This is an optimization exercise on Yosys and OpenROAD, whose aim is small area, a short achievable clock period and few clock cycles per item, not a production implementation. At most, simulation tests tie the RTL to the original design; equivalence was not proved. Some runs may be left out. An edit can pass the tests and still lose a function that they never use. The RTL of runs 4 and 11 was laid out without a check of its function.

### flow/run.sh
#!/bin/bash
# synth_recipe.tcl (not shown) runs the flow's synth.tcl, then flattens the netlist and writes it again
# the make line also repeats each setting of config.mk as NAME=value (left out here)
make -C /OpenROAD-flow-scripts/flow DESIGN_CONFIG=/design/flow/config.mk WORK_HOME=/design/flow/orfs CLKGATE_MAP_FILE= SYNTH_SCRIPT=/design/flow/synth_recipe.tcl finish
### flow/config.mk
export PLATFORM = sky130hd
export DESIGN_NAME = accelerator
export DESIGN_NICKNAME = accelerator
export VERILOG_FILES = /design/flow/design.v
export SDC_FILE = /design/flow/constraint.sdc
export NUM_CORES = 4
export LEC_CHECK = 0
export CAP_MARGIN = 20
export CORE_MARGIN = 2
export CORE_UTILIZATION = 40
export SLEW_MARGIN = 20
### flow/constraint.sdc
create_clock -name core_clock -period 12.0 [get_ports {clk}]
set_input_delay 2.4000 -clock core_clock [delete_from_list [all_inputs] [get_ports {clk}]]
set_output_delay 2.4000 -clock core_clock [all_outputs]
set_load 0.01 [all_outputs]
### flow/design.v
module accelerator (
    input logic clk, rst,
    input logic signed [31:0] a0,
    input logic signed [31:0] a1,
    input logic signed [31:0] a2,
    input logic signed [31:0] a3,
    input logic signed [31:0] a4,
    input logic signed [31:0] a5,
    input logic signed [31:0] a6,
    input logic signed [31:0] a7,
    input logic signed [31:0] b0,
    input logic signed [31:0] b1,
    input logic signed [31:0] b2,
    input logic signed [31:0] b3,
    input logic signed [31:0] b4,
    input logic signed [31:0] b5,
    input logic signed [31:0] b6,
    input logic signed [31:0] b7,
    input logic start,
    output logic done,
    output logic signed [63:0] result
);
    logic signed [31:0] A_v [7:0];                
    logic signed [31:0] B_v [7:0];                
    assign A_v[0] = a0; assign B_v[0] = b0;
    assign A_v[1] = a1; assign B_v[1] = b1;
    assign A_v[2] = a2; assign B_v[2] = b2;
    assign A_v[3] = a3; assign B_v[3] = b3;
    assign A_v[4] = a4; assign B_v[4] = b4;
    assign A_v[5] = a5; assign B_v[5] = b5;
    assign A_v[6] = a6; assign B_v[6] = b6;
    assign A_v[7] = a7; assign B_v[7] = b7;
    logic [7:0]  index, index_next;                  
    logic signed [63:0] acc, acc_next;               
    logic signed [63:0] prod;                        
    logic done_reg, done_next;                       
    typedef enum logic [1:0] {
        IDLE, 
        CALC, 
        DONE
    } state_type;
    state_type state, state_next;
    always_ff @(posedge clk, posedge rst) begin
        if (rst) begin
            state <= IDLE;
            index <= 0;
            acc   <= 0;
            done_reg <= 0;
        end else begin
            state <= state_next;
            index <= index_next;
            acc   <= acc_next;
            done_reg <= done_next;
        end
    end
    assign prod = A_v[index] * B_v[index];
    always_comb begin
        state_next = state;
        index_next = index;
        acc_next   = acc;
        done_next  = done_reg;
        case (state) 
            IDLE: begin
                done_next  = 0;
                if (start) begin
                    state_next = CALC;
                    index_next = 0;
                    acc_next   = 0;  
                end
            end
            CALC: begin
                acc_next   = acc + prod;
                index_next = index + 1'b1;
                if (index == 4'd7) begin
                    state_next = DONE;
                    done_next = 1;
                end
            end
            DONE: begin
                if (!start)      
                    state_next = IDLE;       
            end
            default: begin
                state_next = IDLE;
            end
        endcase
    end
    assign done = done_reg;
    assign result = acc;
endmodule
Fig. 1: run 1, M1 wires
The bar under the picture is 100 µm long.
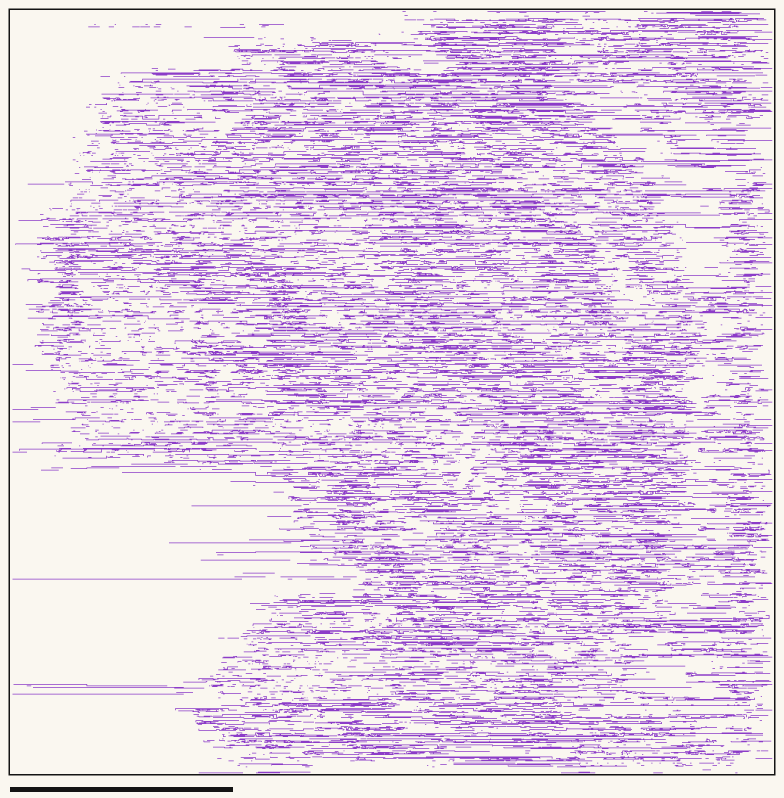
The layer carries 67.9 mm of wire. The layer holds 39% of the routed length. 6952 nets have wire on it.

Fig. 2: run 1, metal 2
The bar under the picture is 100 µm long.
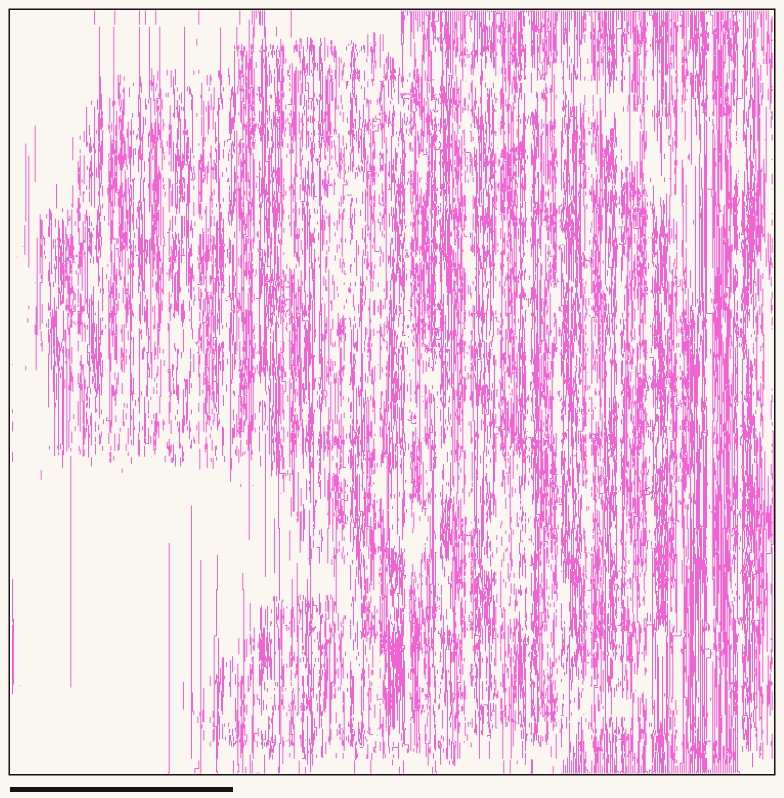
The wires run mostly vertical. The layer holds 46% of the routed length. The longest straight run is 125 µm. The layer carries 80.6 mm of wire.

==> summary.txt, run 1 <==
Setup path
  • Crit. End Element: flip-flop
  • Critical path buffer and inverter count: 6
  • Crit path required time: approximately 12000 ps
  • WS Path Type: in2reg

Clocking
  • CTS tree: yes
  • Worst skew pair latency: 380 ps
  • H-tree depth: 3

Yosys
  • Top post-synthesis cells by area: fa_1 (53%), inv_1 (11%), ha_1 (6.1%)
  • Syn Inst Count: between 5000 and 6000
  • Leading cell type by number of instances after synthesis: inv_1
  • Number of enable flip-flop cells after synthesis: 0
  • Synth cell count leaders: inv_1 (1331), fa_1 (1210), nand2_1 (738)
  • Asr flop ratio synth: 100%

Cells and area
  • Post-layout net count: 7672
  • Max reg flops: 64
  • Largest reg by FF count: acc

Floorplanning
  • Chip Width: 343 µm
  • Initial Util: about 40%
  • Number of core rows: between 100 and 150

Timing
  • Final Skew: ~13 ps
  • Final hold vios: 0
  • Rel. slew slack: 18.5%
  • WHS: just over 500 ps
  • Setup Total Neg Slack: 0 ps
  • Measured slew at the worst slew-check pin: 1220 ps
  • Fmax: 86.9 MHz

Run status
  • Status: finished clean

Drt
  • Via count: approximately 38000
  • Final wirelength: 176000 µm

GRT
  • GRT overflow: 0
  • Total GRT Usage: about 31%

Placed design
  • IO Port Bufs: 579
Testbench counts for the RTL of run 1, summed over its fixed seeds: cycles 10,544, items 960.
Fig. 3: run 1, signal wires on met3
The bar under the picture is 100 µm long.
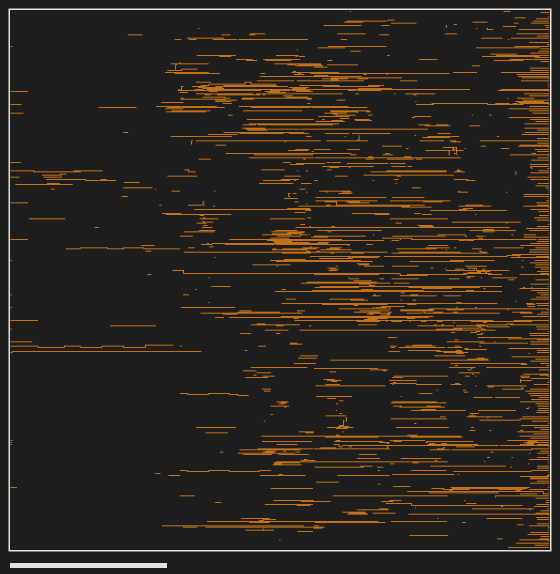
The layer holds 9.6% of the routed length. The wires run mostly horizontal. The layer carries 16900 µm of wire.

## run 1: stage by stage
stage	instance area, µm²	cells
after floorplan	46100	5174
after global placement	54800	7223
after detailed placement	54800	7223
after CTS	55100	7239
after global routing	55100	7245
final	55100	7247
## run 1: routing by layer
metal / part of all wire [%] / track usage, % / up-vias
met5: 0.070 / 0 / -
met4: 6.1 / 15.9 / 18
met3: 9.6 / 7.49 / 338
met2: 46 / 48.2 / 1805
met1: 39 / 39.3 / 19400
li1: - / - / 16400
## run 1: cell type report
cell class	instances	area (µm²)
repair buffers	803	7560
inverters	1331	5000
multi-input cells	3503	38400
flip-flops and latches	75	1880
clock inverters	5	60.1
fillers	11000	59100
well taps	1512	1890
diodes	7	17.5
clock buffers	11	243
## run 1: kinds of logic after synthesis
kind of cell	after synthesis	share of synthesized area, %
buffers and inverters	1596	13.1
adders and majority gates	1434	58.7
and+or+nand+nor	1420	12.8
AOI/OAI and AO/OA	453	6.97
muxes	118	2.89
xor gates and xnor gates	78	1.48
DFF	75	4.08
## run 1: layout by cell type (no fill, tap or decap), drive strengths merged, types with 9 or more instances in the layout
cell,instances
nand2b,40
mux2,118
xor2,23
and2,46
a21o,32
dfrtp,75
o21ai,155
clkbuf,11
nand4,67
clkdlybuf4s50,579
a41oi,13
xnor2,55
inv,1329
nand3,22
nand2,738
nor2,452
a22o,10
o21bai,9
o21a,48
fa,1210
buf,224
ha,224
nor2b,23
a21oi,70
a222oi,66
## run 1: worst max path at each step
stage,slack [ps],to,depth (start not counted),startpoint
detailed placement,280,acc[63]$_DFFE_PP0P_,30,b3[2]
global route,60,acc[62]$_DFFE_PP0P_,30,a3[22]
CTS,660,acc[63]$_DFFE_PP0P_,30,b3[2]
global placement,320,acc[63]$_DFFE_PP0P_,30,b3[2]
floorplan,970,acc[61]$_DFFE_PP0P_,30,b5[0]
finish,490,acc[62]$_DFFE_PP0P_,30,a3[22]
==> run 2: too many edits to list; what changed since run 1 <==
flow/design.v: 90 -> 1334 lines; modules unchanged: 0
  accelerator: edited, 90 -> 1334 lines
Fig. 4: run 2, track usage over the die
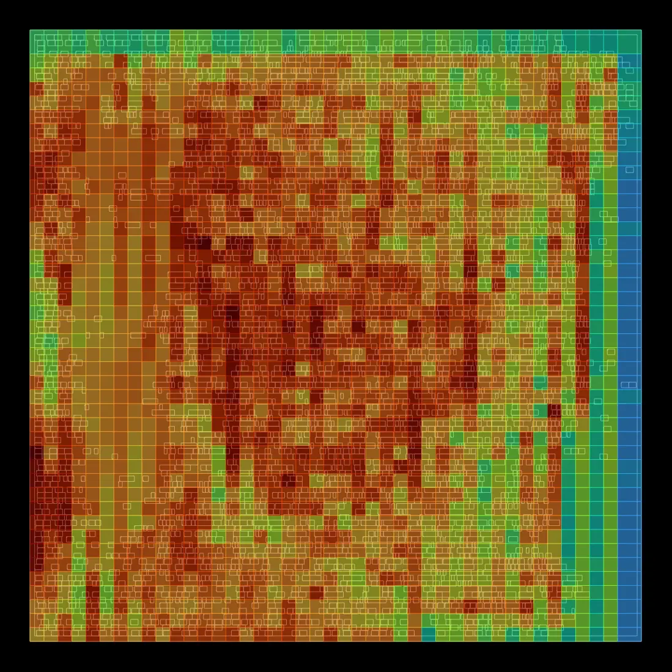
met1 usage: 45.4%
drt wl/cell: 31.6 µm
met2 usage: 58.6%

==> run 2 against run 1 <==
Still clean. Die area decreased by 23%. Final area decreased by 22%. Utilization increased by 0.46 points. Clock skew increased by 15 ps. Flip-flop and latch count increased by 139. Via count decreased by 14%. Critical path depth decreased by 17. Critical endpoint is now result[57].
==> summary.txt, run 2 <==
Run status
  • Status: finished clean

Cells and area
  • FILL cells: roughly 8400
  • Fin area: between 40000 and 50000 µm²
  • Seq. cell area: ~4400 µm²
  • Largest reg by FF count: S
  • Post-layout net count: between 5000 and 6000
  • Max reg flops: 64
  • Commonest non-fill, non-tap cells in the layout: clkdlybuf4s50_1 (579), inv_1 (557), fa_1 (557), a22oi_1 (522), xnor2_1 (328)
  • Multi-input combinational cell area: ~28000 µm²
  • Commonest non-fill, non-tap cell in the layout: clkdlybuf4s50_1
  • Non-Filler Instances: about 5400

Yosys
  • Xor/xnor share of the synthesized area: around 15%
  • Syn_nets: around 5000
  • Simple-gate share of the synthesized area: under 10%
  • Asr flop ratio synth: about 3.3%
  • Top post-synthesis cells by area: fa_1 (31%), dfxtp_1 (12%), a22oi_1 (11%)
  • Post-synthesis compound-gate area fraction: a little over a fifth
  • Largest family of logic cells by synthesized area: adder cells
  • Mux share of post-synthesis cell area: 1.28%
  • Synth area leader: fa_1
  • Synth cell count leaders: fa_1 (557), inv_1 (557), a22oi_1 (522)
  • Mapped cell area: approximately 35000 µm²
  • Syn Inst Count: a little under 4000

Setup path
  • Crit path required time: ~9600 ps
  • WS Path Type: reg2out
  • Critical Path Source: S[1]$_DFF_P_
  • Crit. End Element: primary output

Timing
  • Setup Total Neg Slack: 0 ps
  • Rel. slew slack: around 18%
  • Fmax: 142 MHz
  • Measured slew at the worst slew-check pin: around 1200 ps
  • RSZ-0062 raised after global routing: false
  • Final Skew: approximately 27 ps
  • WHS: approximately 550 ps
  • Final hold vios: 0

Clocking
  • Setup bufs post-CTS: 0
  • CTS root buffer: clkbuf_16
  • CTS tree: yes
  • H-tree depth: 1
  • Worst-path clk slew: roughly 70 ps
  • Worst skew pair latency: 600 ps

GRT
  • Total GRT Usage: 37.3%
  • GRT overflow: 0
  • Global-route wire length before repair: around 240000 µm

Floorplanning
  • Chip Width: roughly 300 µm
  • Number of core rows: roughly 110
  • Initial Util: 40.2%

Placed design
  • Placed Area: 41800 µm²
  • # placed instances: roughly 5300
  • DPL Wire Length: 124000 µm
  • IO Port Bufs: roughly 580

Drt
  • Via count: 32500
  • Final wirelength: between 150000 and 200000 µm
Testbench counts for the RTL of run 2, summed over its fixed seeds: cycles 9,592, items 960.
Fig. 5: run 2, metal 4
The bar under the picture is 100 µm long.
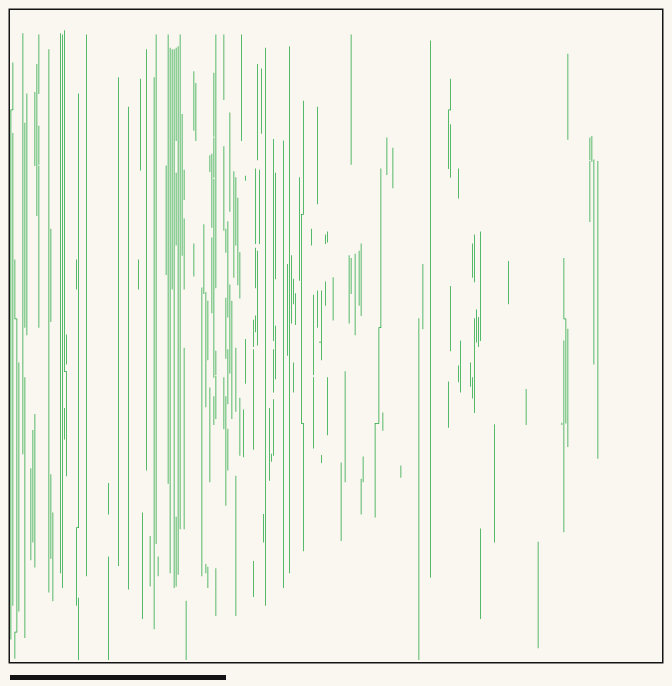
The wires run mostly vertical. The layer carries 11800 µm of wire. The layer holds 6.9% of the routed length.

-- run 2: final timing paths --
kind,endpoint,slack [ps],cells past startpoint
setup / recovery,result[57],4940,13
hold / removal,done_reg$_DFFE_PP0P_,550,2
setup reg to reg,C[33]$_DFF_P_,6820,11
hold reg to reg,done_reg$_DFFE_PP0P_,550,2
max in group asynchronous,c[2]$_DFFE_PP0P_,9680,2
min in group asynchronous,done_reg$_DFFE_PP0P_,2060,2
-- run 2: area by class of cell --
cell class / count / share of cell area, %
antenna: 17 / 0.0991
clock buffer: 34 / 1.78
clock inverter: 17 / 0.624
inverter: 564 / 4.93
multi-input combinational: 2734 / 64.2
sequential: 214 / 10.2
tap: 1165 / 3.40
timing repair buffer: 652 / 14.8
-- run 2: cell families (layout without fill, tap and decap cells) --
kind of cell	Yosys count	after routing
AOI/OAI and AO/OA	1056	1056
xor gates and xnor gates	602	602
adders and majority gates	625	625
buffers and inverters	947	1267
DFF	214	214
muxes	43	43
other	0	17
and+or+nand+nor	408	408
-- run 2: layer usage --
layer / vias up / global-route usage [%] / wire length, µm
met5: - / 0 / 13
met3: 415 / 10.9 / 20200
met1: 16000 / 45.4 / 61500
met2: 2363 / 58.6 / 77000
met4: 2 / 22.2 / 11800
li1: 13700 / - / -
-- run 2: critical path: stages (launching register included) --
cell	delay (ps)
dfxtp_1	340
ha_1	200
inv_1	70
fa_1	410
nor2b_1	190
o31ai_2	100
a211oi_1	550
a211oi_2	210
o22ai_1	510
o31ai_1	200
o21ai_1	380
a21oi_1	150
xnor2_1	180
clkdlybuf4s50_1	590
Fig. 6: run 2, clock nets
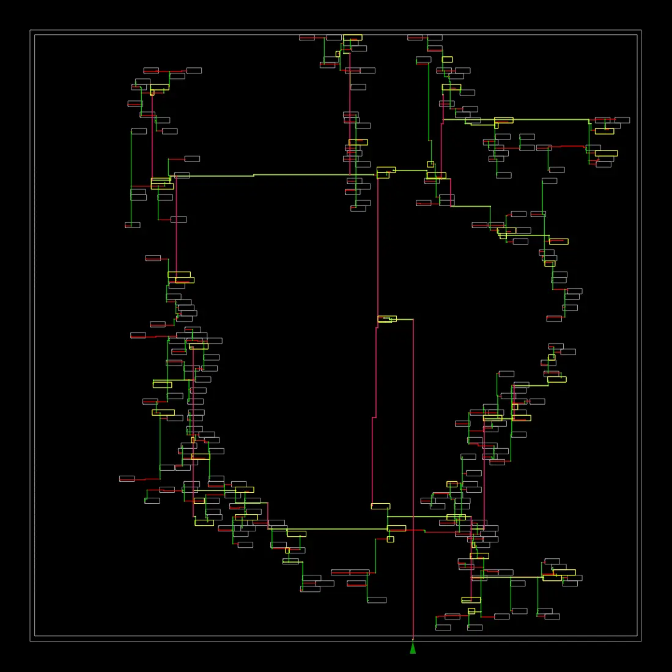

==> inputs of run 3 (changes only) <==
--- a/flow/design.v
+++ b/flow/design.v
@@ -23,5 +23,5 @@
     logic [3:0] c;
-    logic       run, first, done_reg;
+    logic       run, first, done_reg, fin;
     logic       ld;
-    assign ld = run ? ~c[3] : start & ~done_reg;
+    assign ld = run ? ~c[3] : start & ~done_reg & ~fin;
     always_ff @(posedge clk, posedge rst) begin
@@ -32,9 +32,11 @@
             done_reg <= 1'b0;
+            fin      <= 1'b0;
         end else begin
-            first <= ~run & ~done_reg & start;
+            first <= ~run & ~done_reg & ~fin & start;
+            fin   <= 1'b0;
             if (run) begin
                 if (c[3]) begin
-                    run      <= 1'b0;
-                    done_reg <= 1'b1;
-                    c        <= 4'd0;
+                    run <= 1'b0;
+                    c   <= 4'd0;
+                    if (1'b1) fin <= 1'b1; else done_reg <= 1'b1;
                 end else begin
@@ -42,2 +44,4 @@
                 end
+            end else if (fin) begin
+                done_reg <= 1'b1;
             end else if (done_reg) begin
@@ -1332,3 +1336,5 @@
     end
-    assign result = S + C;
+    logic [63:0] R;
+    always_ff @(posedge clk) R <= S + C;
+    assign result = R;
 endmodule
==> flow/flow/run.sh (new file) <==
#!/bin/bash
set -euo pipefail
MARGIN=7.5
bash standard.sh synth > synth.log 2>&1
bash standard.sh "BUFFER_PORTS_ARGS=-buffer_cell sky130_fd_sc_hd__buf_1" \
    SETUP_SLACK_MARGIN=$MARGIN finish > layout.log 2>&1
==> flow/standard.sh (new file) <==
#!/bin/bash
# synth_recipe.tcl (not shown) runs the flow's synth.tcl, then flattens the netlist and writes it again
# the make line also repeats each setting of config.mk as NAME=value (left out here)
make -C /OpenROAD-flow-scripts/flow DESIGN_CONFIG=/design/flow/config.mk WORK_HOME=/design/flow/orfs CLKGATE_MAP_FILE= SYNTH_SCRIPT=/design/flow/synth_recipe.tcl "${@:-finish}"
removed: flow/run.sh
Fig. 7: run 3, clock nets
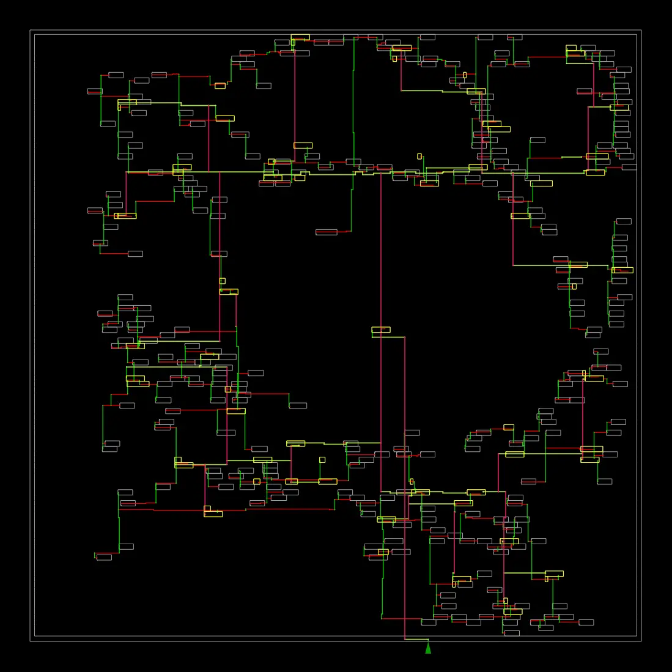
worst skew pair latency: 610 ps

==> run 3 against run 2 <==
Hold slack lost 170 ps. Still clean on timing, DRC and antenna. Clock-buffer cell count up 19. Register-to-register slack improved by 730 ps. Global-route usage shrank 1.3 points. Largest cell class unchanged. Sequential share of layout area is 3.6 points higher.
==> summary.txt, run 3 <==
Yosys
  • Syn_nets: between 5000 and 6000
  • Number of enable flip-flop cells after synthesis: 0
  • Post-synthesis compound-gate area fraction: 20.4%
  • Synth area leader: fa_1
  • Synth cell count leaders: fa_1 (557), inv_1 (553), a22oi_1 (531)
  • Leading cell type by number of instances after synthesis: fa_1
  • Largest family of logic cells by synthesized area: adder cells
  • Simple-gate share of the synthesized area: ~6.3%
  • Mapped cell area: 36700 µm²
  • Top post-synthesis cells by area: fa_1 (30%), dfxtp_1 (15%), a22oi_1 (11%)

Setup path
  • CP endpoint: C[31]$_DFF_P_
  • Critical Path Source: first$_DFF_PP0_
  • Reg2reg end: C[31]$_DFF_P_
  • Crit. End Element: flip-flop

Timing
  • Measured slew at the worst slew-check pin: about 1100 ps
  • Final hold vios: 0
  • RSZ-0062 raised after global routing: true
  • WHS: 385 ps
  • Setup Total Neg Slack: 0 ps
  • Rel. slew slack: about a quarter

Drt
  • Final wirelength: 171000 µm
  • Drt wl/cell: roughly 31 µm

Floorplanning
  • Chip Width: slightly above 300 µm
  • Number of core rows: 111

Placed design
  • DPL Wire Length: between 100000 and 150000 µm
  • Placed Area: 39600 µm²
  • IO Port Bufs: just under 600

GRT
  • Global-route wire length before repair: 245000 µm
  • Met2 usage: a little under three fifths
  • Met1 usage: between 40 and 50%
  • GRT overflow: 0
  • GR peak layer: met2

Clocking
  • CTS root buffer: clkbuf_16
  • CTS tree: yes
  • H-tree depth: 2

Cells and area
  • Post-layout net count: approximately 5400
  • Commonest non-fill, non-tap cell in the layout: buf_1
  • Commonest non-fill, non-tap cells in the layout: buf_1 (579), inv_1 (551), fa_1 (551), a22oi_1 (531), xnor2_1 (322)

Run status
  • Status: finished clean
Testbench counts for the RTL of run 3, summed over its fixed seeds: cycles 10,552, items 960.
Fig. 8: run 3, signal wires on met3
The bar under the picture is 100 µm long.
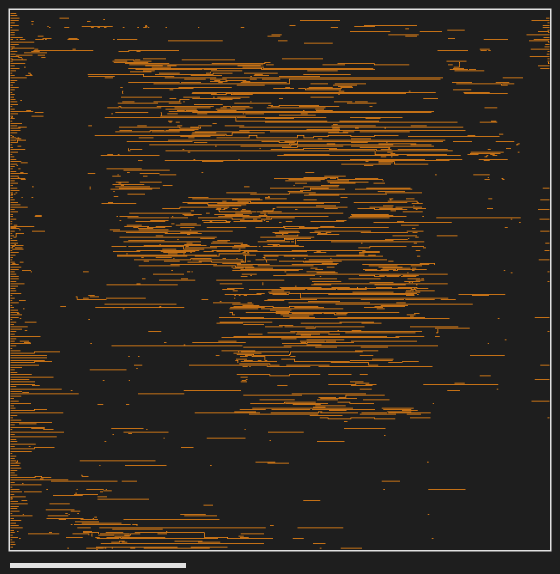
The layer carries 18300 µm of wire. The longest straight run is 162 µm. The layer holds 11% of the routed length.

[run 3: cell types whose count changed in the layout (fill, tap and decap cells not counted), sizes merged, moves of 8 or more]
| cell | change |
|---|---|
| dfxtp | +64 |
| inv | -8 |
| a22oi | +9 |
| nor3 | +8 |
| clkdlybuf4s50 | -579 |
| xor2 | +9 |
| a21oi | -19 |
| buf | +601 |
| clkbuf | +19 |
[run 3: cell families after synthesis]
group	count (synthesis)
AO/OA/AOI/OAI	1037
buffers and inverters	937
adder cells (fa/ha/maj)	625
XOR/XNOR	605
AND/OR/NAND/NOR	446
flip-flops	279
multiplexers	37
[run 3: final cells by class]
type / instances / area (µm²)
repair buffers: 674 / 3060
flip-flops and latches: 279 / 5680
clock buffers: 53 / 1110
multi-input cells: 2750 / 27600
well taps: 1186 / 1480
diodes: 19 / 47.5
inverters: 558 / 2100
fillers: 8895 / 49900
clock inverters: 19 / 254
[run 3: through the flow]
stage	util, %	instances
after floorplan	-	3966
after global placement	43.4	5437
after detailed placement	43.4	5437
after CTS	45.0	5515
after global routing	45.3	5531
final	45.3	5538
[run 3: timing repair]
item,CTS,global route
buffers inserted,6,4
pin swaps,0,10
gates cloned,0,0
setup endpoints to repair,51,28
gates resized for setup,20,52
[run 3: worst max-delay path, cell delays in order (launching register included)]
cell	delay (ps)
dfrtp_4	530
buf_4	160
buf_12	120
buf_12	170
nand2b_4	220
fa_1	490
fa_1	540
fa_2	410
fa_1	510
fa_1	550
inv_1	60
fa_1	460
[run 3: worst min path at each step]
stage	slack, ps	to	from	cells past startpoint
3_5_place_dp	390	R[0]$_DFF_P_	S[0]$_DFF_P_	0
6_report	390	R[0]$_DFF_P_	S[0]$_DFF_P_	0
5_1_grt	400	R[0]$_DFF_P_	S[0]$_DFF_P_	0
3_3_place_gp	400	R[0]$_DFF_P_	S[0]$_DFF_P_	0
4_1_cts	400	R[0]$_DFF_P_	S[0]$_DFF_P_	0
2_1_floorplan	320	R[0]$_DFF_P_	S[0]$_DFF_P_	0
[run 3: routing by layer]
metal / vias to the layer above / wire length (µm)
li1: 14000 / -
met1: 16500 / 62200
met2: 2258 / 76600
met3: 473 / 18300
met4: 10 / 13900
met5: - / 57
## Run 4: large edit since run 3, in outline
flow/design.v: 1340 -> 1340 lines; modules unchanged: 0
  accelerator: edited, 1340 -> 1340 lines
==> flow/flow/run.sh (replaced) <==
#!/bin/bash
set -euo pipefail
MARGIN=${MARGIN:-7.8}
R=orfs/results/sky130hd/accelerator/base
bash standard.sh synth > synth.log 2>&1
cp $R/1_2_yosys.v polfix_in.v
python3 flow/polfix.py polfix_in.v $R/1_2_yosys.v > polfix.log 2>&1
bash standard.sh synth > synth2.log 2>&1
bash standard.sh "BUFFER_PORTS_ARGS=-buffer_cell sky130_fd_sc_hd__buf_1" \
    SETUP_SLACK_MARGIN=$MARGIN finish > layout.log 2>&1
==> flow/flow/polfix.py (new file) <==
#!/usr/bin/env python3
"""Remove inverters between full adders in a flat Yosys netlist.

A full adder is self-dual: with all three inputs complemented it gives both
outputs complemented. Yosys's adder extraction leaves inverters between many
sky130 fa cells; this pass chooses, for each fa cell, whether it works on
complemented signals, so that as few inverters as possible are needed, and
rewires the netlist to match. Registers, ports and all other cells are left
as they are.

usage: polfix.py IN.v OUT.v
"""
import re
import sys
import random
from collections import defaultdict

OUT_PINS = {"X", "Y", "Q", "Q_N", "SUM", "COUT", "HI", "LO"}

src = open(sys.argv[1]).read()
mod_start = src.index("module ")
body_start = None
cell_re = re.compile(r"^  (sky130_fd_sc_hd__\w+) (\S+)\s+\((.*?)\n  \);\n", re.S | re.M)
pin_re = re.compile(r"\.(\w+)\(([^()]*)\)")

cells = []
first = None
last = None
for m in cell_re.finditer(src):
    if first is None:
        first = m.start()
    last = m.end()
    typ, name, body = m.group(1), m.group(2), m.group(3)
    pins = [(p, n.strip()) for p, n in pin_re.findall(body)]
    cells.append({"type": typ, "name": name, "pins": pins})
head = src[:first]
tail = src[last:]
# anything between cells other than whitespace would be lost: check
between = cell_re.sub("", src[first:last])
assert between.strip() == "", "unexpected text between cells"
assert tail.strip() == "endmodule", "unexpected text after cells"
assert "assign" not in tail and "assign" not in head.split(");", 1)[1], "assign statements present"

# output ports
outs = set()
for m in re.finditer(r"^\s*output\s+(\[(\d+):(\d+)\]\s+)?(\S+);", head, re.M):
    nm = m.group(4)
    if m.group(1):
        hi, lo = int(m.group(2)), int(m.group(3))
        for i in range(min(hi, lo), max(hi, lo) + 1):
            outs.add(f"{nm}[{i}]")
    else:
        outs.add(nm)

drv = {}
loads = defaultdict(list)  # net -> [(cell index, pin)]
for ci, c in enumerate(cells):
    for p, n in c["pins"]:
        if p in OUT_PINS:
            drv[n] = (ci, p)
        else:
            loads[n].append((ci, p))


def is_inv(ci):
    return cells[ci]["type"].startswith("sky130_fd_sc_hd__inv_")


def is_fa(ci):
    return cells[ci]["type"].startswith("sky130_fd_sc_hd__fa_")


XSWAP = {"sky130_fd_sc_hd__xor2_1": "sky130_fd_sc_hd__xnor2_1",
         "sky130_fd_sc_hd__xnor2_1": "sky130_fd_sc_hd__xor2_1"}


def is_xs(ci):
    return cells[ci]["type"] in XSWAP


def pin(ci, p):
    for q, n in cells[ci]["pins"]:
        if q == p:
            return n
    raise KeyError(p)


# roots: nets not driven by an inverter; chains of inverters hang off them
uses = defaultdict(list)     # root -> [(ci, pin, parity)]
chain_invs = defaultdict(list)
fixed = set()


def walk(root, net, par):
    if net in outs:
        fixed.add(root)
    for ci, p in loads[net]:
        if is_inv(ci):
            chain_invs[root].append(ci)
            walk(root, pin(ci, "Y"), par ^ 1)
        else:
            uses[root].append((ci, p, par))


roots = [n for n in set(list(drv) + list(loads)) if not (n in drv and is_inv(drv[n][0]))]
for r in roots:
    walk(r, r, 0)

# the roots this pass rewires: those touching an fa cell, not feeding a port
fa_cells = [ci for ci in range(len(cells)) if is_fa(ci)]
touch = set()
for r in roots:
    if r in fixed:
        continue
    d = drv.get(r)
    if (d and is_fa(d[0])) or any(is_fa(ci) for ci, _, _ in uses[r]):
        if chain_invs[r] or (d and is_fa(d[0])) or True:
            touch.add(r)
frozen = set()
for r in roots:
    if r in fixed:
        d = drv.get(r)
        if d and is_fa(d[0]):
            frozen.add(d[0])
        for ci, _, _ in uses[r]:
            if is_fa(ci):
                frozen.add(ci)
# an inverter chain may also feed fa pins of a root that we touch; all good.

x = defaultdict(int)
fa_roots = defaultdict(set)
for r in touch:
    d = drv.get(r)
    if d and (is_fa(d[0]) or is_xs(d[0])):
        fa_roots[d[0]].add(r)
    for ci, _, _ in uses[r]:
        if is_fa(ci):
            fa_roots[ci].add(r)


def cost(r):
    d = drv.get(r)
    pol = x[d[0]] if d and (is_fa(d[0]) or is_xs(d[0])) else 0
    need1 = False
    for ci, p, par in uses[r]:
        need = par ^ pol ^ (x[ci] if is_fa(ci) else 0)
        if need:
            need1 = True
            break
    return 1 if need1 else 0


before = sum(len(set(chain_invs[r])) for r in touch)
total = sum(cost(r) for r in touch)
rng = random.Random(1)
def outnet(ci):
    for q, n in cells[ci]["pins"]:
        if q in OUT_PINS:
            return n


xs_cells = [ci for ci in range(len(cells)) if is_xs(ci) and outnet(ci) in touch]
order = [f for f in fa_cells if f not in frozen] + xs_cells
import math
best = dict(x)
best_total = total
T = 2.0
steps = 1500000
for it in range(steps):
    T = 2.0 * (1 - it / steps) + 0.01
    f = order[rng.randrange(len(order))]
    rs = fa_roots[f]
    old = sum(cost(r) for r in rs)
    x[f] ^= 1
    new = sum(cost(r) for r in rs)
    dlt = new - old
    if dlt <= 0 or rng.random() < math.exp(-dlt / T):
        total += dlt
        if total < best_total:
            best_total = total
            best = dict(x)
    else:
        x[f] ^= 1
x = defaultdict(int, best)
total = best_total

# rewrite
dead = set()
for r in touch:
    dead.update(chain_invs[r])
newcells = []
newnets = []
k = 0
for r in sorted(touch):
    d = drv.get(r)
    pol = x[d[0]] if d and (is_fa(d[0]) or is_xs(d[0])) else 0
    if d and is_xs(d[0]) and pol:
        cells[d[0]]["type"] = XSWAP[cells[d[0]]["type"]]
        cells[d[0]]["pins"] = [({"X": "Y", "Y": "X"}.get(q, q), n) for q, n in cells[d[0]]["pins"]]
    inv_net = None
    for ci, p, par in uses[r]:
        need = par ^ pol ^ (x[ci] if is_fa(ci) else 0)
        net = r
        if need:
            if inv_net is None:
                k += 1
                inv_net = f"_polfix_n{k}_"
                newnets.append(inv_net)
                newcells.append({"type": "sky130_fd_sc_hd__inv_1", "name": f"_polfix_i{k}_",
                                 "pins": [("A", r), ("Y", inv_net)]})
            net = inv_net
        c = cells[ci]
        c["pins"] = [(q, net if q == p else n) for q, n in c["pins"]]
        # a cell may use the same root on two pins with different needs;
        # replace one pin at a time
for ci in sorted(dead):
    pass

out = [head]
for nn in newnets:
    out.append(f"  wire {nn};\n")
for ci, c in enumerate(cells + newcells):
    if ci < len(cells) and ci in dead:
        continue
    pins = ",\n".join(f"    .{p}({n + ' ' if n.startswith(chr(92)) else n})" for p, n in c["pins"])
    out.append(f"  {c['type']} {c['name']}{' ' if c['name'].startswith(chr(92)) else ''} (\n{pins}\n  );\n")
out.append(tail)
open(sys.argv[2], "w").write("".join(out))
flipped = sum(1 for f in fa_cells if x[f])
print(f"polfix: {len(fa_cells)} fa cells, {flipped} flipped, {len(frozen)} frozen; "
      f"inverters on touched nets {before} -> {k}", file=sys.stderr)
Fig. 9: run 4, M1 wires
The bar under the picture is 100 µm long.
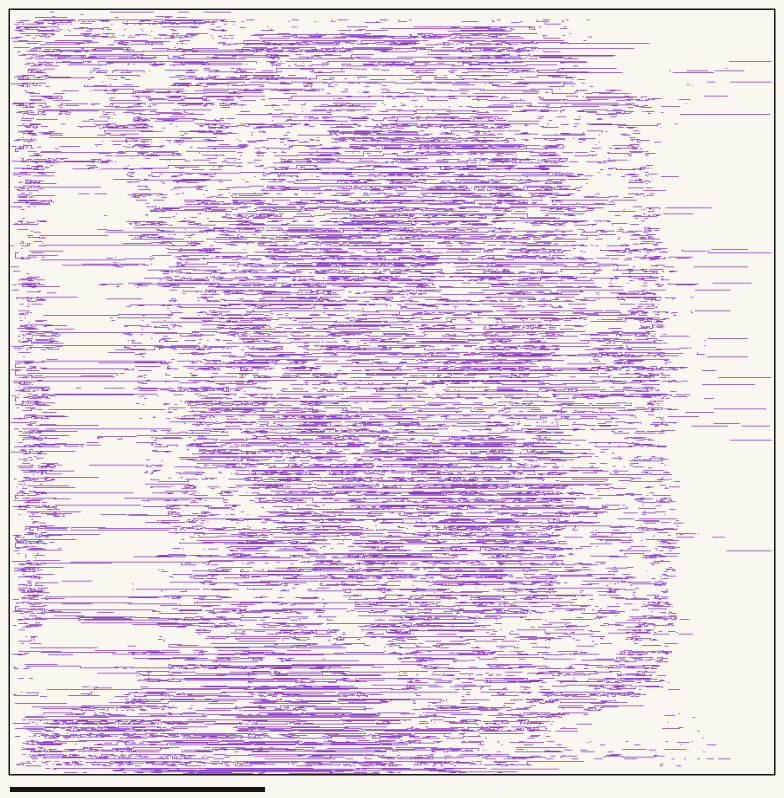
4512 nets have wire on it. The layer holds 36% of the routed length. The layer carries 59.4 mm of wire. The longest straight run is 102 µm.

Fig. 10: run 4, track usage over the die
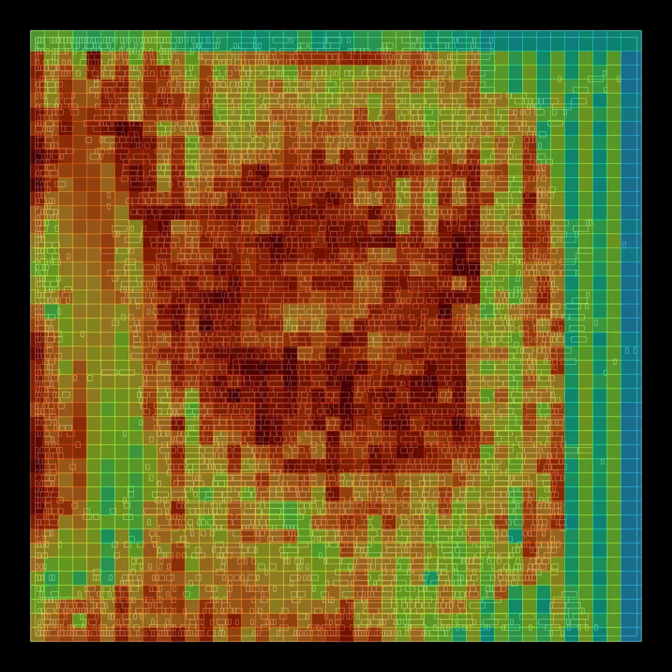
met3 Usage GRT: 12.4%
GR peak layer: met2
Total GRT Usage: 35.7%
met2 usage: 53.9%
drt wl/cell: 32.4 µm

==> run 4 against run 3 <==
Flip-flop and latch count unchanged. Sequential share of layout area is 0.24 points higher. Area after synthesis shrank 4.6%. Highest routed layer unchanged. Routed wire length shrank 2.4%. Hold slack barely moved. Still clean.
==> summary.txt, run 4 <==
Setup path
  • WS Path Type: reg2reg
  • Crit path required time: around 12000 ps
  • Crit. End Element: flip-flop

Timing
  • WHS: just under 400 ps
  • Rel. slew slack: between 10% and 20%
  • Final Skew: 28.7 ps
  • RSZ-0062 raised after global routing: true
  • Final hold vios: 0
  • Measured slew at the worst slew-check pin: about 1200 ps
  • Setup Total Neg Slack: 0 ps

Cells and area
  • Commonest non-fill, non-tap cells in the layout: buf_1 (579), fa_1 (547), a22oi_1 (533), xnor2_1 (461), dfxtp_1 (197)
  • Non-Filler Instances: between 5000 and 6000
  • Area grow syn2layout: 19.5%
  • Post-layout net count: between 5000 and 6000
  • Commonest non-fill, non-tap cell in the layout: buf_1

Placed design
  • DPL Wire Length: 110000 µm
  • # placed instances: between 4000 and 5000

Hold path
  • Tightest Hold Check Type: reg2reg

Clocking
  • Worst skew pair latency: 590 ps
  • CTS tree: yes
  • Worst-path clk slew: ~70 ps
  • H-tree depth: 2
  • CTS root buffer: clkbuf_16

Drt
  • Via count: between 30000 and 40000
  • First-pass DRT Iterations: 10
  • Final wirelength: roughly 170000 µm
  • Routed Antenna Nets: 0

Floorplanning
  • Chip Width: roughly 300 µm
  • Initial Util: between 40% and 50%
  • Number of core rows: 108

Yosys
  • Mapped cell area: ~35000 µm²
  • Syn Inst Count: 3521
  • Syn_nets: roughly 4700

Run status
  • Status: finished clean

GRT
  • Global-route wire length before repair: about 230000 µm
  • GRT overflow: 0
run 4: final timing paths:
| check | endpoint | startpoint | slack (ps) | depth (start not counted) |
|---|---|---|---|---|
| worst max-delay path | C[28]$_DFF_P_ | one[12]$_DFF_P_ | 7780 | 9 |
| worst min-delay path | R[0]$_DFF_P_ | S[0]$_DFF_P_ | 390 | 0 |
| worst max register to register | C[28]$_DFF_P_ | one[12]$_DFF_P_ | 7780 | 9 |
| worst min register to register | R[0]$_DFF_P_ | S[0]$_DFF_P_ | 390 | 0 |
| max in group asynchronous | c[2]$_DFFE_PP0P_ | rst | 9990 | 2 |
| min in group asynchronous | done_reg$_DFFE_PP0N_ | rst | 1750 | 2 |
run 4: cell type report:
cell class | count | area [µm²]
antenna | 13 | 32.5
clock buffer | 52 | 1050
clock inverter | 10 | 119
fill | 8088 | 44900
inverter | 124 | 492
multi-input combinational | 2738 | 27700
sequential | 279 | 5850
tap | 1155 | 1450
timing repair buffer | 777 | 5170
run 4: through the flow:
step                      instance area [µm²]  util, %
after CTS                               40100     46.3
final                                   41800     48.2
after global placement                  37800     43.5
after floorplan                         35000        -
after global routing                    41800     48.2
after detailed placement                37800     43.5
run 4: timing repair:
item / 4_1_cts / 5_1_grt
buffers inserted: 43 / 97
setup endpoints to repair: 79 / 50
gates resized for setup: 101 / 93
pin swaps: 1 / 13
hold buffers: 0 / 0
gates cloned: 0 / 2
run 4: critical path: stages (launching register included):
cell and delay [ps]:
dfxtp_4 470, buf_6 200, a22oi_1 120, xnor2_1 270, fa_1 530, fa_1 470
fa_1 560, fa_1 490, fa_1 530, fa_1 480
run 4: routing by layer:
metal,routed length [µm],global-route usage (%)
met5,158,0
met4,14000,23.3
met3,21300,12.4
met2,72000,53.9
met1,59400,43.3
Fig. 11: run 4, metal 4
The bar under the picture is 100 µm long.
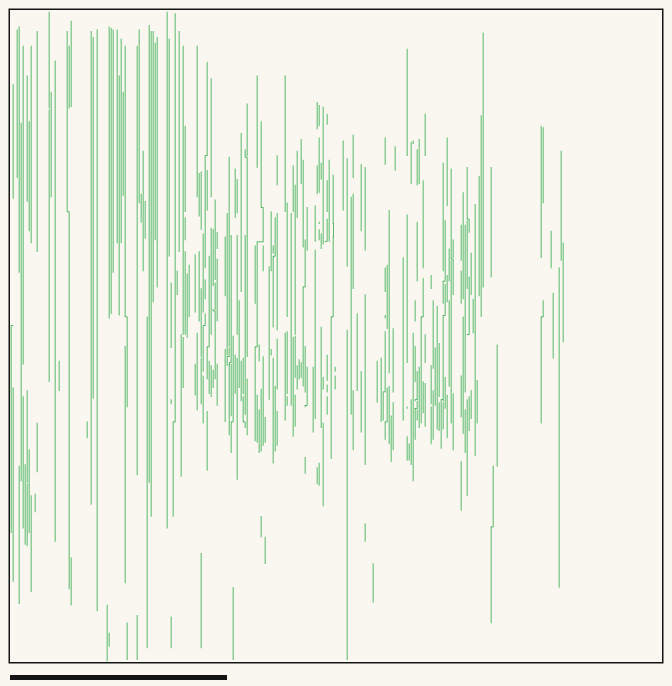

==> inputs of run 5 (changes only) <==
--- a/flow/design.v
+++ b/flow/design.v
@@ -55,17 +55,16 @@
     assign done = done_reg;
-    logic [31:0] amux, bmux;
-    always_comb begin
-        case (c[2:0])
-            3'd0: begin amux = a0; bmux = b0; end
-            3'd1: begin amux = a1; bmux = b1; end
-            3'd2: begin amux = a2; bmux = b2; end
-            3'd3: begin amux = a3; bmux = b3; end
-            3'd4: begin amux = a4; bmux = b4; end
-            3'd5: begin amux = a5; bmux = b5; end
-            3'd6: begin amux = a6; bmux = b6; end
-            default: begin amux = a7; bmux = b7; end
-        endcase
+    logic [7:0] sel, selb;
+    always_ff @(posedge clk, posedge rst) begin
+        if (rst) sel <= 8'd1;
+        else if (run) sel <= c[3] ? 8'd1 : {sel[6:0], sel[7]};
+        else if (!done_reg && !fin && start) sel <= 8'd2;
     end
+    assign selb = sel & {8{ld}};
+    logic [31:0] amux, bmux;
+    assign amux = ({32{sel[0]}} & a0) | ({32{sel[1]}} & a1) | ({32{sel[2]}} & a2) | ({32{sel[3]}} & a3)
+                | ({32{sel[4]}} & a4) | ({32{sel[5]}} & a5) | ({32{sel[6]}} & a6) | ({32{sel[7]}} & a7);
+    assign bmux = ({32{selb[0]}} & b0) | ({32{selb[1]}} & b1) | ({32{selb[2]}} & b2) | ({32{selb[3]}} & b3)
+                | ({32{selb[4]}} & b4) | ({32{selb[5]}} & b5) | ({32{selb[6]}} & b6) | ({32{selb[7]}} & b7);
     logic [31:0] bg;
-    assign bg = ld ? bmux : 32'd0;
+    assign bg = bmux;
     logic [15:0] neg_d, one_d, two_d;
@@ -1337,3 +1336,25 @@
     logic [63:0] R;
-    always_ff @(posedge clk) R <= S + C;
+    logic [63:0] ap, ag, lc, lp, sum;
+    logic [15:0] bgn, bpr;
+    logic [16:0] bc;
+    always_comb begin
+        ap = S ^ C;
+        ag = S & C;
+        for (int i = 0; i < 16; i++) begin
+            lc[4*i] = 1'b0;
+            lp[4*i] = 1'b1;
+            for (int j = 1; j < 4; j++) begin
+                lc[4*i+j] = ag[4*i+j-1] | (ap[4*i+j-1] & lc[4*i+j-1]);
+                lp[4*i+j] = lp[4*i+j-1] & ap[4*i+j-1];
+            end
+            bgn[i] = ag[4*i+3] | (ap[4*i+3] & lc[4*i+3]);
+            bpr[i] = lp[4*i+3] & ap[4*i+3];
+        end
+        bc[0] = 1'b0;
+        for (int i = 0; i < 16; i++)
+            bc[i+1] = bgn[i] | (bpr[i] & bc[i]);
+        for (int i = 0; i < 64; i++)
+            sum[i] = ap[i] ^ (lc[i] | (lp[i] & bc[i/4]));
+    end
+    always_ff @(posedge clk) R <= sum;
     assign result = R;
--- a/flow/flow/run.sh
+++ b/flow/flow/run.sh
@@ -2,3 +2,3 @@
 set -euo pipefail
-MARGIN=${MARGIN:-7.8}
+MARGIN=${MARGIN:-7.5}
 R=orfs/results/sky130hd/accelerator/base
Fig. 12: run 5, metal 4
The bar under the picture is 100 µm long.
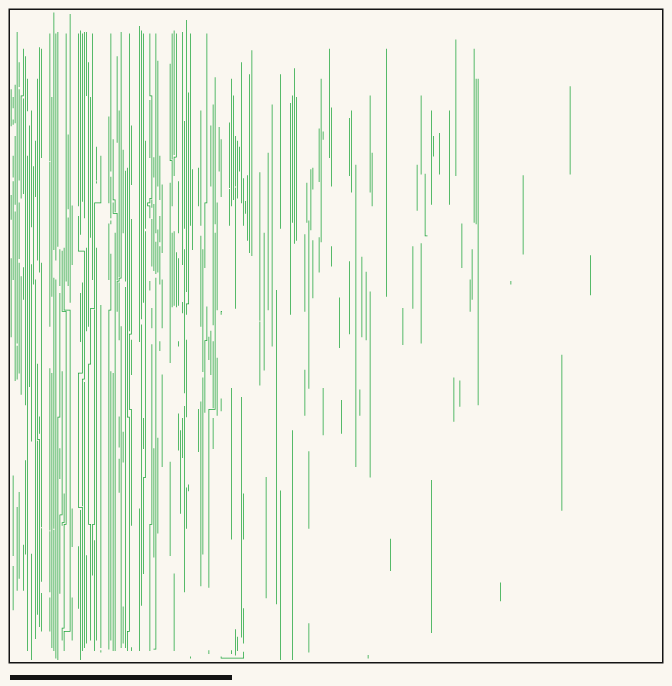
The longest straight run is 223 µm. 222 nets have wire on it. The layer holds 11% of the routed length.

==> run 5 against run 4 <==
Setup slack got worse by 210 ps. Final area is 9.2% lower. Non-clock buffer count fell by 150. Hold slack lost 13 ps. Critical endpoint is now C[29]$_DFF_P_. Largest cell class unchanged.
==> summary.txt, run 5 <==
Run status
  • Status: finished clean

Placed design
  • DPL Wire Length: about 110000 µm
  • IO Port Bufs: between 500 and 600
  • # placed instances: between 4000 and 5000

Yosys
  • Syn Inst Count: approximately 3200
  • Mapped cell area: between 30000 and 40000 µm²
  • Syn_nets: 4383

Clocking
  • Hold_buf cts: 0
  • Worst skew pair latency: roughly 590 ps
  • H-tree depth: 2
  • CTS root buffer: clkbuf_16
  • CTS tree: yes

Drt
  • First-pass DRT Iterations: 9
  • Final wirelength: 157000 µm
  • Via count: roughly 30000
  • Drt wl/cell: roughly 33 µm

Timing
  • Final Skew: between 30 and 40 ps
  • Measured slew at the worst slew-check pin: approximately 940 ps
  • Fmax: about 230 MHz
  • Final hold vios: 0
  • Rel. slew slack: a little under two fifths
  • RSZ-0062 raised after global routing: false

GRT
  • GRT overflow: 0
  • Global-route wire length before repair: 224000 µm
  • Total GRT Usage: 36.4%

Cells and area
  • FILL cells: approximately 8100
  • Post-layout net count: approximately 4700
  • Non-Filler Instances: roughly 4700
  • Commonest non-fill, non-tap cell in the layout: a22oi_1
  • Commonest non-fill, non-tap cells in the layout: a22oi_1 (742), buf_1 (579), fa_1 (572), xnor2_1 (453), dfxtp_1 (197)

Hold path
  • Tightest Hold Check Type: reg2reg

Floorplanning
  • Initial Util: between 40 and 50%
  • Chip Width: 294 µm

Setup path
  • WS Path Type: reg2reg
  • R2r worst-path depth: 9
  • Crit path required time: about 12000 ps
Testbench counts for the RTL of run 5, summed over its fixed seeds: cycles 10,552, items 960.
Fig. 13: run 5, metal 2
The bar under the picture is 100 µm long.
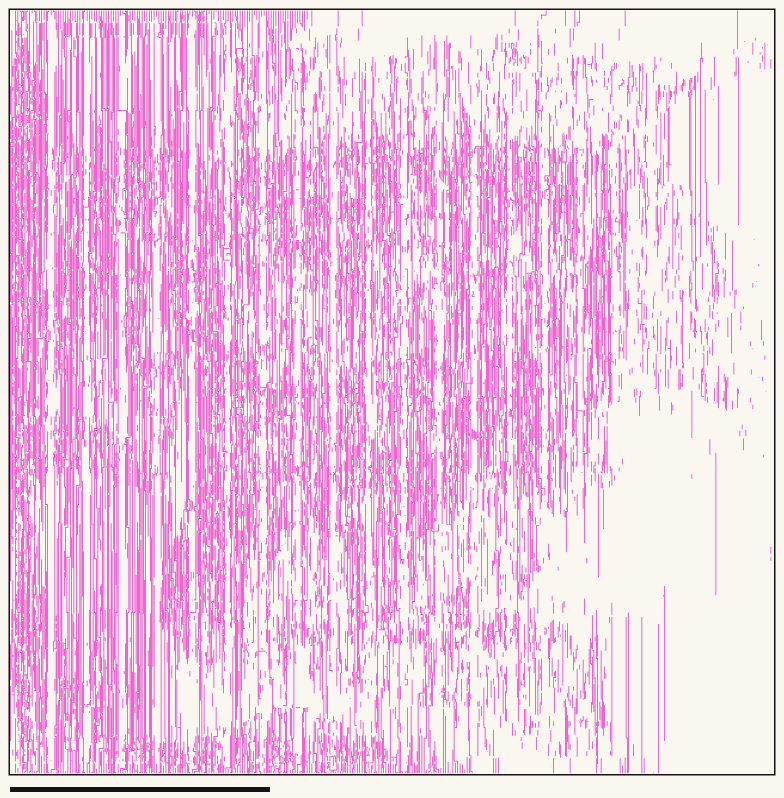
4007 nets have wire on it. The longest straight run is 140 µm.

run 5: final timing paths:
| kind | slack, ps | to | from |
|---|---|---|---|
| max in group asynchronous | 9630 | first$_DFF_PP0_ | rst |
| max | 7580 | C[29]$_DFF_P_ | one[5]$_DFF_P_ |
| max reg2reg | 7580 | C[29]$_DFF_P_ | one[5]$_DFF_P_ |
| min | 370 | R[0]$_DFF_P_ | S[0]$_DFF_P_ |
| min reg2reg | 370 | R[0]$_DFF_P_ | S[0]$_DFF_P_ |
| min in group asynchronous | 1890 | fin$_DFF_PP0_ | rst |
run 5: repair_timing:
item,4_1_cts,5_1_grt
resized for setup,54,18
setup buffers,0,3
setup endpoints to repair,45,49
pin swaps,0,1
run 5: area by class of cell:
type / count / area (µm²) / area share [%]
Inverter: 145 / 549 / 1.45
Timing Repair Buffer: 627 / 2600 / 6.84
Tap cell: 1080 / 1350 / 3.56
Sequential cell: 287 / 6050 / 15.9
Clock buffer: 54 / 1110 / 2.94
Multi-Input combinational cell: 2455 / 26000 / 68.6
Antenna cell: 36 / 90.1 / 0.237
Clock inverter: 17 / 175 / 0.461
run 5: per-stage QoR:
step / util, % / instance area [µm²] / setup slack [ps]
6_report: 45.5 / 38000 / 7580
5_1_grt: 45.5 / 37900 / 7500
4_1_cts: 45.3 / 37800 / 7470
3_5_place_dp: 43.6 / 36300 / 6960
3_3_place_gp: 43.6 / 36300 / 7020
2_1_floorplan: - / 33600 / 7680
run 5: worst max-delay path, stage by stage, from the launching register on:
cell	delay [ps]
dfxtp_2	310
buf_4	440
a22oi_1	200
xor2_1	200
fa_1	540
fa_1	550
fa_1	530
fa_1	470
fa_1	510
fa_1	470
run 5: per-layer routing:
metal / GRT usage (%) / routed length (µm) / vias to the layer above
met5: 0 / 218 / -
met1: 41.4 / 52500 / 14700
met3: 11.6 / 17600 / 641
met2: 55.3 / 69600 / 2316
li1: - / - / 11900
met4: 31.3 / 16700 / 24
Fig. 14: run 5, M1 wires
The bar under the picture is 100 µm long.
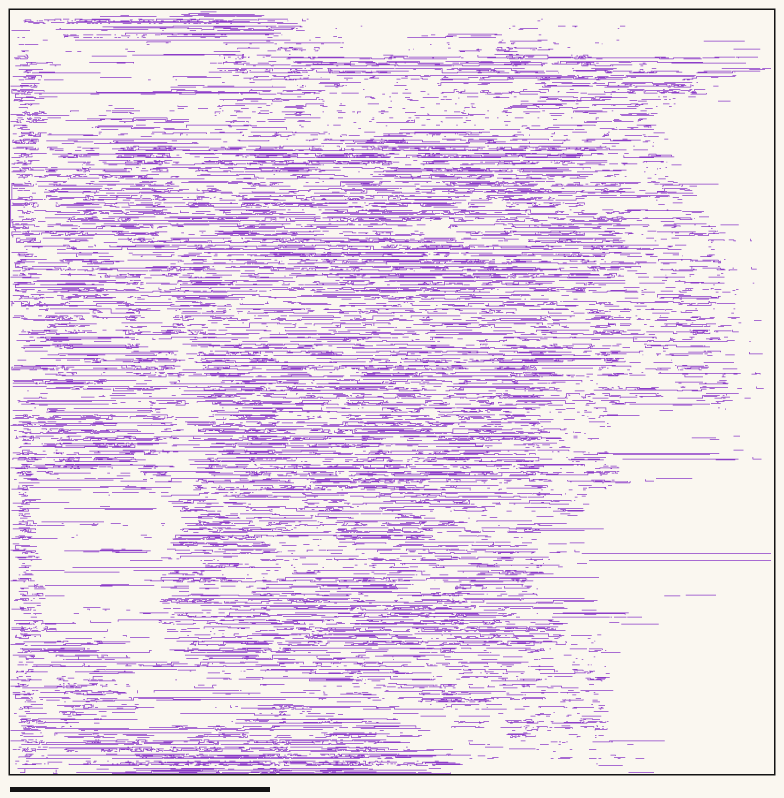

==> inputs of run 6 (changes only) <==
--- a/flow/flow/run.sh
+++ b/flow/flow/run.sh
@@ -2,3 +2,3 @@
 set -euo pipefail
-MARGIN=${MARGIN:-7.5}
+MARGIN=${MARGIN:-7.0}
 R=orfs/results/sky130hd/accelerator/base
--- a/flow/flow/polfix.py
+++ b/flow/flow/polfix.py
@@ -72,4 +72,19 @@
 
-XSWAP = {"sky130_fd_sc_hd__xor2_1": "sky130_fd_sc_hd__xnor2_1",
-         "sky130_fd_sc_hd__xnor2_1": "sky130_fd_sc_hd__xor2_1"}
+# cells whose output can be complemented by a swap to another cell type:
+# type -> (other type, its output pin, area change)
+PAIRS = [("xor2_1", "X", "xnor2_1", "Y", 8.7584, 8.7584),
+         ("nand2b_1", "Y", "and2b_1", "X", 6.256, 7.5072),
+         ("nor2b_1", "Y", "or2b_1", "X", 6.256, 7.5072),
+         ("nand2_1", "Y", "and2_1", "X", 3.7536, 6.256),
+         ("nor2_1", "Y", "or2_1", "X", 3.7536, 6.256),
+         ("a21oi_1", "Y", "a21o_1", "X", 5.0048, 7.5072),
+         ("o21ai_0", "Y", "o21a_1", "X", 5.0048, 7.5072),
+         ("a22oi_1", "Y", "a22o_1", "X", 7.5072, 8.7584),
+         ("nand3_1", "Y", "and3_1", "X", 5.0048, 6.256),
+         ("clkbuf_1", "X", "clkinv_1", "Y", 3.7536, 3.7536)]
+XSWAP = {}
+for t1, p1, t2, p2, a1, a2 in PAIRS:
+    XSWAP["sky130_fd_sc_hd__" + t1] = ("sky130_fd_sc_hd__" + t2, p1, p2, a2 - a1)
+    XSWAP["sky130_fd_sc_hd__" + t2] = ("sky130_fd_sc_hd__" + t1, p2, p1, a1 - a2)
+INV_AREA = 3.7536
 
@@ -115,5 +130,4 @@
     d = drv.get(r)
-    if (d and is_fa(d[0])) or any(is_fa(ci) for ci, _, _ in uses[r]):
-        if chain_invs[r] or (d and is_fa(d[0])) or True:
-            touch.add(r)
+    if (d and (is_fa(d[0]) or is_xs(d[0]))) or any(is_fa(ci) for ci, _, _ in uses[r]) or chain_invs[r]:
+        touch.add(r)
 frozen = set()
@@ -143,3 +157,3 @@
     pol = x[d[0]] if d and (is_fa(d[0]) or is_xs(d[0])) else 0
-    need1 = False
+    c0 = XSWAP[cells[d[0]]["type"]][3] if pol and d and is_xs(d[0]) else 0.0
     for ci, p, par in uses[r]:
@@ -147,5 +161,4 @@
         if need:
-            need1 = True
-            break
-    return 1 if need1 else 0
+            return INV_AREA + c0
+    return c0
 
@@ -161,3 +174,4 @@
 
-xs_cells = [ci for ci in range(len(cells)) if is_xs(ci) and outnet(ci) in touch]
+xs_cells = [ci for ci in range(len(cells)) if is_xs(ci) and outnet(ci) in touch
+            and drv.get(outnet(ci), (None,))[0] == ci]
 order = [f for f in fa_cells if f not in frozen] + xs_cells
@@ -169,3 +183,3 @@
 for it in range(steps):
-    T = 2.0 * (1 - it / steps) + 0.01
+    T = 8.0 * (1 - it / steps) + 0.04
     f = order[rng.randrange(len(order))]
@@ -197,4 +211,5 @@
     if d and is_xs(d[0]) and pol:
-        cells[d[0]]["type"] = XSWAP[cells[d[0]]["type"]]
-        cells[d[0]]["pins"] = [({"X": "Y", "Y": "X"}.get(q, q), n) for q, n in cells[d[0]]["pins"]]
+        nt, po, pn, _ = XSWAP[cells[d[0]]["type"]]
+        cells[d[0]]["type"] = nt
+        cells[d[0]]["pins"] = [(pn if q == po else q, n) for q, n in cells[d[0]]["pins"]]
     inv_net = None
@@ -229,3 +244,5 @@
 flipped = sum(1 for f in fa_cells if x[f])
-print(f"polfix: {len(fa_cells)} fa cells, {flipped} flipped, {len(frozen)} frozen; "
+nsw = sum(1 for f in xs_cells if x[f])
+print(f"polfix: cost (inverter + swap area) {before * INV_AREA:.1f} -> {total:.1f} um2", file=sys.stderr)
+print(f"polfix: {len(fa_cells)} fa cells, {flipped} flipped, {nsw} cells swapped, {len(frozen)} frozen; "
       f"inverters on touched nets {before} -> {k}", file=sys.stderr)
Fig. 15: run 6, M1 wires
The bar under the picture is 100 µm long.
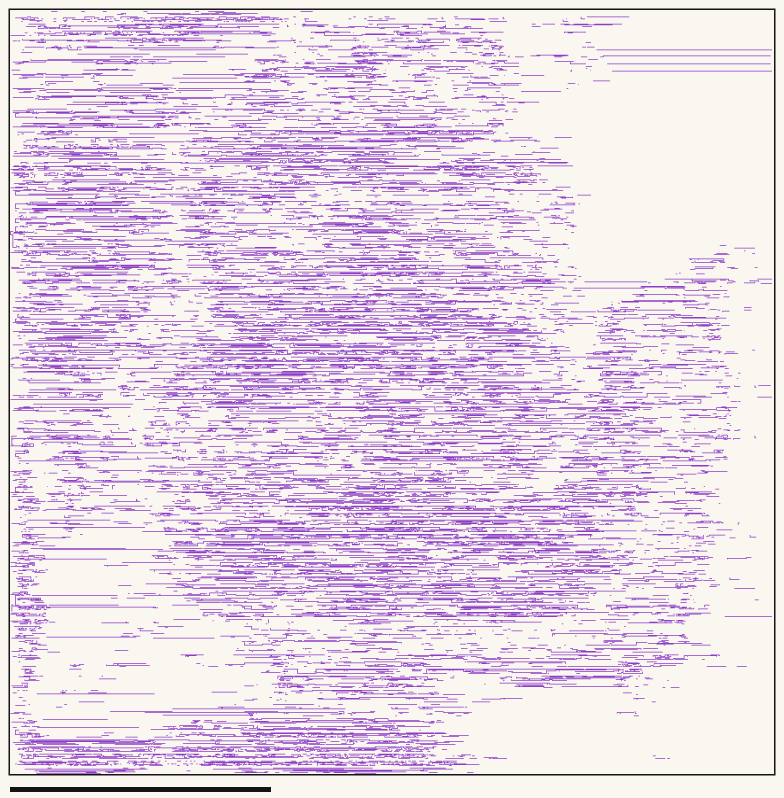
The layer holds 35% of the routed length. The layer carries 50.2 mm of wire. The longest straight run is 74.1 µm. The wires run mostly horizontal. 3991 nets have wire on it.

Fig. 16: run 6, metal 2
The bar under the picture is 100 µm long.
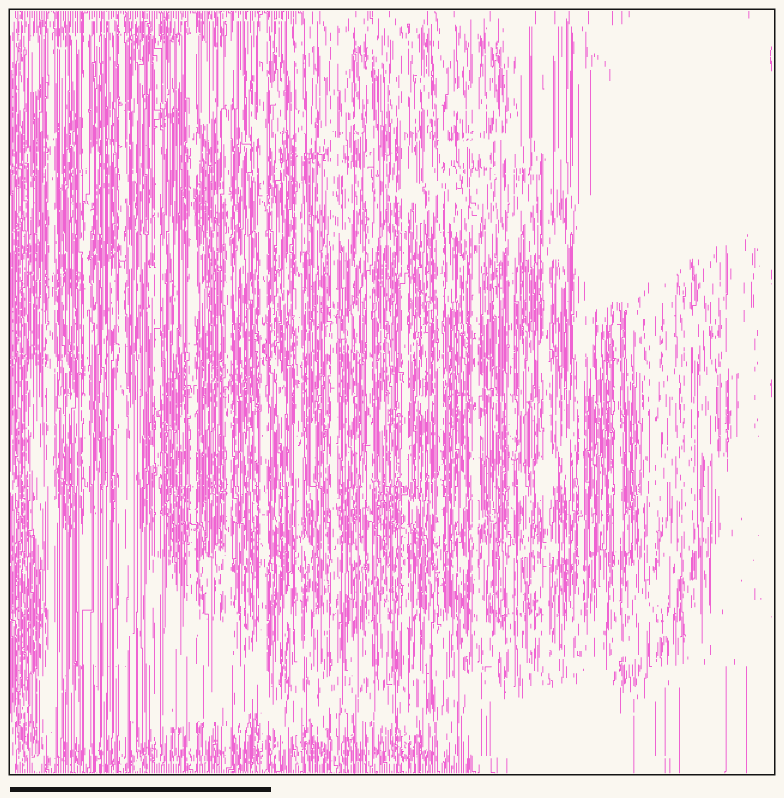
The layer carries 64.6 mm of wire. The longest straight run is 107 µm. The wires run mostly vertical. The layer holds 45% of the routed length.

==> run 6 against run 5 <==
Still clean on timing, DRC and antenna. Flip-flop and latch count did not move. Final cell count down 2.3%. First-iteration DRC count is 10% lower. Critical path depth decreased by 1. Routed wire length down 9.2%. Area after synthesis is 0.54% lower. Non-clock buffer count fell by 5. Clock skew fell by 0.80 ps. Highest routed layer unchanged.
==> summary.txt, run 6 <==
Setup path
  • Crit. End Element: flip-flop
  • CP dominant cell by count: fa_1
  • Crit path cell chain: a22oi_1, xor2_1, fa_1, fa_1, fa_1, fa_1, fa_1, fa_1
  • WS Path Type: reg2reg
  • Slowest-stage cell, CP: dfxtp_2
  • Crit path required time: around 12000 ps

GRT
  • GRT overflow: 0
  • Global-route wire length before repair: 206000 µm
  • Total GRT Usage: between 30% and 40%

Timing
  • Fmax: slightly above 200 MHz
  • Rel. slew slack: between 10% and 20%
  • WHS: ~380 ps
  • Setup Total Neg Slack: 0 ps
  • Final hold vios: 0
  • Final Skew: 36.9 ps
  • Measured slew at the worst slew-check pin: roughly 1200 ps
  • RSZ-0062 raised after global routing: false

Run status
  • Status: finished clean

Clocking
  • H-tree depth: 2
  • Setup bufs post-CTS: 0
  • Worst-path clk slew: ~60 ps
  • Hold_buf cts: 0
  • CTS tree: yes

Cells and area
  • Commonest non-fill, non-tap cell in the layout: a22oi_1
  • Post-layout net count: approximately 4600
  • Fin area: roughly 37000 µm²
  • Commonest non-fill, non-tap cells in the layout: a22oi_1 (744), buf_1 (579), fa_1 (572), xnor2_1 (462), dfxtp_1 (198)

Drt
  • DR top layer: met5
  • DR WL met2: 64600 µm
  • Met1 wire length: between 50000 and 60000 µm
  • Met3 wire length: roughly 16000 µm
  • Drt wl/cell: 30.9 µm
  • Routed Antenna Nets: 0
  • Via count: about 29000
  • First-pass DRT Iterations: 6
  • Final wirelength: between 100000 and 150000 µm

Hold path
  • Tightest Hold Check Type: reg2reg

Floorplanning
  • Chip Width: about 290 µm
  • Number of core rows: approximately 110
  • Initial Util: roughly two fifths

Yosys
  • Syn_nets: 4311

Placed design
  • Placed Area: ~36000 µm²
-- run 6: final timing paths --
kind,startpoint,endpoint,slack (ps),depth (start not counted)
hold reg to reg,S[0]$_DFF_P_,R[0]$_DFF_P_,380,0
setup / recovery,one[5]$_DFF_P_,C[29]$_DFF_P_,7160,8
min in group asynchronous,rst,done_reg$_DFFE_PP0N_,1940,2
hold / removal,S[0]$_DFF_P_,R[0]$_DFF_P_,380,0
max in group asynchronous,rst,first$_DFF_PP0_,9610,2
setup reg to reg,one[5]$_DFF_P_,C[29]$_DFF_P_,7160,8
-- run 6: what timing repair did --
action | in CTS | in global routing
gates resized for setup | 1 | 1
pin swaps | 0 | 0
setup endpoints to repair | 3 | 1
-- run 6: layout make-up --
type / count / area, µm²
diodes: 9 / 22.5
flip-flops and latches: 287 / 5920
clock buffers: 52 / 1110
multi-input cells: 2455 / 26100
fillers: 8020 / 45800
inverters: 73 / 274
well taps: 1080 / 1350
repair buffers: 622 / 2500
clock inverters: 17 / 190
-- run 6: critical path: cells and delay by family (launching register included) --
kind | cells | cell delay [ps]
AO/OA/AOI/OAI | 1 | 240
XOR/XNOR | 1 | 220
adder cells (fa/ha/maj) | 6 | 3120
flip-flops | 1 | 1140
-- run 6: per-layer routing --
| layer | vias up | global-route usage [%] |
|---|---|---|
| li1 | 11700 | - |
| met1 | 14200 | 39.2 |
| met2 | 2128 | 51.3 |
| met3 | 474 | 8.78 |
| met4 | 4 | 23.6 |
| met5 | - | 0 |
-- run 6: stage by stage --
step	worst slack, ps	instances
2_1_floorplan	7680	3163
3_3_place_gp	6980	4517
3_5_place_dp	6900	4517
4_1_cts	7270	4586
5_1_grt	7090	4594
6_report	7160	4595
==> inputs of run 7 (changes only) <==
--- a/flow/flow/run.sh
+++ b/flow/flow/run.sh
@@ -2,3 +2,3 @@
 set -euo pipefail
-MARGIN=${MARGIN:-7.0}
+MARGIN=${MARGIN:-7.7}
 R=orfs/results/sky130hd/accelerator/base
Fig. 17: run 7, signal wires on met3
The bar under the picture is 100 µm long.
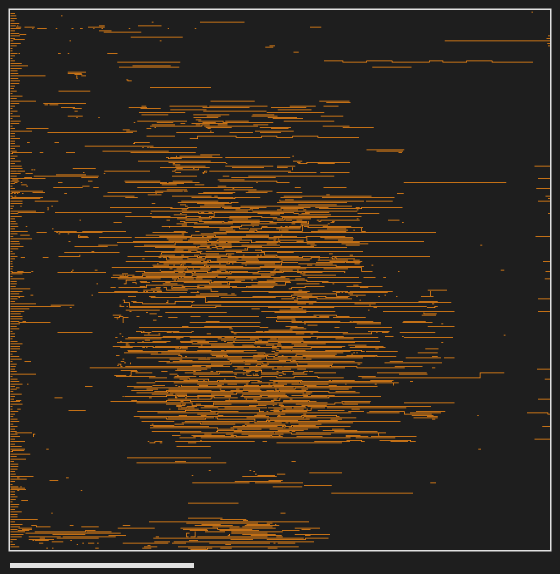
The wires run mostly horizontal. The layer carries 19700 µm of wire. The layer holds 13% of the routed length.

==> run 7 against run 6 <==
Clock skew shrank 10 ps. Synthesized cell count is the same. Routed wire length grew 8.8%. Critical path depth grew 1. Hold slack gained 0.67 ps. Final area grew 6.1%. Utilization grew 2.8 points. Sequential share of layout area shrank 0.60 points. Setup slack gained 500 ps. Register-to-register slack gained 500 ps. Largest cell class unchanged.
==> summary.txt, run 7 <==
Clocking
  • CTS tree: yes
  • CTS root buffer: clkbuf_16
  • Worst-path clk slew: 60 ps
  • Hold_buf cts: 0

Timing
  • Final Skew: 26.5 ps
  • Measured slew at the worst slew-check pin: roughly 900 ps
  • RSZ-0062 raised after global routing: true
  • Fmax: about 230 MHz
  • Setup Total Neg Slack: 0 ps

Setup path
  • Crit path cell chain: buf_12, a22oi_1, xor2_1, fa_1, fa_1, fa_1, fa_1, fa_1, fa_1
  • WS Path Type: reg2reg
  • Slowest-stage cell, CP: dfxtp_4
  • CP dominant cell by count: fa_1
  • Largest delay share family, worst path: adder cells
  • Critical path buffer and inverter count: 1

Floorplanning
  • Initial Util: between 40% and 50%

Hold path
  • Tightest Hold Check Type: reg2reg

Cells and area
  • Commonest non-fill, non-tap cells in the layout: a22oi_1 (741), buf_1 (579), fa_1 (571), xnor2_1 (460), dfxtp_1 (199)
  • Final core utilization: 47.7%

Drt
  • First-pass DRT Iterations: 9
  • Routed Antenna Nets: 0
  • Final wirelength: 155000 µm

Placed design
  • Placed Area: approximately 36000 µm²
  • IO Port Bufs: just under 600

GRT
  • Global-route wire length before repair: approximately 210000 µm
  • Total GRT Usage: between 30% and 40%

Yosys
  • Syn Inst Count: 3163
  • Mapped cell area: roughly 33000 µm²
  • Syn_nets: 4311

Run status
  • Status: finished clean
Fig. 18: run 7, metal 4
The bar under the picture is 100 µm long.
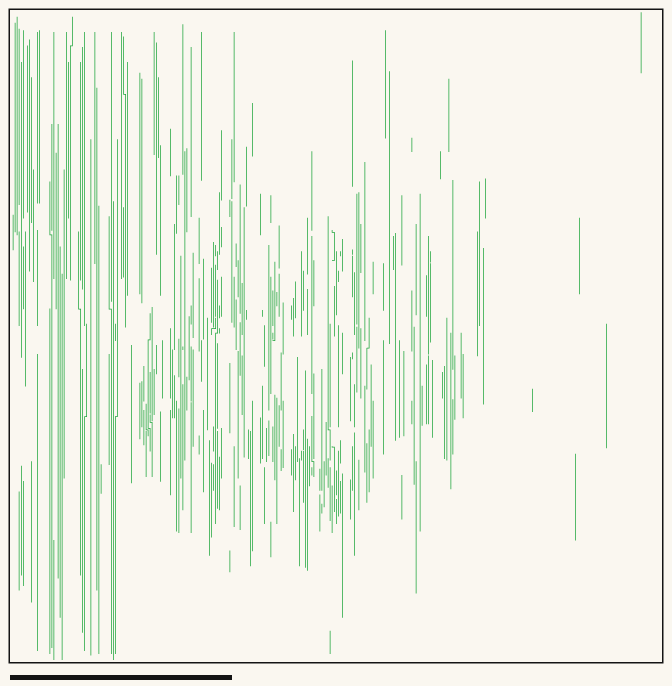
The layer holds 9.1% of the routed length. 184 nets have wire on it. The longest straight run is 232 µm. The layer carries 14000 µm of wire. The wires run mostly vertical.

[run 7: how the worst min path moves through the flow]
stage,startpoint,endpoint,slack (ps),depth (start not counted)
finish,S[0]$_DFF_P_,R[0]$_DFF_P_,380,0
global route,S[0]$_DFF_P_,R[0]$_DFF_P_,400,0
CTS,S[0]$_DFF_P_,R[0]$_DFF_P_,380,0
detailed placement,S[0]$_DFF_P_,R[0]$_DFF_P_,370,0
global placement,S[0]$_DFF_P_,R[0]$_DFF_P_,370,0
floorplan,S[0]$_DFF_P_,R[0]$_DFF_P_,320,0
[run 7: worst register-to-register path, cell delays in order (launching register included)]
cell and delay, ps:
dfxtp_4 670, buf_12 270, a22oi_1 130, xor2_1 190, fa_1 560, fa_1 420
fa_1 520, fa_1 460, fa_1 510, fa_1 490
[run 7: final cells by class]
| type | instances | area, µm² |
|---|---|---|
| tap | 1080 | 1350 |
| timing repair buffer | 716 | 4510 |
| antenna | 8 | 20.0 |
| fill | 7796 | 43500 |
| clock buffer | 50 | 1140 |
| sequential | 287 | 6050 |
| clock inverter | 18 | 234 |
| inverter | 73 | 282 |
| multi-input combinational | 2455 | 26200 |
[run 7: what timing repair did]
item / 4_1_cts / 5_1_grt
setup endpoints to repair: 86 / 51
gates resized for setup: 77 / 55
cloned: 1 / 1
pin swaps: 1 / 8
buffers inserted: 19 / 67
[run 7: layer usage]
metal	vias up	part of all wire (%)	track usage (%)
li1	11900	-	-
met1	14700	34	40.0
met2	2475	44	52.8
met3	662	13	9.30
met4	6	9.1	23.6
met5	-	0.051	0.340
[run 7: through the flow]
step / instances / hold slack [ps]
final: 4687 / 381
after floorplan: 3163 / 324
after global routing: 4686 / 400
after detailed placement: 4523 / 367
after CTS: 4611 / 382
after global placement: 4522 / 369
==> inputs of run 8 (changes only) <==
--- a/flow/flow/run.sh
+++ b/flow/flow/run.sh
@@ -2,3 +2,3 @@
 set -euo pipefail
-MARGIN=${MARGIN:-7.7}
+MARGIN=${MARGIN:-7.5}
 R=orfs/results/sky130hd/accelerator/base
--- a/flow/config.mk
+++ b/flow/config.mk
@@ -7,2 +7,3 @@
 export LEC_CHECK = 0
+export ABC_AREA = 1
 export CAP_MARGIN = 20
==> run 8 against run 7 <==
Still clean on timing, DRC and antenna. Register-to-register slack worse by 120 ps. First-iteration DRC count down 12%. Flip-flop and latch count unchanged. Critical path type is now in2reg.
==> summary.txt, run 8 <==
Setup path
  • CP peak stage delay: 490 ps
  • Crit path cell chain: buf_1, nand2_1, nand2_1, nand2_4, inv_2, buf_6, nand3_1, nand3_1, a221oi_1, nand4_1, nor2_1
  • Slowest-stage cell, CP: a221oi_1
  • Largest delay share family, worst path: simple AND/OR/NAND/NOR gates
  • Crit path required time: around 13000 ps
  • Critical path buffer and inverter count: 3

Timing
  • RSZ-0062 raised after global routing: true
  • Setup Total Neg Slack: 0 ps
  • Min setup slack post-route: between 7000 and 8000 ps
  • Rel. slew slack: 17.9%
  • Final Skew: 26.7 ps
  • Fmax: 224 MHz
  • Measured slew at the worst slew-check pin: about 1200 ps
  • WHS: between 300 and 400 ps

Clocking
  • CTS tree: yes
  • H-tree depth: 2
  • Worst skew pair latency: 590 ps
  • Worst-path clk slew: around 60 ps

Run status
  • Status: finished clean

Placed design
  • Worst slack, placed: 6400 ps
  • # placed instances: about 5000
  • IO Port Bufs: between 500 and 600

Cells and area
  • Commonest non-fill, non-tap cells in the layout: buf_1 (579), fa_1 (568), o22ai_1 (499), xnor2_1 (427), nand2_1 (343)
  • Post-layout net count: between 5000 and 6000
  • Commonest non-fill, non-tap cell in the layout: buf_1
  • Area grow syn2layout: 16.1%
  • Non-Filler Instances: between 5000 and 6000

Yosys
  • Mapped cell area: around 33000 µm²
  • Syn Inst Count: approximately 3500

Drt
  • DR WL met2: about 72000 µm
  • Final wirelength: between 150000 and 200000 µm
  • Routed Antenna Nets: 0
  • DR top layer: met5
  • Via count: slightly above 30000

Hold path
  • Tightest Hold Check Type: reg2reg

Floorplanning
  • Number of core rows: approximately 110
  • Initial Util: 40.5%
  • Chip Width: 292 µm

GRT
  • Global-route wire length before repair: around 220000 µm
-- run 8: cell type report --
| type | count | area [µm²] |
|---|---|---|
| fill | 8062 | 43600 |
| clock inverter | 14 | 104 |
| inverter | 252 | 1060 |
| timing repair inverter | 3 | 18.8 |
| multi-input combinational | 2660 | 25600 |
| sequential | 287 | 5860 |
| timing repair buffer | 717 | 3440 |
| tap | 1070 | 1340 |
| clock buffer | 51 | 1120 |
| antenna | 36 | 90.1 |
-- run 8: stage by stage --
step / cell area [µm²]
floorplan: 33300
global placement: 36400
detailed placement: 36400
CTS: 38100
global route: 38600
finish: 38600
-- run 8: layer usage --
layer  up-vias  GRT usage (%)
li1      12700              -
met1     15000           41.0
met3       649           8.70
met2      2337           57.8
met4         6           31.5
met5         -              0
-- run 8: final timing paths --
kind / cells past startpoint / slack (ps) / endpoint / startpoint
max in group asynchronous: 2 / 9570 / first$_DFF_PP0_ / rst
worst min register to register: 0 / 380 / R[0]$_DFF_P_ / S[0]$_DFF_P_
worst max-delay path: 11 / 7540 / two[0]$_DFF_P_ / start
worst min-delay path: 0 / 380 / R[0]$_DFF_P_ / S[0]$_DFF_P_
min in group asynchronous: 2 / 1970 / done_reg$_DFFE_PP0N_ / rst
worst max register to register: 10 / 7540 / C[45]$_DFF_P_ / neg[6]$_DFF_P_
-- run 8: repair_timing --
action | CTS | global route
pin swaps | 0 | 10
buffers inserted | 31 | 12
gates cloned | 2 | 3
setup endpoints to repair | 110 | 68
gates resized for setup | 59 | 93
-- run 8: worst register-to-register path, stage by stage (launching register included) --
cell	delay [ps]
dfxtp_2	380
inv_2	150
buf_12	220
clkinvlp_4	110
buf_4	170
xor2_1	720
fa_1	590
fa_1	520
fa_1	460
fa_1	520
fa_1	480
Fig. 19: run 8, metal 2
The bar under the picture is 100 µm long.
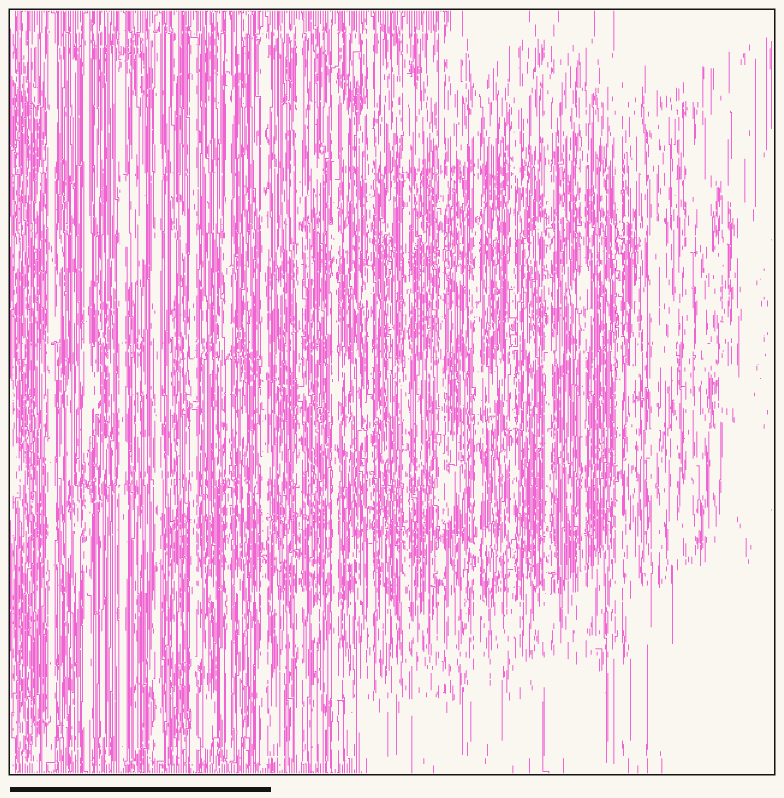
The layer holds 46% of the routed length. The wires run mostly vertical. 4282 nets have wire on it. The layer carries 72.4 mm of wire. The longest straight run is 141 µm.

Fig. 20: run 8, track usage over the die
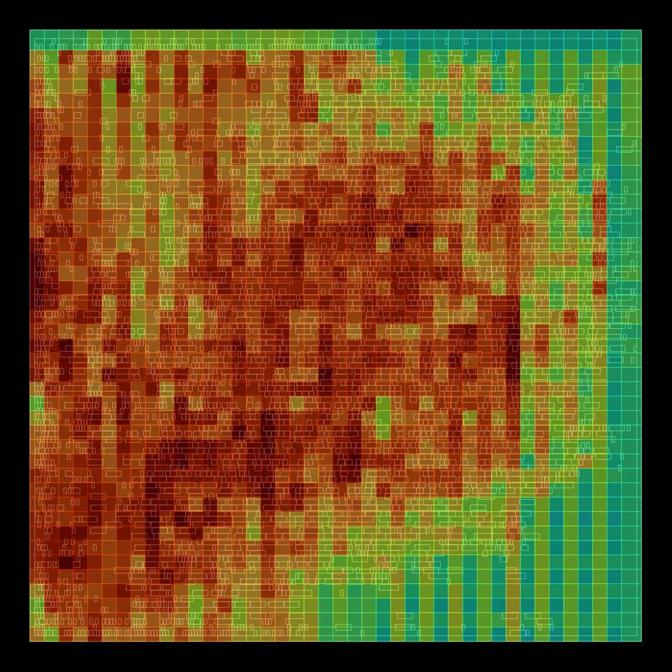
Total GRT Usage: 36.3%
met3 Usage GRT: 8.70%
drt wl/cell: 31.1 µm
final core utilization: 47.0%
met2 usage: 57.8%

Fig. 21: run 8, signal wires on met3
The bar under the picture is 100 µm long.
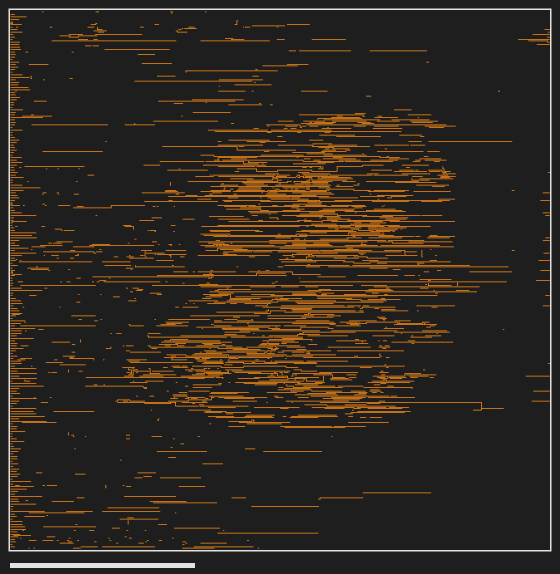

==> inputs of run 9 (changes only) <==
--- a/flow/flow/run.sh
+++ b/flow/flow/run.sh
@@ -9,2 +9,3 @@
 bash standard.sh "BUFFER_PORTS_ARGS=-buffer_cell sky130_fd_sc_hd__buf_1" \
+    "CTS_BUF_LIST=sky130_fd_sc_hd__clkbuf_4 sky130_fd_sc_hd__clkbuf_8" \
     SETUP_SLACK_MARGIN=$MARGIN finish > layout.log 2>&1
--- a/flow/config.mk
+++ b/flow/config.mk
@@ -7,3 +7,2 @@
 export LEC_CHECK = 0
-export ABC_AREA = 1
 export CAP_MARGIN = 20
Fig. 22: run 9, signal wires on met3
The bar under the picture is 100 µm long.
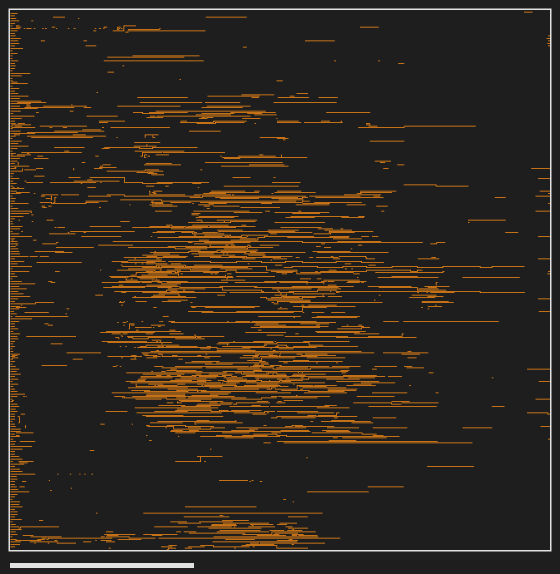
The layer holds 11% of the routed length. 566 nets have wire on it. The layer carries 16400 µm of wire.

Fig. 23: run 9, M1 wires
The bar under the picture is 100 µm long.
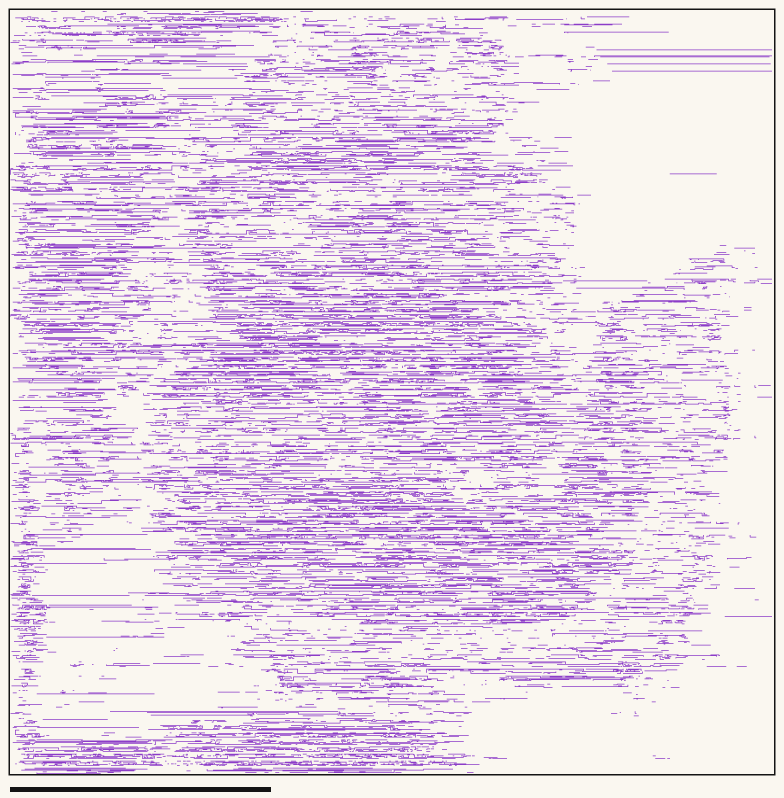
4022 nets have wire on it. The wires run mostly horizontal. The longest straight run is 87.4 µm.

==> run 9 against run 8 <==
Still clean. Final area shrank 2.3%. Critical path depth down 2. Flip-flop and latch count stayed put. Sequential share of layout area rose by 0.86 points. Register-to-register slack lost 20 ps. Hold slack improved by 1.4 ps. Synthesized cell count decreased by 9.8%. Non-clock buffer count fell by 88. Setup slack lost 20 ps. Global-route usage shrank 3.4 points.
==> summary.txt, run 9 <==
Clocking
  • Worst skew pair latency: roughly 700 ps
  • Worst-path clk slew: ~60 ps
  • H-tree depth: 2
  • Hold_buf cts: 0
  • CTS tree: yes

Timing
  • Final hold vios: 0
  • Rel. slew slack: roughly a third
  • Measured slew at the worst slew-check pin: around 1000 ps
  • Setup Total Neg Slack: 0 ps
  • Min setup slack post-route: between 7000 and 8000 ps
  • Final Skew: roughly 57 ps
  • Fmax: 223 MHz

Floorplanning
  • Number of core rows: ~110

Drt
  • Final wirelength: ~140000 µm
  • Routed Antenna Nets: 0
  • First-pass DRT Iterations: 7
  • Drt wl/cell: between 30 and 40 µm
  • Via count: between 20000 and 30000

Run status
  • Status: finished clean

Setup path
  • CP peak stage delay: around 600 ps
  • WS Path Type: reg2reg
  • Critical path buffer and inverter count: 1
  • CP dominant cell by count: fa_1
  • Crit. End Element: flip-flop
  • Crit path cell chain: buf_4, a22oi_1, xnor2_1, fa_1, fa_1, fa_1, fa_1, fa_1, fa_1
  • Crit path required time: 12560 ps
  • Largest delay share family, worst path: adder cells

Cells and area
  • Commonest non-fill, non-tap cell in the layout: a22oi_1
  • Area grow syn2layout: 12.9%
  • Fin area: 37800 µm²
  • Post-layout net count: around 4700
  • Final core utilization: approximately 45%

Yosys
  • Syn_nets: ~4300
  • Mapped cell area: about 33000 µm²
  • Yosys warning count: 1

Hold path
  • Tightest Hold Check Type: reg2reg

Placed design
  • Placed Area: between 30000 and 40000 µm²
  • DPL Wire Length: about 99000 µm

GRT
  • GRT overflow: 0
  • Global-route wire length before repair: between 200000 and 250000 µm
run 9: stage by stage:
step,hold slack [ps],std cells
floorplan,324,3163
global placement,369,4517
detailed placement,369,4517
CTS,383,4627
global route,384,4643
finish,381,4643
run 9: worst paths after layout:
| check | startpoint | end | slack (ps) | cells past startpoint |
|---|---|---|---|---|
| setup / recovery | opA[29]$_DFF_P_ | C[32]$_DFF_P_ | 7520 | 9 |
| hold / removal | S[0]$_DFF_P_ | R[0]$_DFF_P_ | 380 | 0 |
| setup reg to reg | opA[29]$_DFF_P_ | C[32]$_DFF_P_ | 7520 | 9 |
| hold reg to reg | S[0]$_DFF_P_ | R[0]$_DFF_P_ | 380 | 0 |
| max in group asynchronous | rst | first$_DFF_PP0_ | 9680 | 2 |
| min in group asynchronous | rst | sel[4]$_DFFE_PP0P_ | 1860 | 2 |
run 9: timing repair:
| action | CTS | global route |
|---|---|---|
| setup buffers | 1 | 6 |
| endpoints found under the hold margin | 0 | 0 |
| resized for setup | 56 | 10 |
| setup endpoints to repair | 60 | 29 |
| pin swaps | 0 | 1 |
| gates cloned | 0 | 0 |
run 9: cell type report:
type | instances | area [µm²]
Antenna cell | 10 | 25.0
Sequential cell | 287 | 6060
Timing Repair Buffer | 629 | 2670
Tap cell | 1080 | 1350
Inverter | 73 | 282
Clock buffer | 83 | 1050
Clock inverter | 26 | 245
Multi-Input combinational cell | 2455 | 26100
Fill cell | 7999 | 45500
run 9: routing by layer:
layer / global-route usage, % / part of all wire [%] / vias to the layer above
met1: 39.4 / 35 / 14300
met2: 51.6 / 45 / 2182
met3: 8.96 / 11 / 542
met5: 0 / 0 / -
li1: - / - / 11800
met4: 23.3 / 8.3 / 0
==> inputs of run 10 (changes only) <==
==> flow/flow/run.sh (replaced) <==
#!/bin/bash
set -euo pipefail
MARGIN=${MARGIN:-7.7}
R=orfs/results/sky130hd/accelerator/base
bash standard.sh synth > synth.log 2>&1
cp $R/1_2_yosys.v polfix_in.v
python3 flow/polfix.py polfix_in.v $R/1_2_yosys.v > polfix.log 2>&1
bash standard.sh synth > synth2.log 2>&1
bash standard.sh "BUFFER_PORTS_ARGS=-buffer_cell sky130_fd_sc_hd__buf_1" \
    TNS_END_PERCENT=20 SETUP_SLACK_MARGIN=$MARGIN finish > layout.log 2>&1
Fig. 24: run 10, track usage over the die
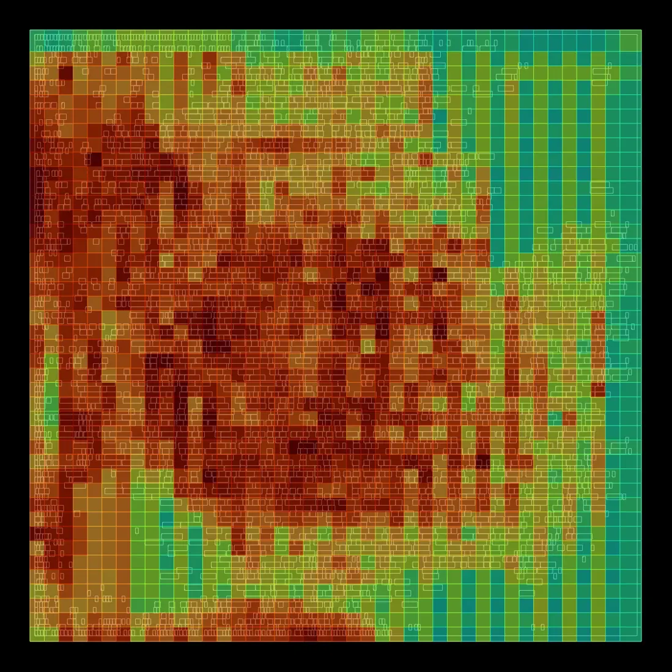
met3 Usage GRT: 8.66%
met1 usage: 39.6%
final core utilization: 47.7%
Total GRT Usage: 33.1%
drt wl/cell: 33.3 µm

Fig. 25: run 10, metal 4
The bar under the picture is 100 µm long.
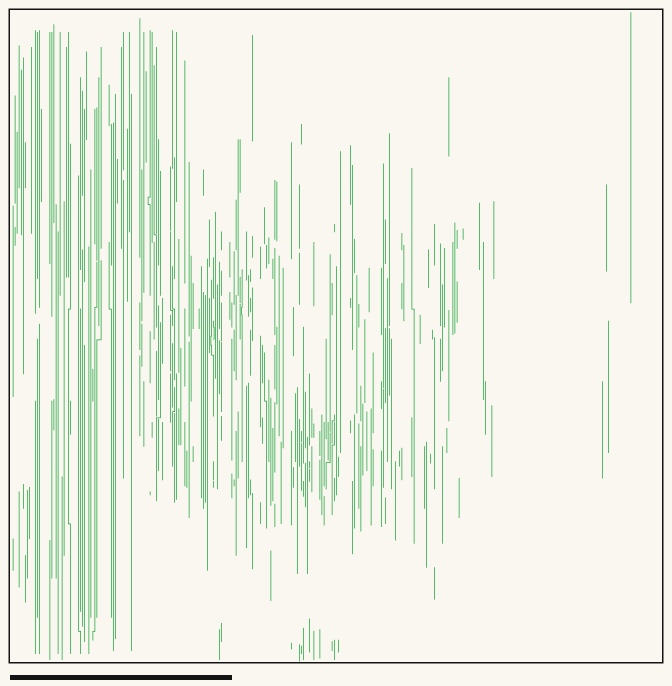
The wires run mostly vertical. The longest straight run is 250 µm. The layer holds 9.8% of the routed length. The layer carries 15300 µm of wire.

==> run 10 against run 9 <==
Non-clock buffer count up 92. Die area unchanged. Final area up 5.3%. Final cell count up 1.1%. Maximum frequency up 3.5%. Critical path type is now in2reg. Critical endpoint is now two[7]$_DFF_P_.
==> summary.txt, run 10 <==
Run status
  • Status: finished clean

Timing
  • Measured slew at the worst slew-check pin: ~1100 ps
  • Final hold vios: 0
  • Min setup slack post-route: between 7000 and 8000 ps
  • Setup Total Neg Slack: 0 ps
  • RSZ-0062 raised after global routing: true
  • Final Skew: ~47 ps
  • Rel. slew slack: 23.1%
  • Fmax: 231 MHz

Cells and area
  • Fin area: just under 40000 µm²
  • Post-layout net count: around 4700
  • FILL cells: slightly below 8000
  • Area grow syn2layout: 18.8%
  • Multi-input combinational cell area: approximately 26000 µm²
  • Commonest non-fill, non-tap cells in the layout: a22oi_1 (742), buf_1 (579), fa_1 (572), xnor2_1 (462), dfxtp_1 (197)
  • Commonest non-fill, non-tap cell in the layout: a22oi_1

Drt
  • Met3 wire length: about 20000 µm
  • Met1 wire length: approximately 53000 µm
  • First-pass DRT Iterations: 8
  • Via count: about 30000
  • DR WL met2: between 60000 and 70000 µm

Setup path
  • Crit path cell chain: buf_1, and3_1, nor2_4, nor2b_2, buf_4, a22oi_1, nand4_1, o31ai_1
  • Largest delay share family, worst path: simple AND/OR/NAND/NOR gates
  • Slowest-stage cell, CP: a22oi_1
  • Critical path buffer and inverter count: 2
  • FF-to-FF Start: two[6]$_DFF_P_
  • Reg2reg setup slack: about 7700 ps
  • R2r worst-path depth: 9
  • WS Path Type: in2reg

Floorplanning
  • Chip Width: between 200 and 300 µm
  • Initial Util: 40.2%

Yosys
  • Syn_nets: 4311
  • Mapped cell area: between 30000 and 40000 µm²

Placed design
  • DPL Wire Length: ~100000 µm
  • Worst slack, placed: 6960 ps
  • IO Port Bufs: roughly 580

Hold path
  • Worst Hold Depth: 0
  • HP Start: S[0]$_DFF_P_
  • Hold Crit Endpoint: R[0]$_DFF_P_

Clocking
  • CTS tree: yes
  • Worst-path clk slew: around 60 ps
  • CTS root buffer: clkbuf_16
  • Hold_buf cts: 0

GRT
  • GRT overflow: 0
[run 10: how the worst max path moves through the flow]
stage	endpoint	depth (start not counted)	start
5_1_grt	R[56]$_DFF_P_	18	C[1]$_DFF_P_
2_1_floorplan	C[41]$_DFF_P_	9	neg[12]$_DFF_P_
4_1_cts	R[56]$_DFF_P_	16	C[1]$_DFF_P_
3_3_place_gp	two[15]$_DFF_P_	9	start
3_5_place_dp	two[15]$_DFF_P_	9	start
6_report	two[7]$_DFF_P_	8	start
[run 10: what timing repair did]
item | in CTS | in global routing
gates cloned | 0 | 2
pin swaps | 1 | 4
endpoints found under the setup margin | 79 | 59
buffers inserted | 10 | 95
gates resized for setup | 82 | 26
[run 10: final cells by class]
cell class / count / area share, %
inverter: 73 / 0.718
clock inverter: 22 / 0.529
timing repair buffer: 721 / 11.5
multi-input combinational: 2456 / 65.8
antenna: 3 / 0.0189
sequential: 287 / 15.3
tap: 1080 / 3.40
clock buffer: 50 / 2.82
[run 10: worst register-to-register path: stages (launching register included)]
cell and delay (ps):
dfxtp_4 680, buf_12 280, a22oi_1 130, xnor2_1 160
fa_1 460, fa_1 480, fa_1 520, fa_1 460
fa_1 510, fa_1 470
[run 10: metrics by stage]
step,std cells,hold WS (ps)
floorplan,3163,324
global placement,4510,365
detailed placement,4510,372
CTS,4592,381
global route,4690,382
finish,4692,381
[run 10: metal layers]
layer	global-route usage [%]	vias to the layer above
li1	-	12000
met1	39.6	14700
met2	51.7	2548
met3	8.66	688
met4	23.9	6
met5	0.113	-
==> run 11: too many edits to list; what changed since run 10 <==
flow/design.v: 1361 -> 1851 lines; modules unchanged: 0
  accelerator: edited, 1361 -> 1851 lines
==> flow/flow/run.sh (replaced) <==
#!/bin/bash
set -euo pipefail
MARGIN=${MARGIN:-7.5}
R=orfs/results/sky130hd/accelerator/base
bash standard.sh synth > synth.log 2>&1
cp $R/1_2_yosys.v polfix_in.v
python3 flow/polfix.py polfix_in.v $R/1_2_yosys.v > polfix.log 2>&1
bash standard.sh synth > synth2.log 2>&1
bash standard.sh "BUFFER_PORTS_ARGS=-buffer_cell sky130_fd_sc_hd__buf_1" \
    SETUP_SLACK_MARGIN=$MARGIN finish > layout.log 2>&1
Fig. 26: run 11, metal 2
The bar under the picture is 100 µm long.
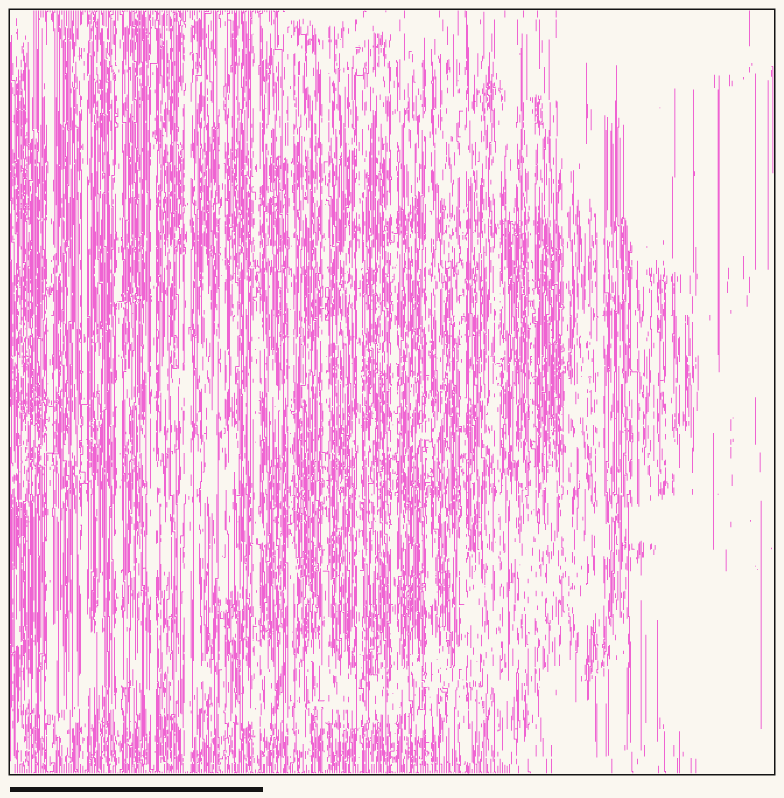
The layer carries 69.8 mm of wire. 4207 nets have wire on it. The wires run mostly vertical. The longest straight run is 125 µm.

==> run 11 against run 10 <==
Still clean on timing, DRC and antenna. Register-to-register slack got worse by 130 ps. Hold slack got worse by 11 ps. Non-clock buffer count fell by 88. Die area rose by 5.8%. Global-route usage rose by 1.1 points. Utilization fell by 2.6 points. Critical endpoint is now C[24]$_DFF_P_. Largest cell class unchanged.
==> summary.txt, run 11 <==
Yosys
  • Syn_nets: ~4500
  • Mapped cell area: about 35000 µm²
  • Yosys warning count: 1

Drt
  • First-pass DRT Iterations: 9
  • Via count: 30100
  • Routed Antenna Nets: 0
  • Final wirelength: 158000 µm

Timing
  • RSZ-0062 raised after global routing: false
  • Measured slew at the worst slew-check pin: around 1100 ps
  • Setup Total Neg Slack: 0 ps
  • Final Skew: 37.1 ps
  • Final hold vios: 0
  • Fmax: 226 MHz

GRT
  • Met1 usage: about 42%
  • GRT overflow: 0
  • Global-route wire length before repair: 223000 µm
  • GR peak layer: met2
  • Total GRT Usage: approximately 34%
  • Met3 Usage GRT: around a tenth

Cells and area
  • Commonest non-fill, non-tap cell in the layout: buf_1
  • Commonest non-fill, non-tap cells in the layout: buf_1 (579), fa_1 (572), xnor2_1 (482), a22oi_1 (465), dfxtp_1 (256)

Clocking
  • Worst skew pair latency: approximately 610 ps
  • CTS root buffer: clkbuf_16
  • Worst-path clk slew: 70 ps
  • CTS tree: yes
  • H-tree depth: 2

Setup path
  • CP peak stage delay: approximately 900 ps
  • Crit path required time: 12480 ps
  • Crit. End Element: flip-flop
  • Critical path buffer and inverter count: 0
  • Crit path cell chain: a22oi_1, xnor2_1, fa_1, fa_1, fa_1, fa_1, fa_1, fa_1
  • FF-to-FF Start: one[3]$_DFF_P_

Run status
  • Status: finished clean
Fig. 27: run 11, metal 4
The bar under the picture is 100 µm long.
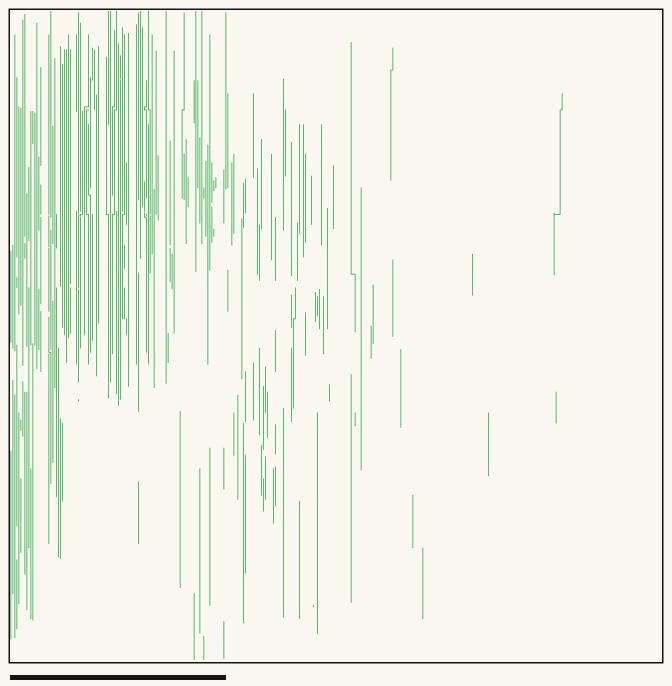
171 nets have wire on it. The layer holds 8.0% of the routed length. The longest straight run is 172 µm. The wires run mostly vertical.

==> run 11: area by class of cell <==
class                           count  area (µm²)  area share [%]
Antenna cell                       47         118           0.295
Clock buffer                       58        1200            3.02
Clock inverter                     20         300           0.754
Inverter                          155         592            1.49
Multi-Input combinational cell   2486       26000            65.3
Sequential cell                   367        7560            19.0
Tap cell                         1165        1460            3.66
Timing Repair Buffer              633        2590            6.51
==> run 11: repair_timing <==
action	in CTS	in global routing
resized for setup	53	54
gates cloned	0	1
buffers inserted	6	0
endpoints found under the hold margin	0	0
hold buffers	0	0
setup endpoints to repair	46	75
==> run 11: worst register-to-register path, cell delays in order (launching register included) <==
cell	delay, ps
dfxtp_1	910
a22oi_1	180
xnor2_1	260
fa_1	490
fa_1	460
fa_1	510
fa_1	490
fa_1	520
fa_1	480
==> run 11: how the worst min path moves through the flow <==
stage,from,end,slack (ps),depth (start not counted)
4_1_cts,S[0]$_DFF_P_,R[0]$_DFF_P_,370,0
5_1_grt,S[0]$_DFF_P_,R[0]$_DFF_P_,380,0
6_report,S[0]$_DFF_P_,R[0]$_DFF_P_,370,0
3_5_place_dp,S[0]$_DFF_P_,R[0]$_DFF_P_,360,0
2_1_floorplan,S[0]$_DFF_P_,R[0]$_DFF_P_,320,0
3_3_place_gp,S[0]$_DFF_P_,R[0]$_DFF_P_,360,0
==> run 11: stage by stage <==
stage | instances | util [%] | worst slack, ps | area, µm² | hold WS, ps
6_report | 4931 | 45.2 | 7580 | 39800 | 370
4_1_cts | 4882 | 44.9 | 7500 | 39600 | 373
3_5_place_dp | 4798 | 43.1 | 7020 | 37900 | 363
3_3_place_gp | 4798 | 43.1 | 7070 | 37900 | 362
5_1_grt | 4927 | 45.2 | 7490 | 39800 | 379
2_1_floorplan | 3391 | - | 7540 | 35400 | 324
==> run 11: per-layer routing <==
metal	part of all wire, %	routed length [µm]
met1	37	57700
met4	8.0	12600
met2	44	69800
met5	0.039	62
met3	11	17400
--- run 12: outline of the changes from run 11 ---
flow/design.v: 1851 -> 1841 lines; modules unchanged: 0
  accelerator: edited, 1851 -> 1841 lines
Fig. 28: run 12, metal 4
The bar under the picture is 100 µm long.
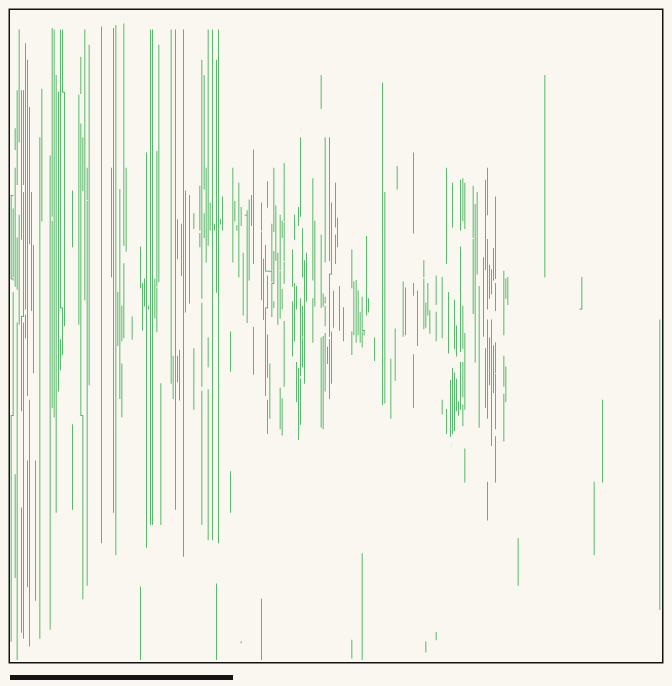
166 nets have wire on it. The layer holds 8.3% of the routed length. The wires run mostly vertical.

Fig. 29: run 12, track usage over the die
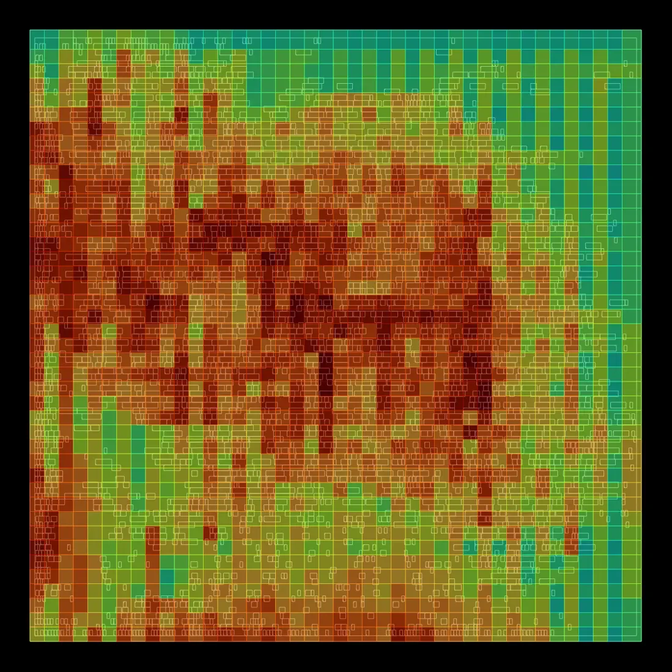
met3 Usage GRT: 8.82%
met1 usage: 43.3%
final core utilization: 45.9%
drt wl/cell: 31.9 µm
met2 usage: 51.7%

==> run 12 against run 11 <==
Still clean. Maximum frequency fell by 1.1%. Non-clock buffer count up 27. First-iteration DRC count decreased by 5.7%. Synthesized cell count is 5.8% lower. Via count is 1.8% lower. Flip-flop and latch count is 80 lower. Final area shrank 5.2%. Hold slack better by 27 ps. Utilization is 0.77 points higher. Highest routed layer unchanged.
==> summary.txt, run 12 <==
Run status
  • Status: finished clean

GRT
  • Global-route wire length before repair: roughly 210000 µm
  • Total GRT Usage: between 30% and 40%
  • GRT overflow: 0

Setup path
  • Reg2reg end: C[28]$_DFF_P_
  • WS Path Type: reg2reg
  • Crit path required time: roughly 12000 ps
  • CP peak stage delay: approximately 550 ps
  • Crit. End Element: flip-flop
  • CP dominant cell by count: fa_1
  • Slowest-stage cell, CP: fa_1
  • Crit path cell chain: buf_4, o22ai_1, xnor2_1, fa_1, fa_1, fa_1, fa_1, fa_1, fa_1

Cells and area
  • Area grow syn2layout: 13.6%
  • Commonest non-fill, non-tap cells in the layout: buf_1 (579), fa_1 (571), o22ai_1 (499), xnor2_1 (430), a22oi_1 (268)
  • Seq. cell area: 5980 µm²
  • Post-layout net count: roughly 4700
  • Fin area: 37700 µm²
  • FILL cells: ~7800
  • Multi-input combinational cell area: 25700 µm²
  • Commonest non-fill, non-tap cell in the layout: buf_1

Floorplanning
  • Number of core rows: ~110
  • Initial Util: 40.4%
  • Chip Width: ~290 µm

Drt
  • Via count: 29500
  • Final wirelength: ~150000 µm
  • First-pass DRT Iterations: 8

Placed design
  • IO Port Bufs: 579
  • DPL Wire Length: between 100000 and 150000 µm
  • Placed Area: approximately 36000 µm²

Yosys
  • Mapped cell area: around 33000 µm²
  • Yosys warning count: 1
  • Syn_nets: approximately 4300

Clocking
  • Hold_buf cts: 0
  • H-tree depth: 2
  • CTS root buffer: clkbuf_16
  • CTS tree: yes
  • Worst-path clk slew: 50 ps

Hold path
  • Tightest Hold Check Type: reg2reg
  • Worst Hold Depth: 0
  • Hold Crit Endpoint: R[0]$_DFF_P_
  • HP Start: S[0]$_DFF_P_

Timing
  • Fmax: 224 MHz
  • Measured slew at the worst slew-check pin: around 1000 ps
  • RSZ-0062 raised after global routing: true
  • Setup Total Neg Slack: 0 ps
Testbench counts for the RTL of run 12, summed over its fixed seeds: cycles 10,552, items 960.
## run 12: repair_timing
| action | in CTS | in global routing |
|---|---|---|
| resized for setup | 36 | 33 |
| gates cloned | 0 | 0 |
| pin swaps | 2 | 3 |
| endpoints found under the setup margin | 46 | 33 |
| setup buffers | 4 | 7 |
## run 12: per-layer routing
layer / routed length, µm / GRT usage, % / vias to the layer above
met5: 62 / 0 / -
met4: 12300 / 22.6 / 4
met3: 17000 / 8.82 / 610
met2: 63800 / 51.7 / 2373
met1: 55100 / 43.3 / 14600
li1: - / - / 11900
## run 12: worst max-delay path by stage
stage | from | to | cells past startpoint
5_1_grt | opAn[25]$_DFF_P_ | C[37]$_DFF_P_ | 8
3_3_place_gp | start | twon[6]$_DFF_P_ | 10
6_report | onen[9]$_DFF_P_ | C[28]$_DFF_P_ | 9
3_5_place_dp | start | twon[6]$_DFF_P_ | 10
4_1_cts | C[1]$_DFF_P_ | R[52]$_DFF_P_ | 16
2_1_floorplan | negn[2]$_DFF_P_ | C[29]$_DFF_P_ | 11
## run 12: worst max-delay path, delay by kind of cell, from the launching register on
kind                     cells  cell delay (ps)
adder cells (fa/ha/maj)      6             3090
AO/OA/AOI/OAI                1              210
flip-flops                   1              310
XOR/XNOR                     1              190
buffers and inverters        1              460
## run 12: per-stage QoR
stage	utilization (%)	instances	setup WS, ps	hold slack, ps
floorplan	-	3196	7500	332
global placement	43.8	4561	7200	400
detailed placement	43.8	4561	7150	401
CTS	45.6	4633	7510	417
global route	45.9	4645	7450	410
finish	45.9	4647	7530	398
## run 12: layout make-up
type,instances,area share (%)
timing repair buffer,660,7.96
clock inverter,17,0.683
antenna,7,0.0464
tap,1070,3.55
clock buffer,51,2.81
sequential,287,15.9
inverter,83,0.836
multi-input combinational,2472,68.3
Fig. 30: run 12, metal 2
The bar under the picture is 100 µm long.
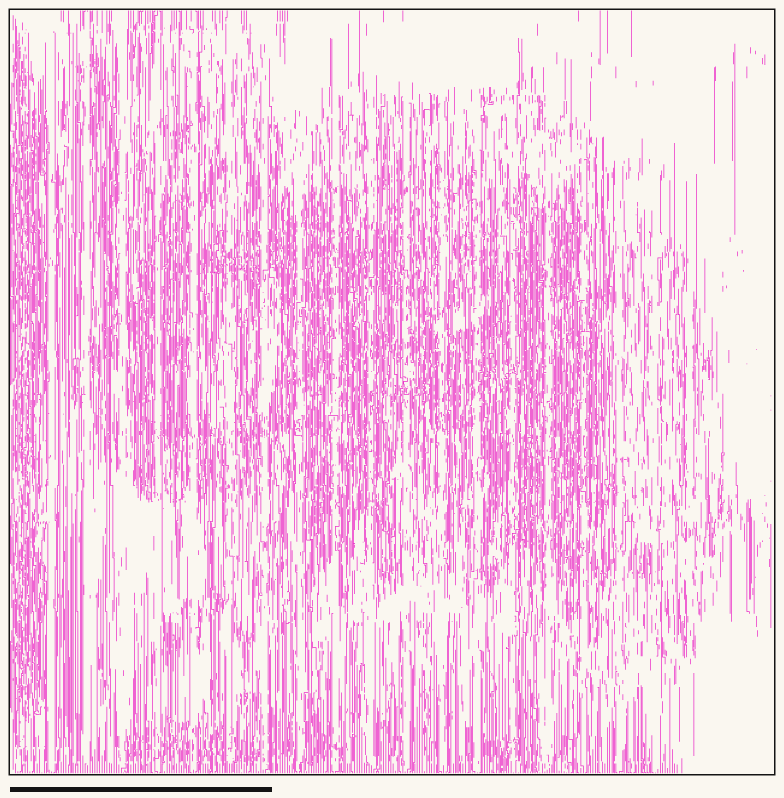

==> inputs of run 13 (changes only) <==
--- a/flow/flow/run.sh
+++ b/flow/flow/run.sh
@@ -2,3 +2,3 @@
 set -euo pipefail
-MARGIN=${MARGIN:-7.5}
+MARGIN=${MARGIN:-7.9}
 R=orfs/results/sky130hd/accelerator/base
Fig. 31: run 13, metal 2
The bar under the picture is 100 µm long.
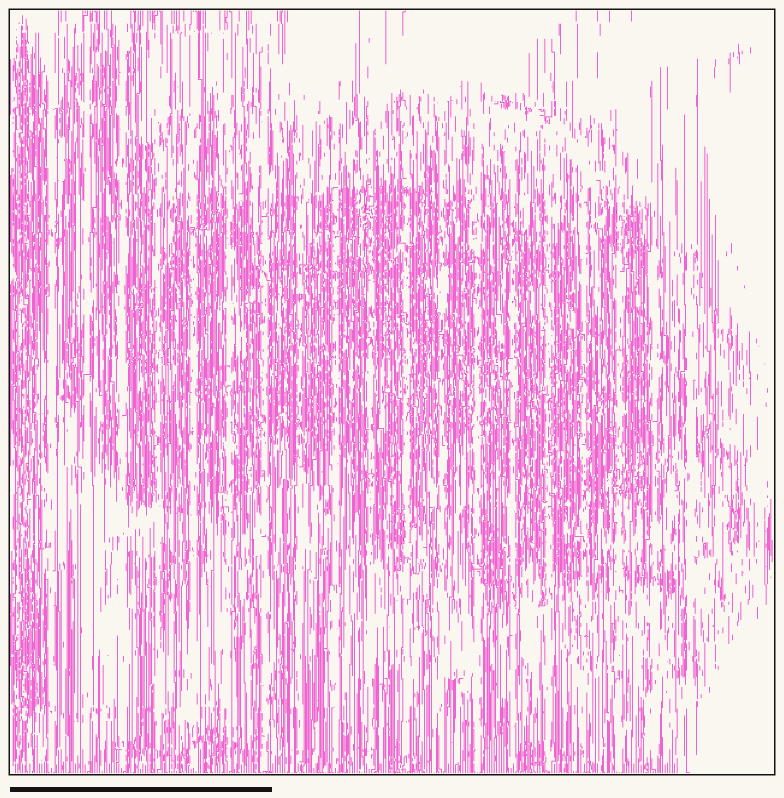
4212 nets have wire on it. The wires run mostly vertical. The longest straight run is 114 µm. The layer carries 70.1 mm of wire. The layer holds 42% of the routed length.

Fig. 32: run 13, clock nets
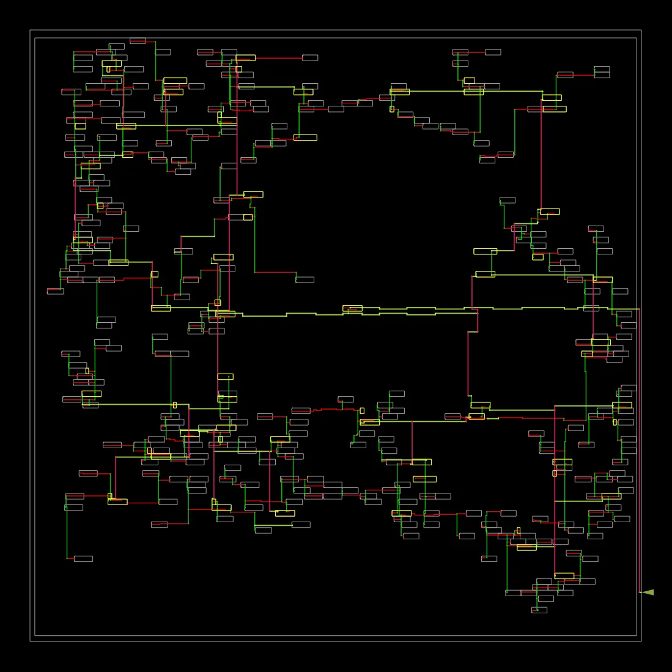
worst skew pair latency: 620 ps
# clk buffers: 49
Final Skew: 63.1 ps
total number of sequential cells: 287
CTS sink count: 287

==> run 13 against run 12 <==
Largest cell class unchanged. Flip-flop and latch count unchanged. Maximum frequency is 7.7% higher. Register-to-register slack better by 320 ps. Critical path type unchanged. Final area is 11% higher. Setup slack better by 320 ps. Critical endpoint is now C[32]$_DFF_P_. Global-route usage rose by 4.2 points. First-iteration DRC count is 21% higher. Clock-buffer cell count is 2 lower. Non-clock buffer count is 206 higher.
==> summary.txt, run 13 <==
Run status
  • Status: finished clean

Placed design
  • IO Port Bufs: 579
  • DPL Wire Length: about 110000 µm
  • Worst slack, placed: just under 7000 ps

Floorplanning
  • Initial Util: between 40% and 50%
  • Chip Width: roughly 290 µm
  • Number of core rows: around 110

Yosys
  • Syn Inst Count: 3196
  • Yosys warning count: 1

GRT
  • Global-route wire length before repair: roughly 230000 µm
  • Total GRT Usage: about two fifths

Timing
  • Setup Total Neg Slack: 0 ps
  • Fmax: between 200 and 250 MHz
  • Measured slew at the worst slew-check pin: around 890 ps

Cells and area
  • Commonest non-fill, non-tap cells in the layout: buf_1 (579), fa_1 (497), o22ai_1 (468), xnor2_1 (421), a22oi_1 (260)
  • Area grow syn2layout: 26.5%
  • Non-Filler Instances: between 4000 and 5000
  • Post-layout net count: between 4000 and 5000

Hold path
  • Worst Hold Depth: 0
  • Tightest Hold Check Type: reg2reg

Drt
  • Routed Antenna Nets: 0
  • Via count: roughly 32000

Setup path
  • R2r worst-path depth: 9
  • Crit path required time: approximately 12000 ps
  • Crit. End Element: flip-flop

Clocking
  • H-tree depth: 2
==> run 13: changes by cell type in the layout (fill, tap and decap cells not counted), sizes merged, moves of 3 or more <==
cell | before | now
inv | 81 | 84
buf | 659 | 843
diode | 7 | 12
bufbuf | 0 | 11
clkbuf | 52 | 61
==> run 13: final timing paths <==
path                                  start         endpoint
setup / recovery           opAn[27]$_DFF_P_    C[32]$_DFF_P_
hold / removal                 S[0]$_DFF_P_     R[0]$_DFF_P_
setup reg to reg           opAn[27]$_DFF_P_    C[32]$_DFF_P_
hold reg to reg                S[0]$_DFF_P_     R[0]$_DFF_P_
max in group asynchronous               rst  first$_DFF_PP0_
min in group asynchronous               rst    fin$_DFF_PP0_
==> run 13: routing by layer <==
metal | GRT usage, % | wire length, µm | up-vias
li1 | - | - | 12400
met1 | 45.7 | 57600 | 15400
met2 | 56.9 | 70100 | 2860
met3 | 15.8 | 24600 | 974
met4 | 25.7 | 16200 | 20
met5 | 0.510 | 174 | -
==> run 13: critical path: stages, from the launching register on <==
cell     delay [ps]
dfxtp_4         450
buf_4           250
o22ai_2         150
xor2_4          220
fa_2            640
fa_2            470
fa_1            510
fa_2            360
fa_1            530
fa_1            400
==> run 13: cell type report <==
type	instances	area (µm²)	share of cell area, %
Clock buffer	49	1060	2.53
Inverter	83	332	0.790
Multi-Input combinational cell	2473	26500	63.0
Sequential cell	287	6060	14.4
Antenna cell	12	30.0	0.0715
Clock inverter	20	273	0.650
Timing Repair Buffer	866	6420	15.3
Tap cell	1070	1340	3.19
==> run 13: repair_timing <==
action,in CTS,in global routing
setup buffers,123,76
gates cloned,15,11
pin swaps,49,125
hold buffers,0,0
resized for setup,258,129
endpoints found under the setup margin,106,79
==> run 13: metrics by stage <==
step	utilization, %	cell area [µm²]	hold slack (ps)
finish	51.1	42000	398
global route	51.1	42000	402
CTS	49.3	40500	411
detailed placement	43.7	35900	400
global placement	43.7	35900	398
floorplan	-	33300	332

afterwards: timing with drivers on the ports:
In the flow no input, the clock included, has a driving cell. The finished layouts below were timed again as built, in two steps. Step 1, drivers: a clkbuf_16 drives clk and a buf_2 each remaining input, both assumed. Step 2 adds t to the input delays and takes it off the output delays; t is the mean of the earliest and latest rising clock arrival at the registers after step 1. Input paths then give back, and output paths get back, about the clock's delay inside the block. Slacks: ideal ports / drivers / drivers and shift; pairs: ideal ports / drivers.
| run | t (ns) | slack for setup (ns) | worst setup path after step 2 | slew at the worst register clock pin (ns) | cell pins on the clock port's net |
|---|---|---|---|---|---|
| run 1 | 0.431 | 0.491 / 0.495 / 0.063 | input to register | 0.07 / 0.07 | 1 |
| run 2 | 0.643 | 4.937 / 4.884 / 5.528 | register to output | 0.07 / 0.07 | 1 |
| run 3 | 0.643 | 7.551 / 7.551 / 7.427 | input to register | 0.07 / 0.07 | 1 |
| run 4 | 0.635 | 7.784 / 7.784 / 7.355 | input to register | 0.07 / 0.07 | 1 |
| run 5 | 0.645 | 7.578 / 7.578 / 7.175 | input to register | 0.06 / 0.06 | 1 |
| run 6 | 0.645 | 7.159 / 7.159 / 6.859 | input to register | 0.07 / 0.07 | 1 |
| run 7 | 0.645 | 7.655 / 7.655 / 7.222 | input to register | 0.07 / 0.07 | 1 |
| run 8 | 0.629 | 7.536 / 7.502 / 6.872 | input to register | 0.07 / 0.07 | 1 |
| run 9 | 0.734 | 7.517 / 7.517 / 6.945 | input to register | 0.07 / 0.07 | 1 |
| run 10 | 0.649 | 7.667 / 7.663 / 7.015 | input to register | 0.06 / 0.06 | 1 |
| run 11 | 0.661 | 7.581 / 7.581 / 6.941 | input to register | 0.07 / 0.07 | 1 |
| run 12 | 0.645 | 7.533 / 7.533 / 6.981 | input to register | 0.06 / 0.06 | 1 |
| run 13 | 0.661 | 7.851 / 7.851 / 7.324 | input to register | 0.07 / 0.07 | 1 |
After both steps every run listed still meets setup and hold. The setup slack of run 8, which loses most, moves by -0.034 ns with the drivers and by -0.664 ns with both steps.
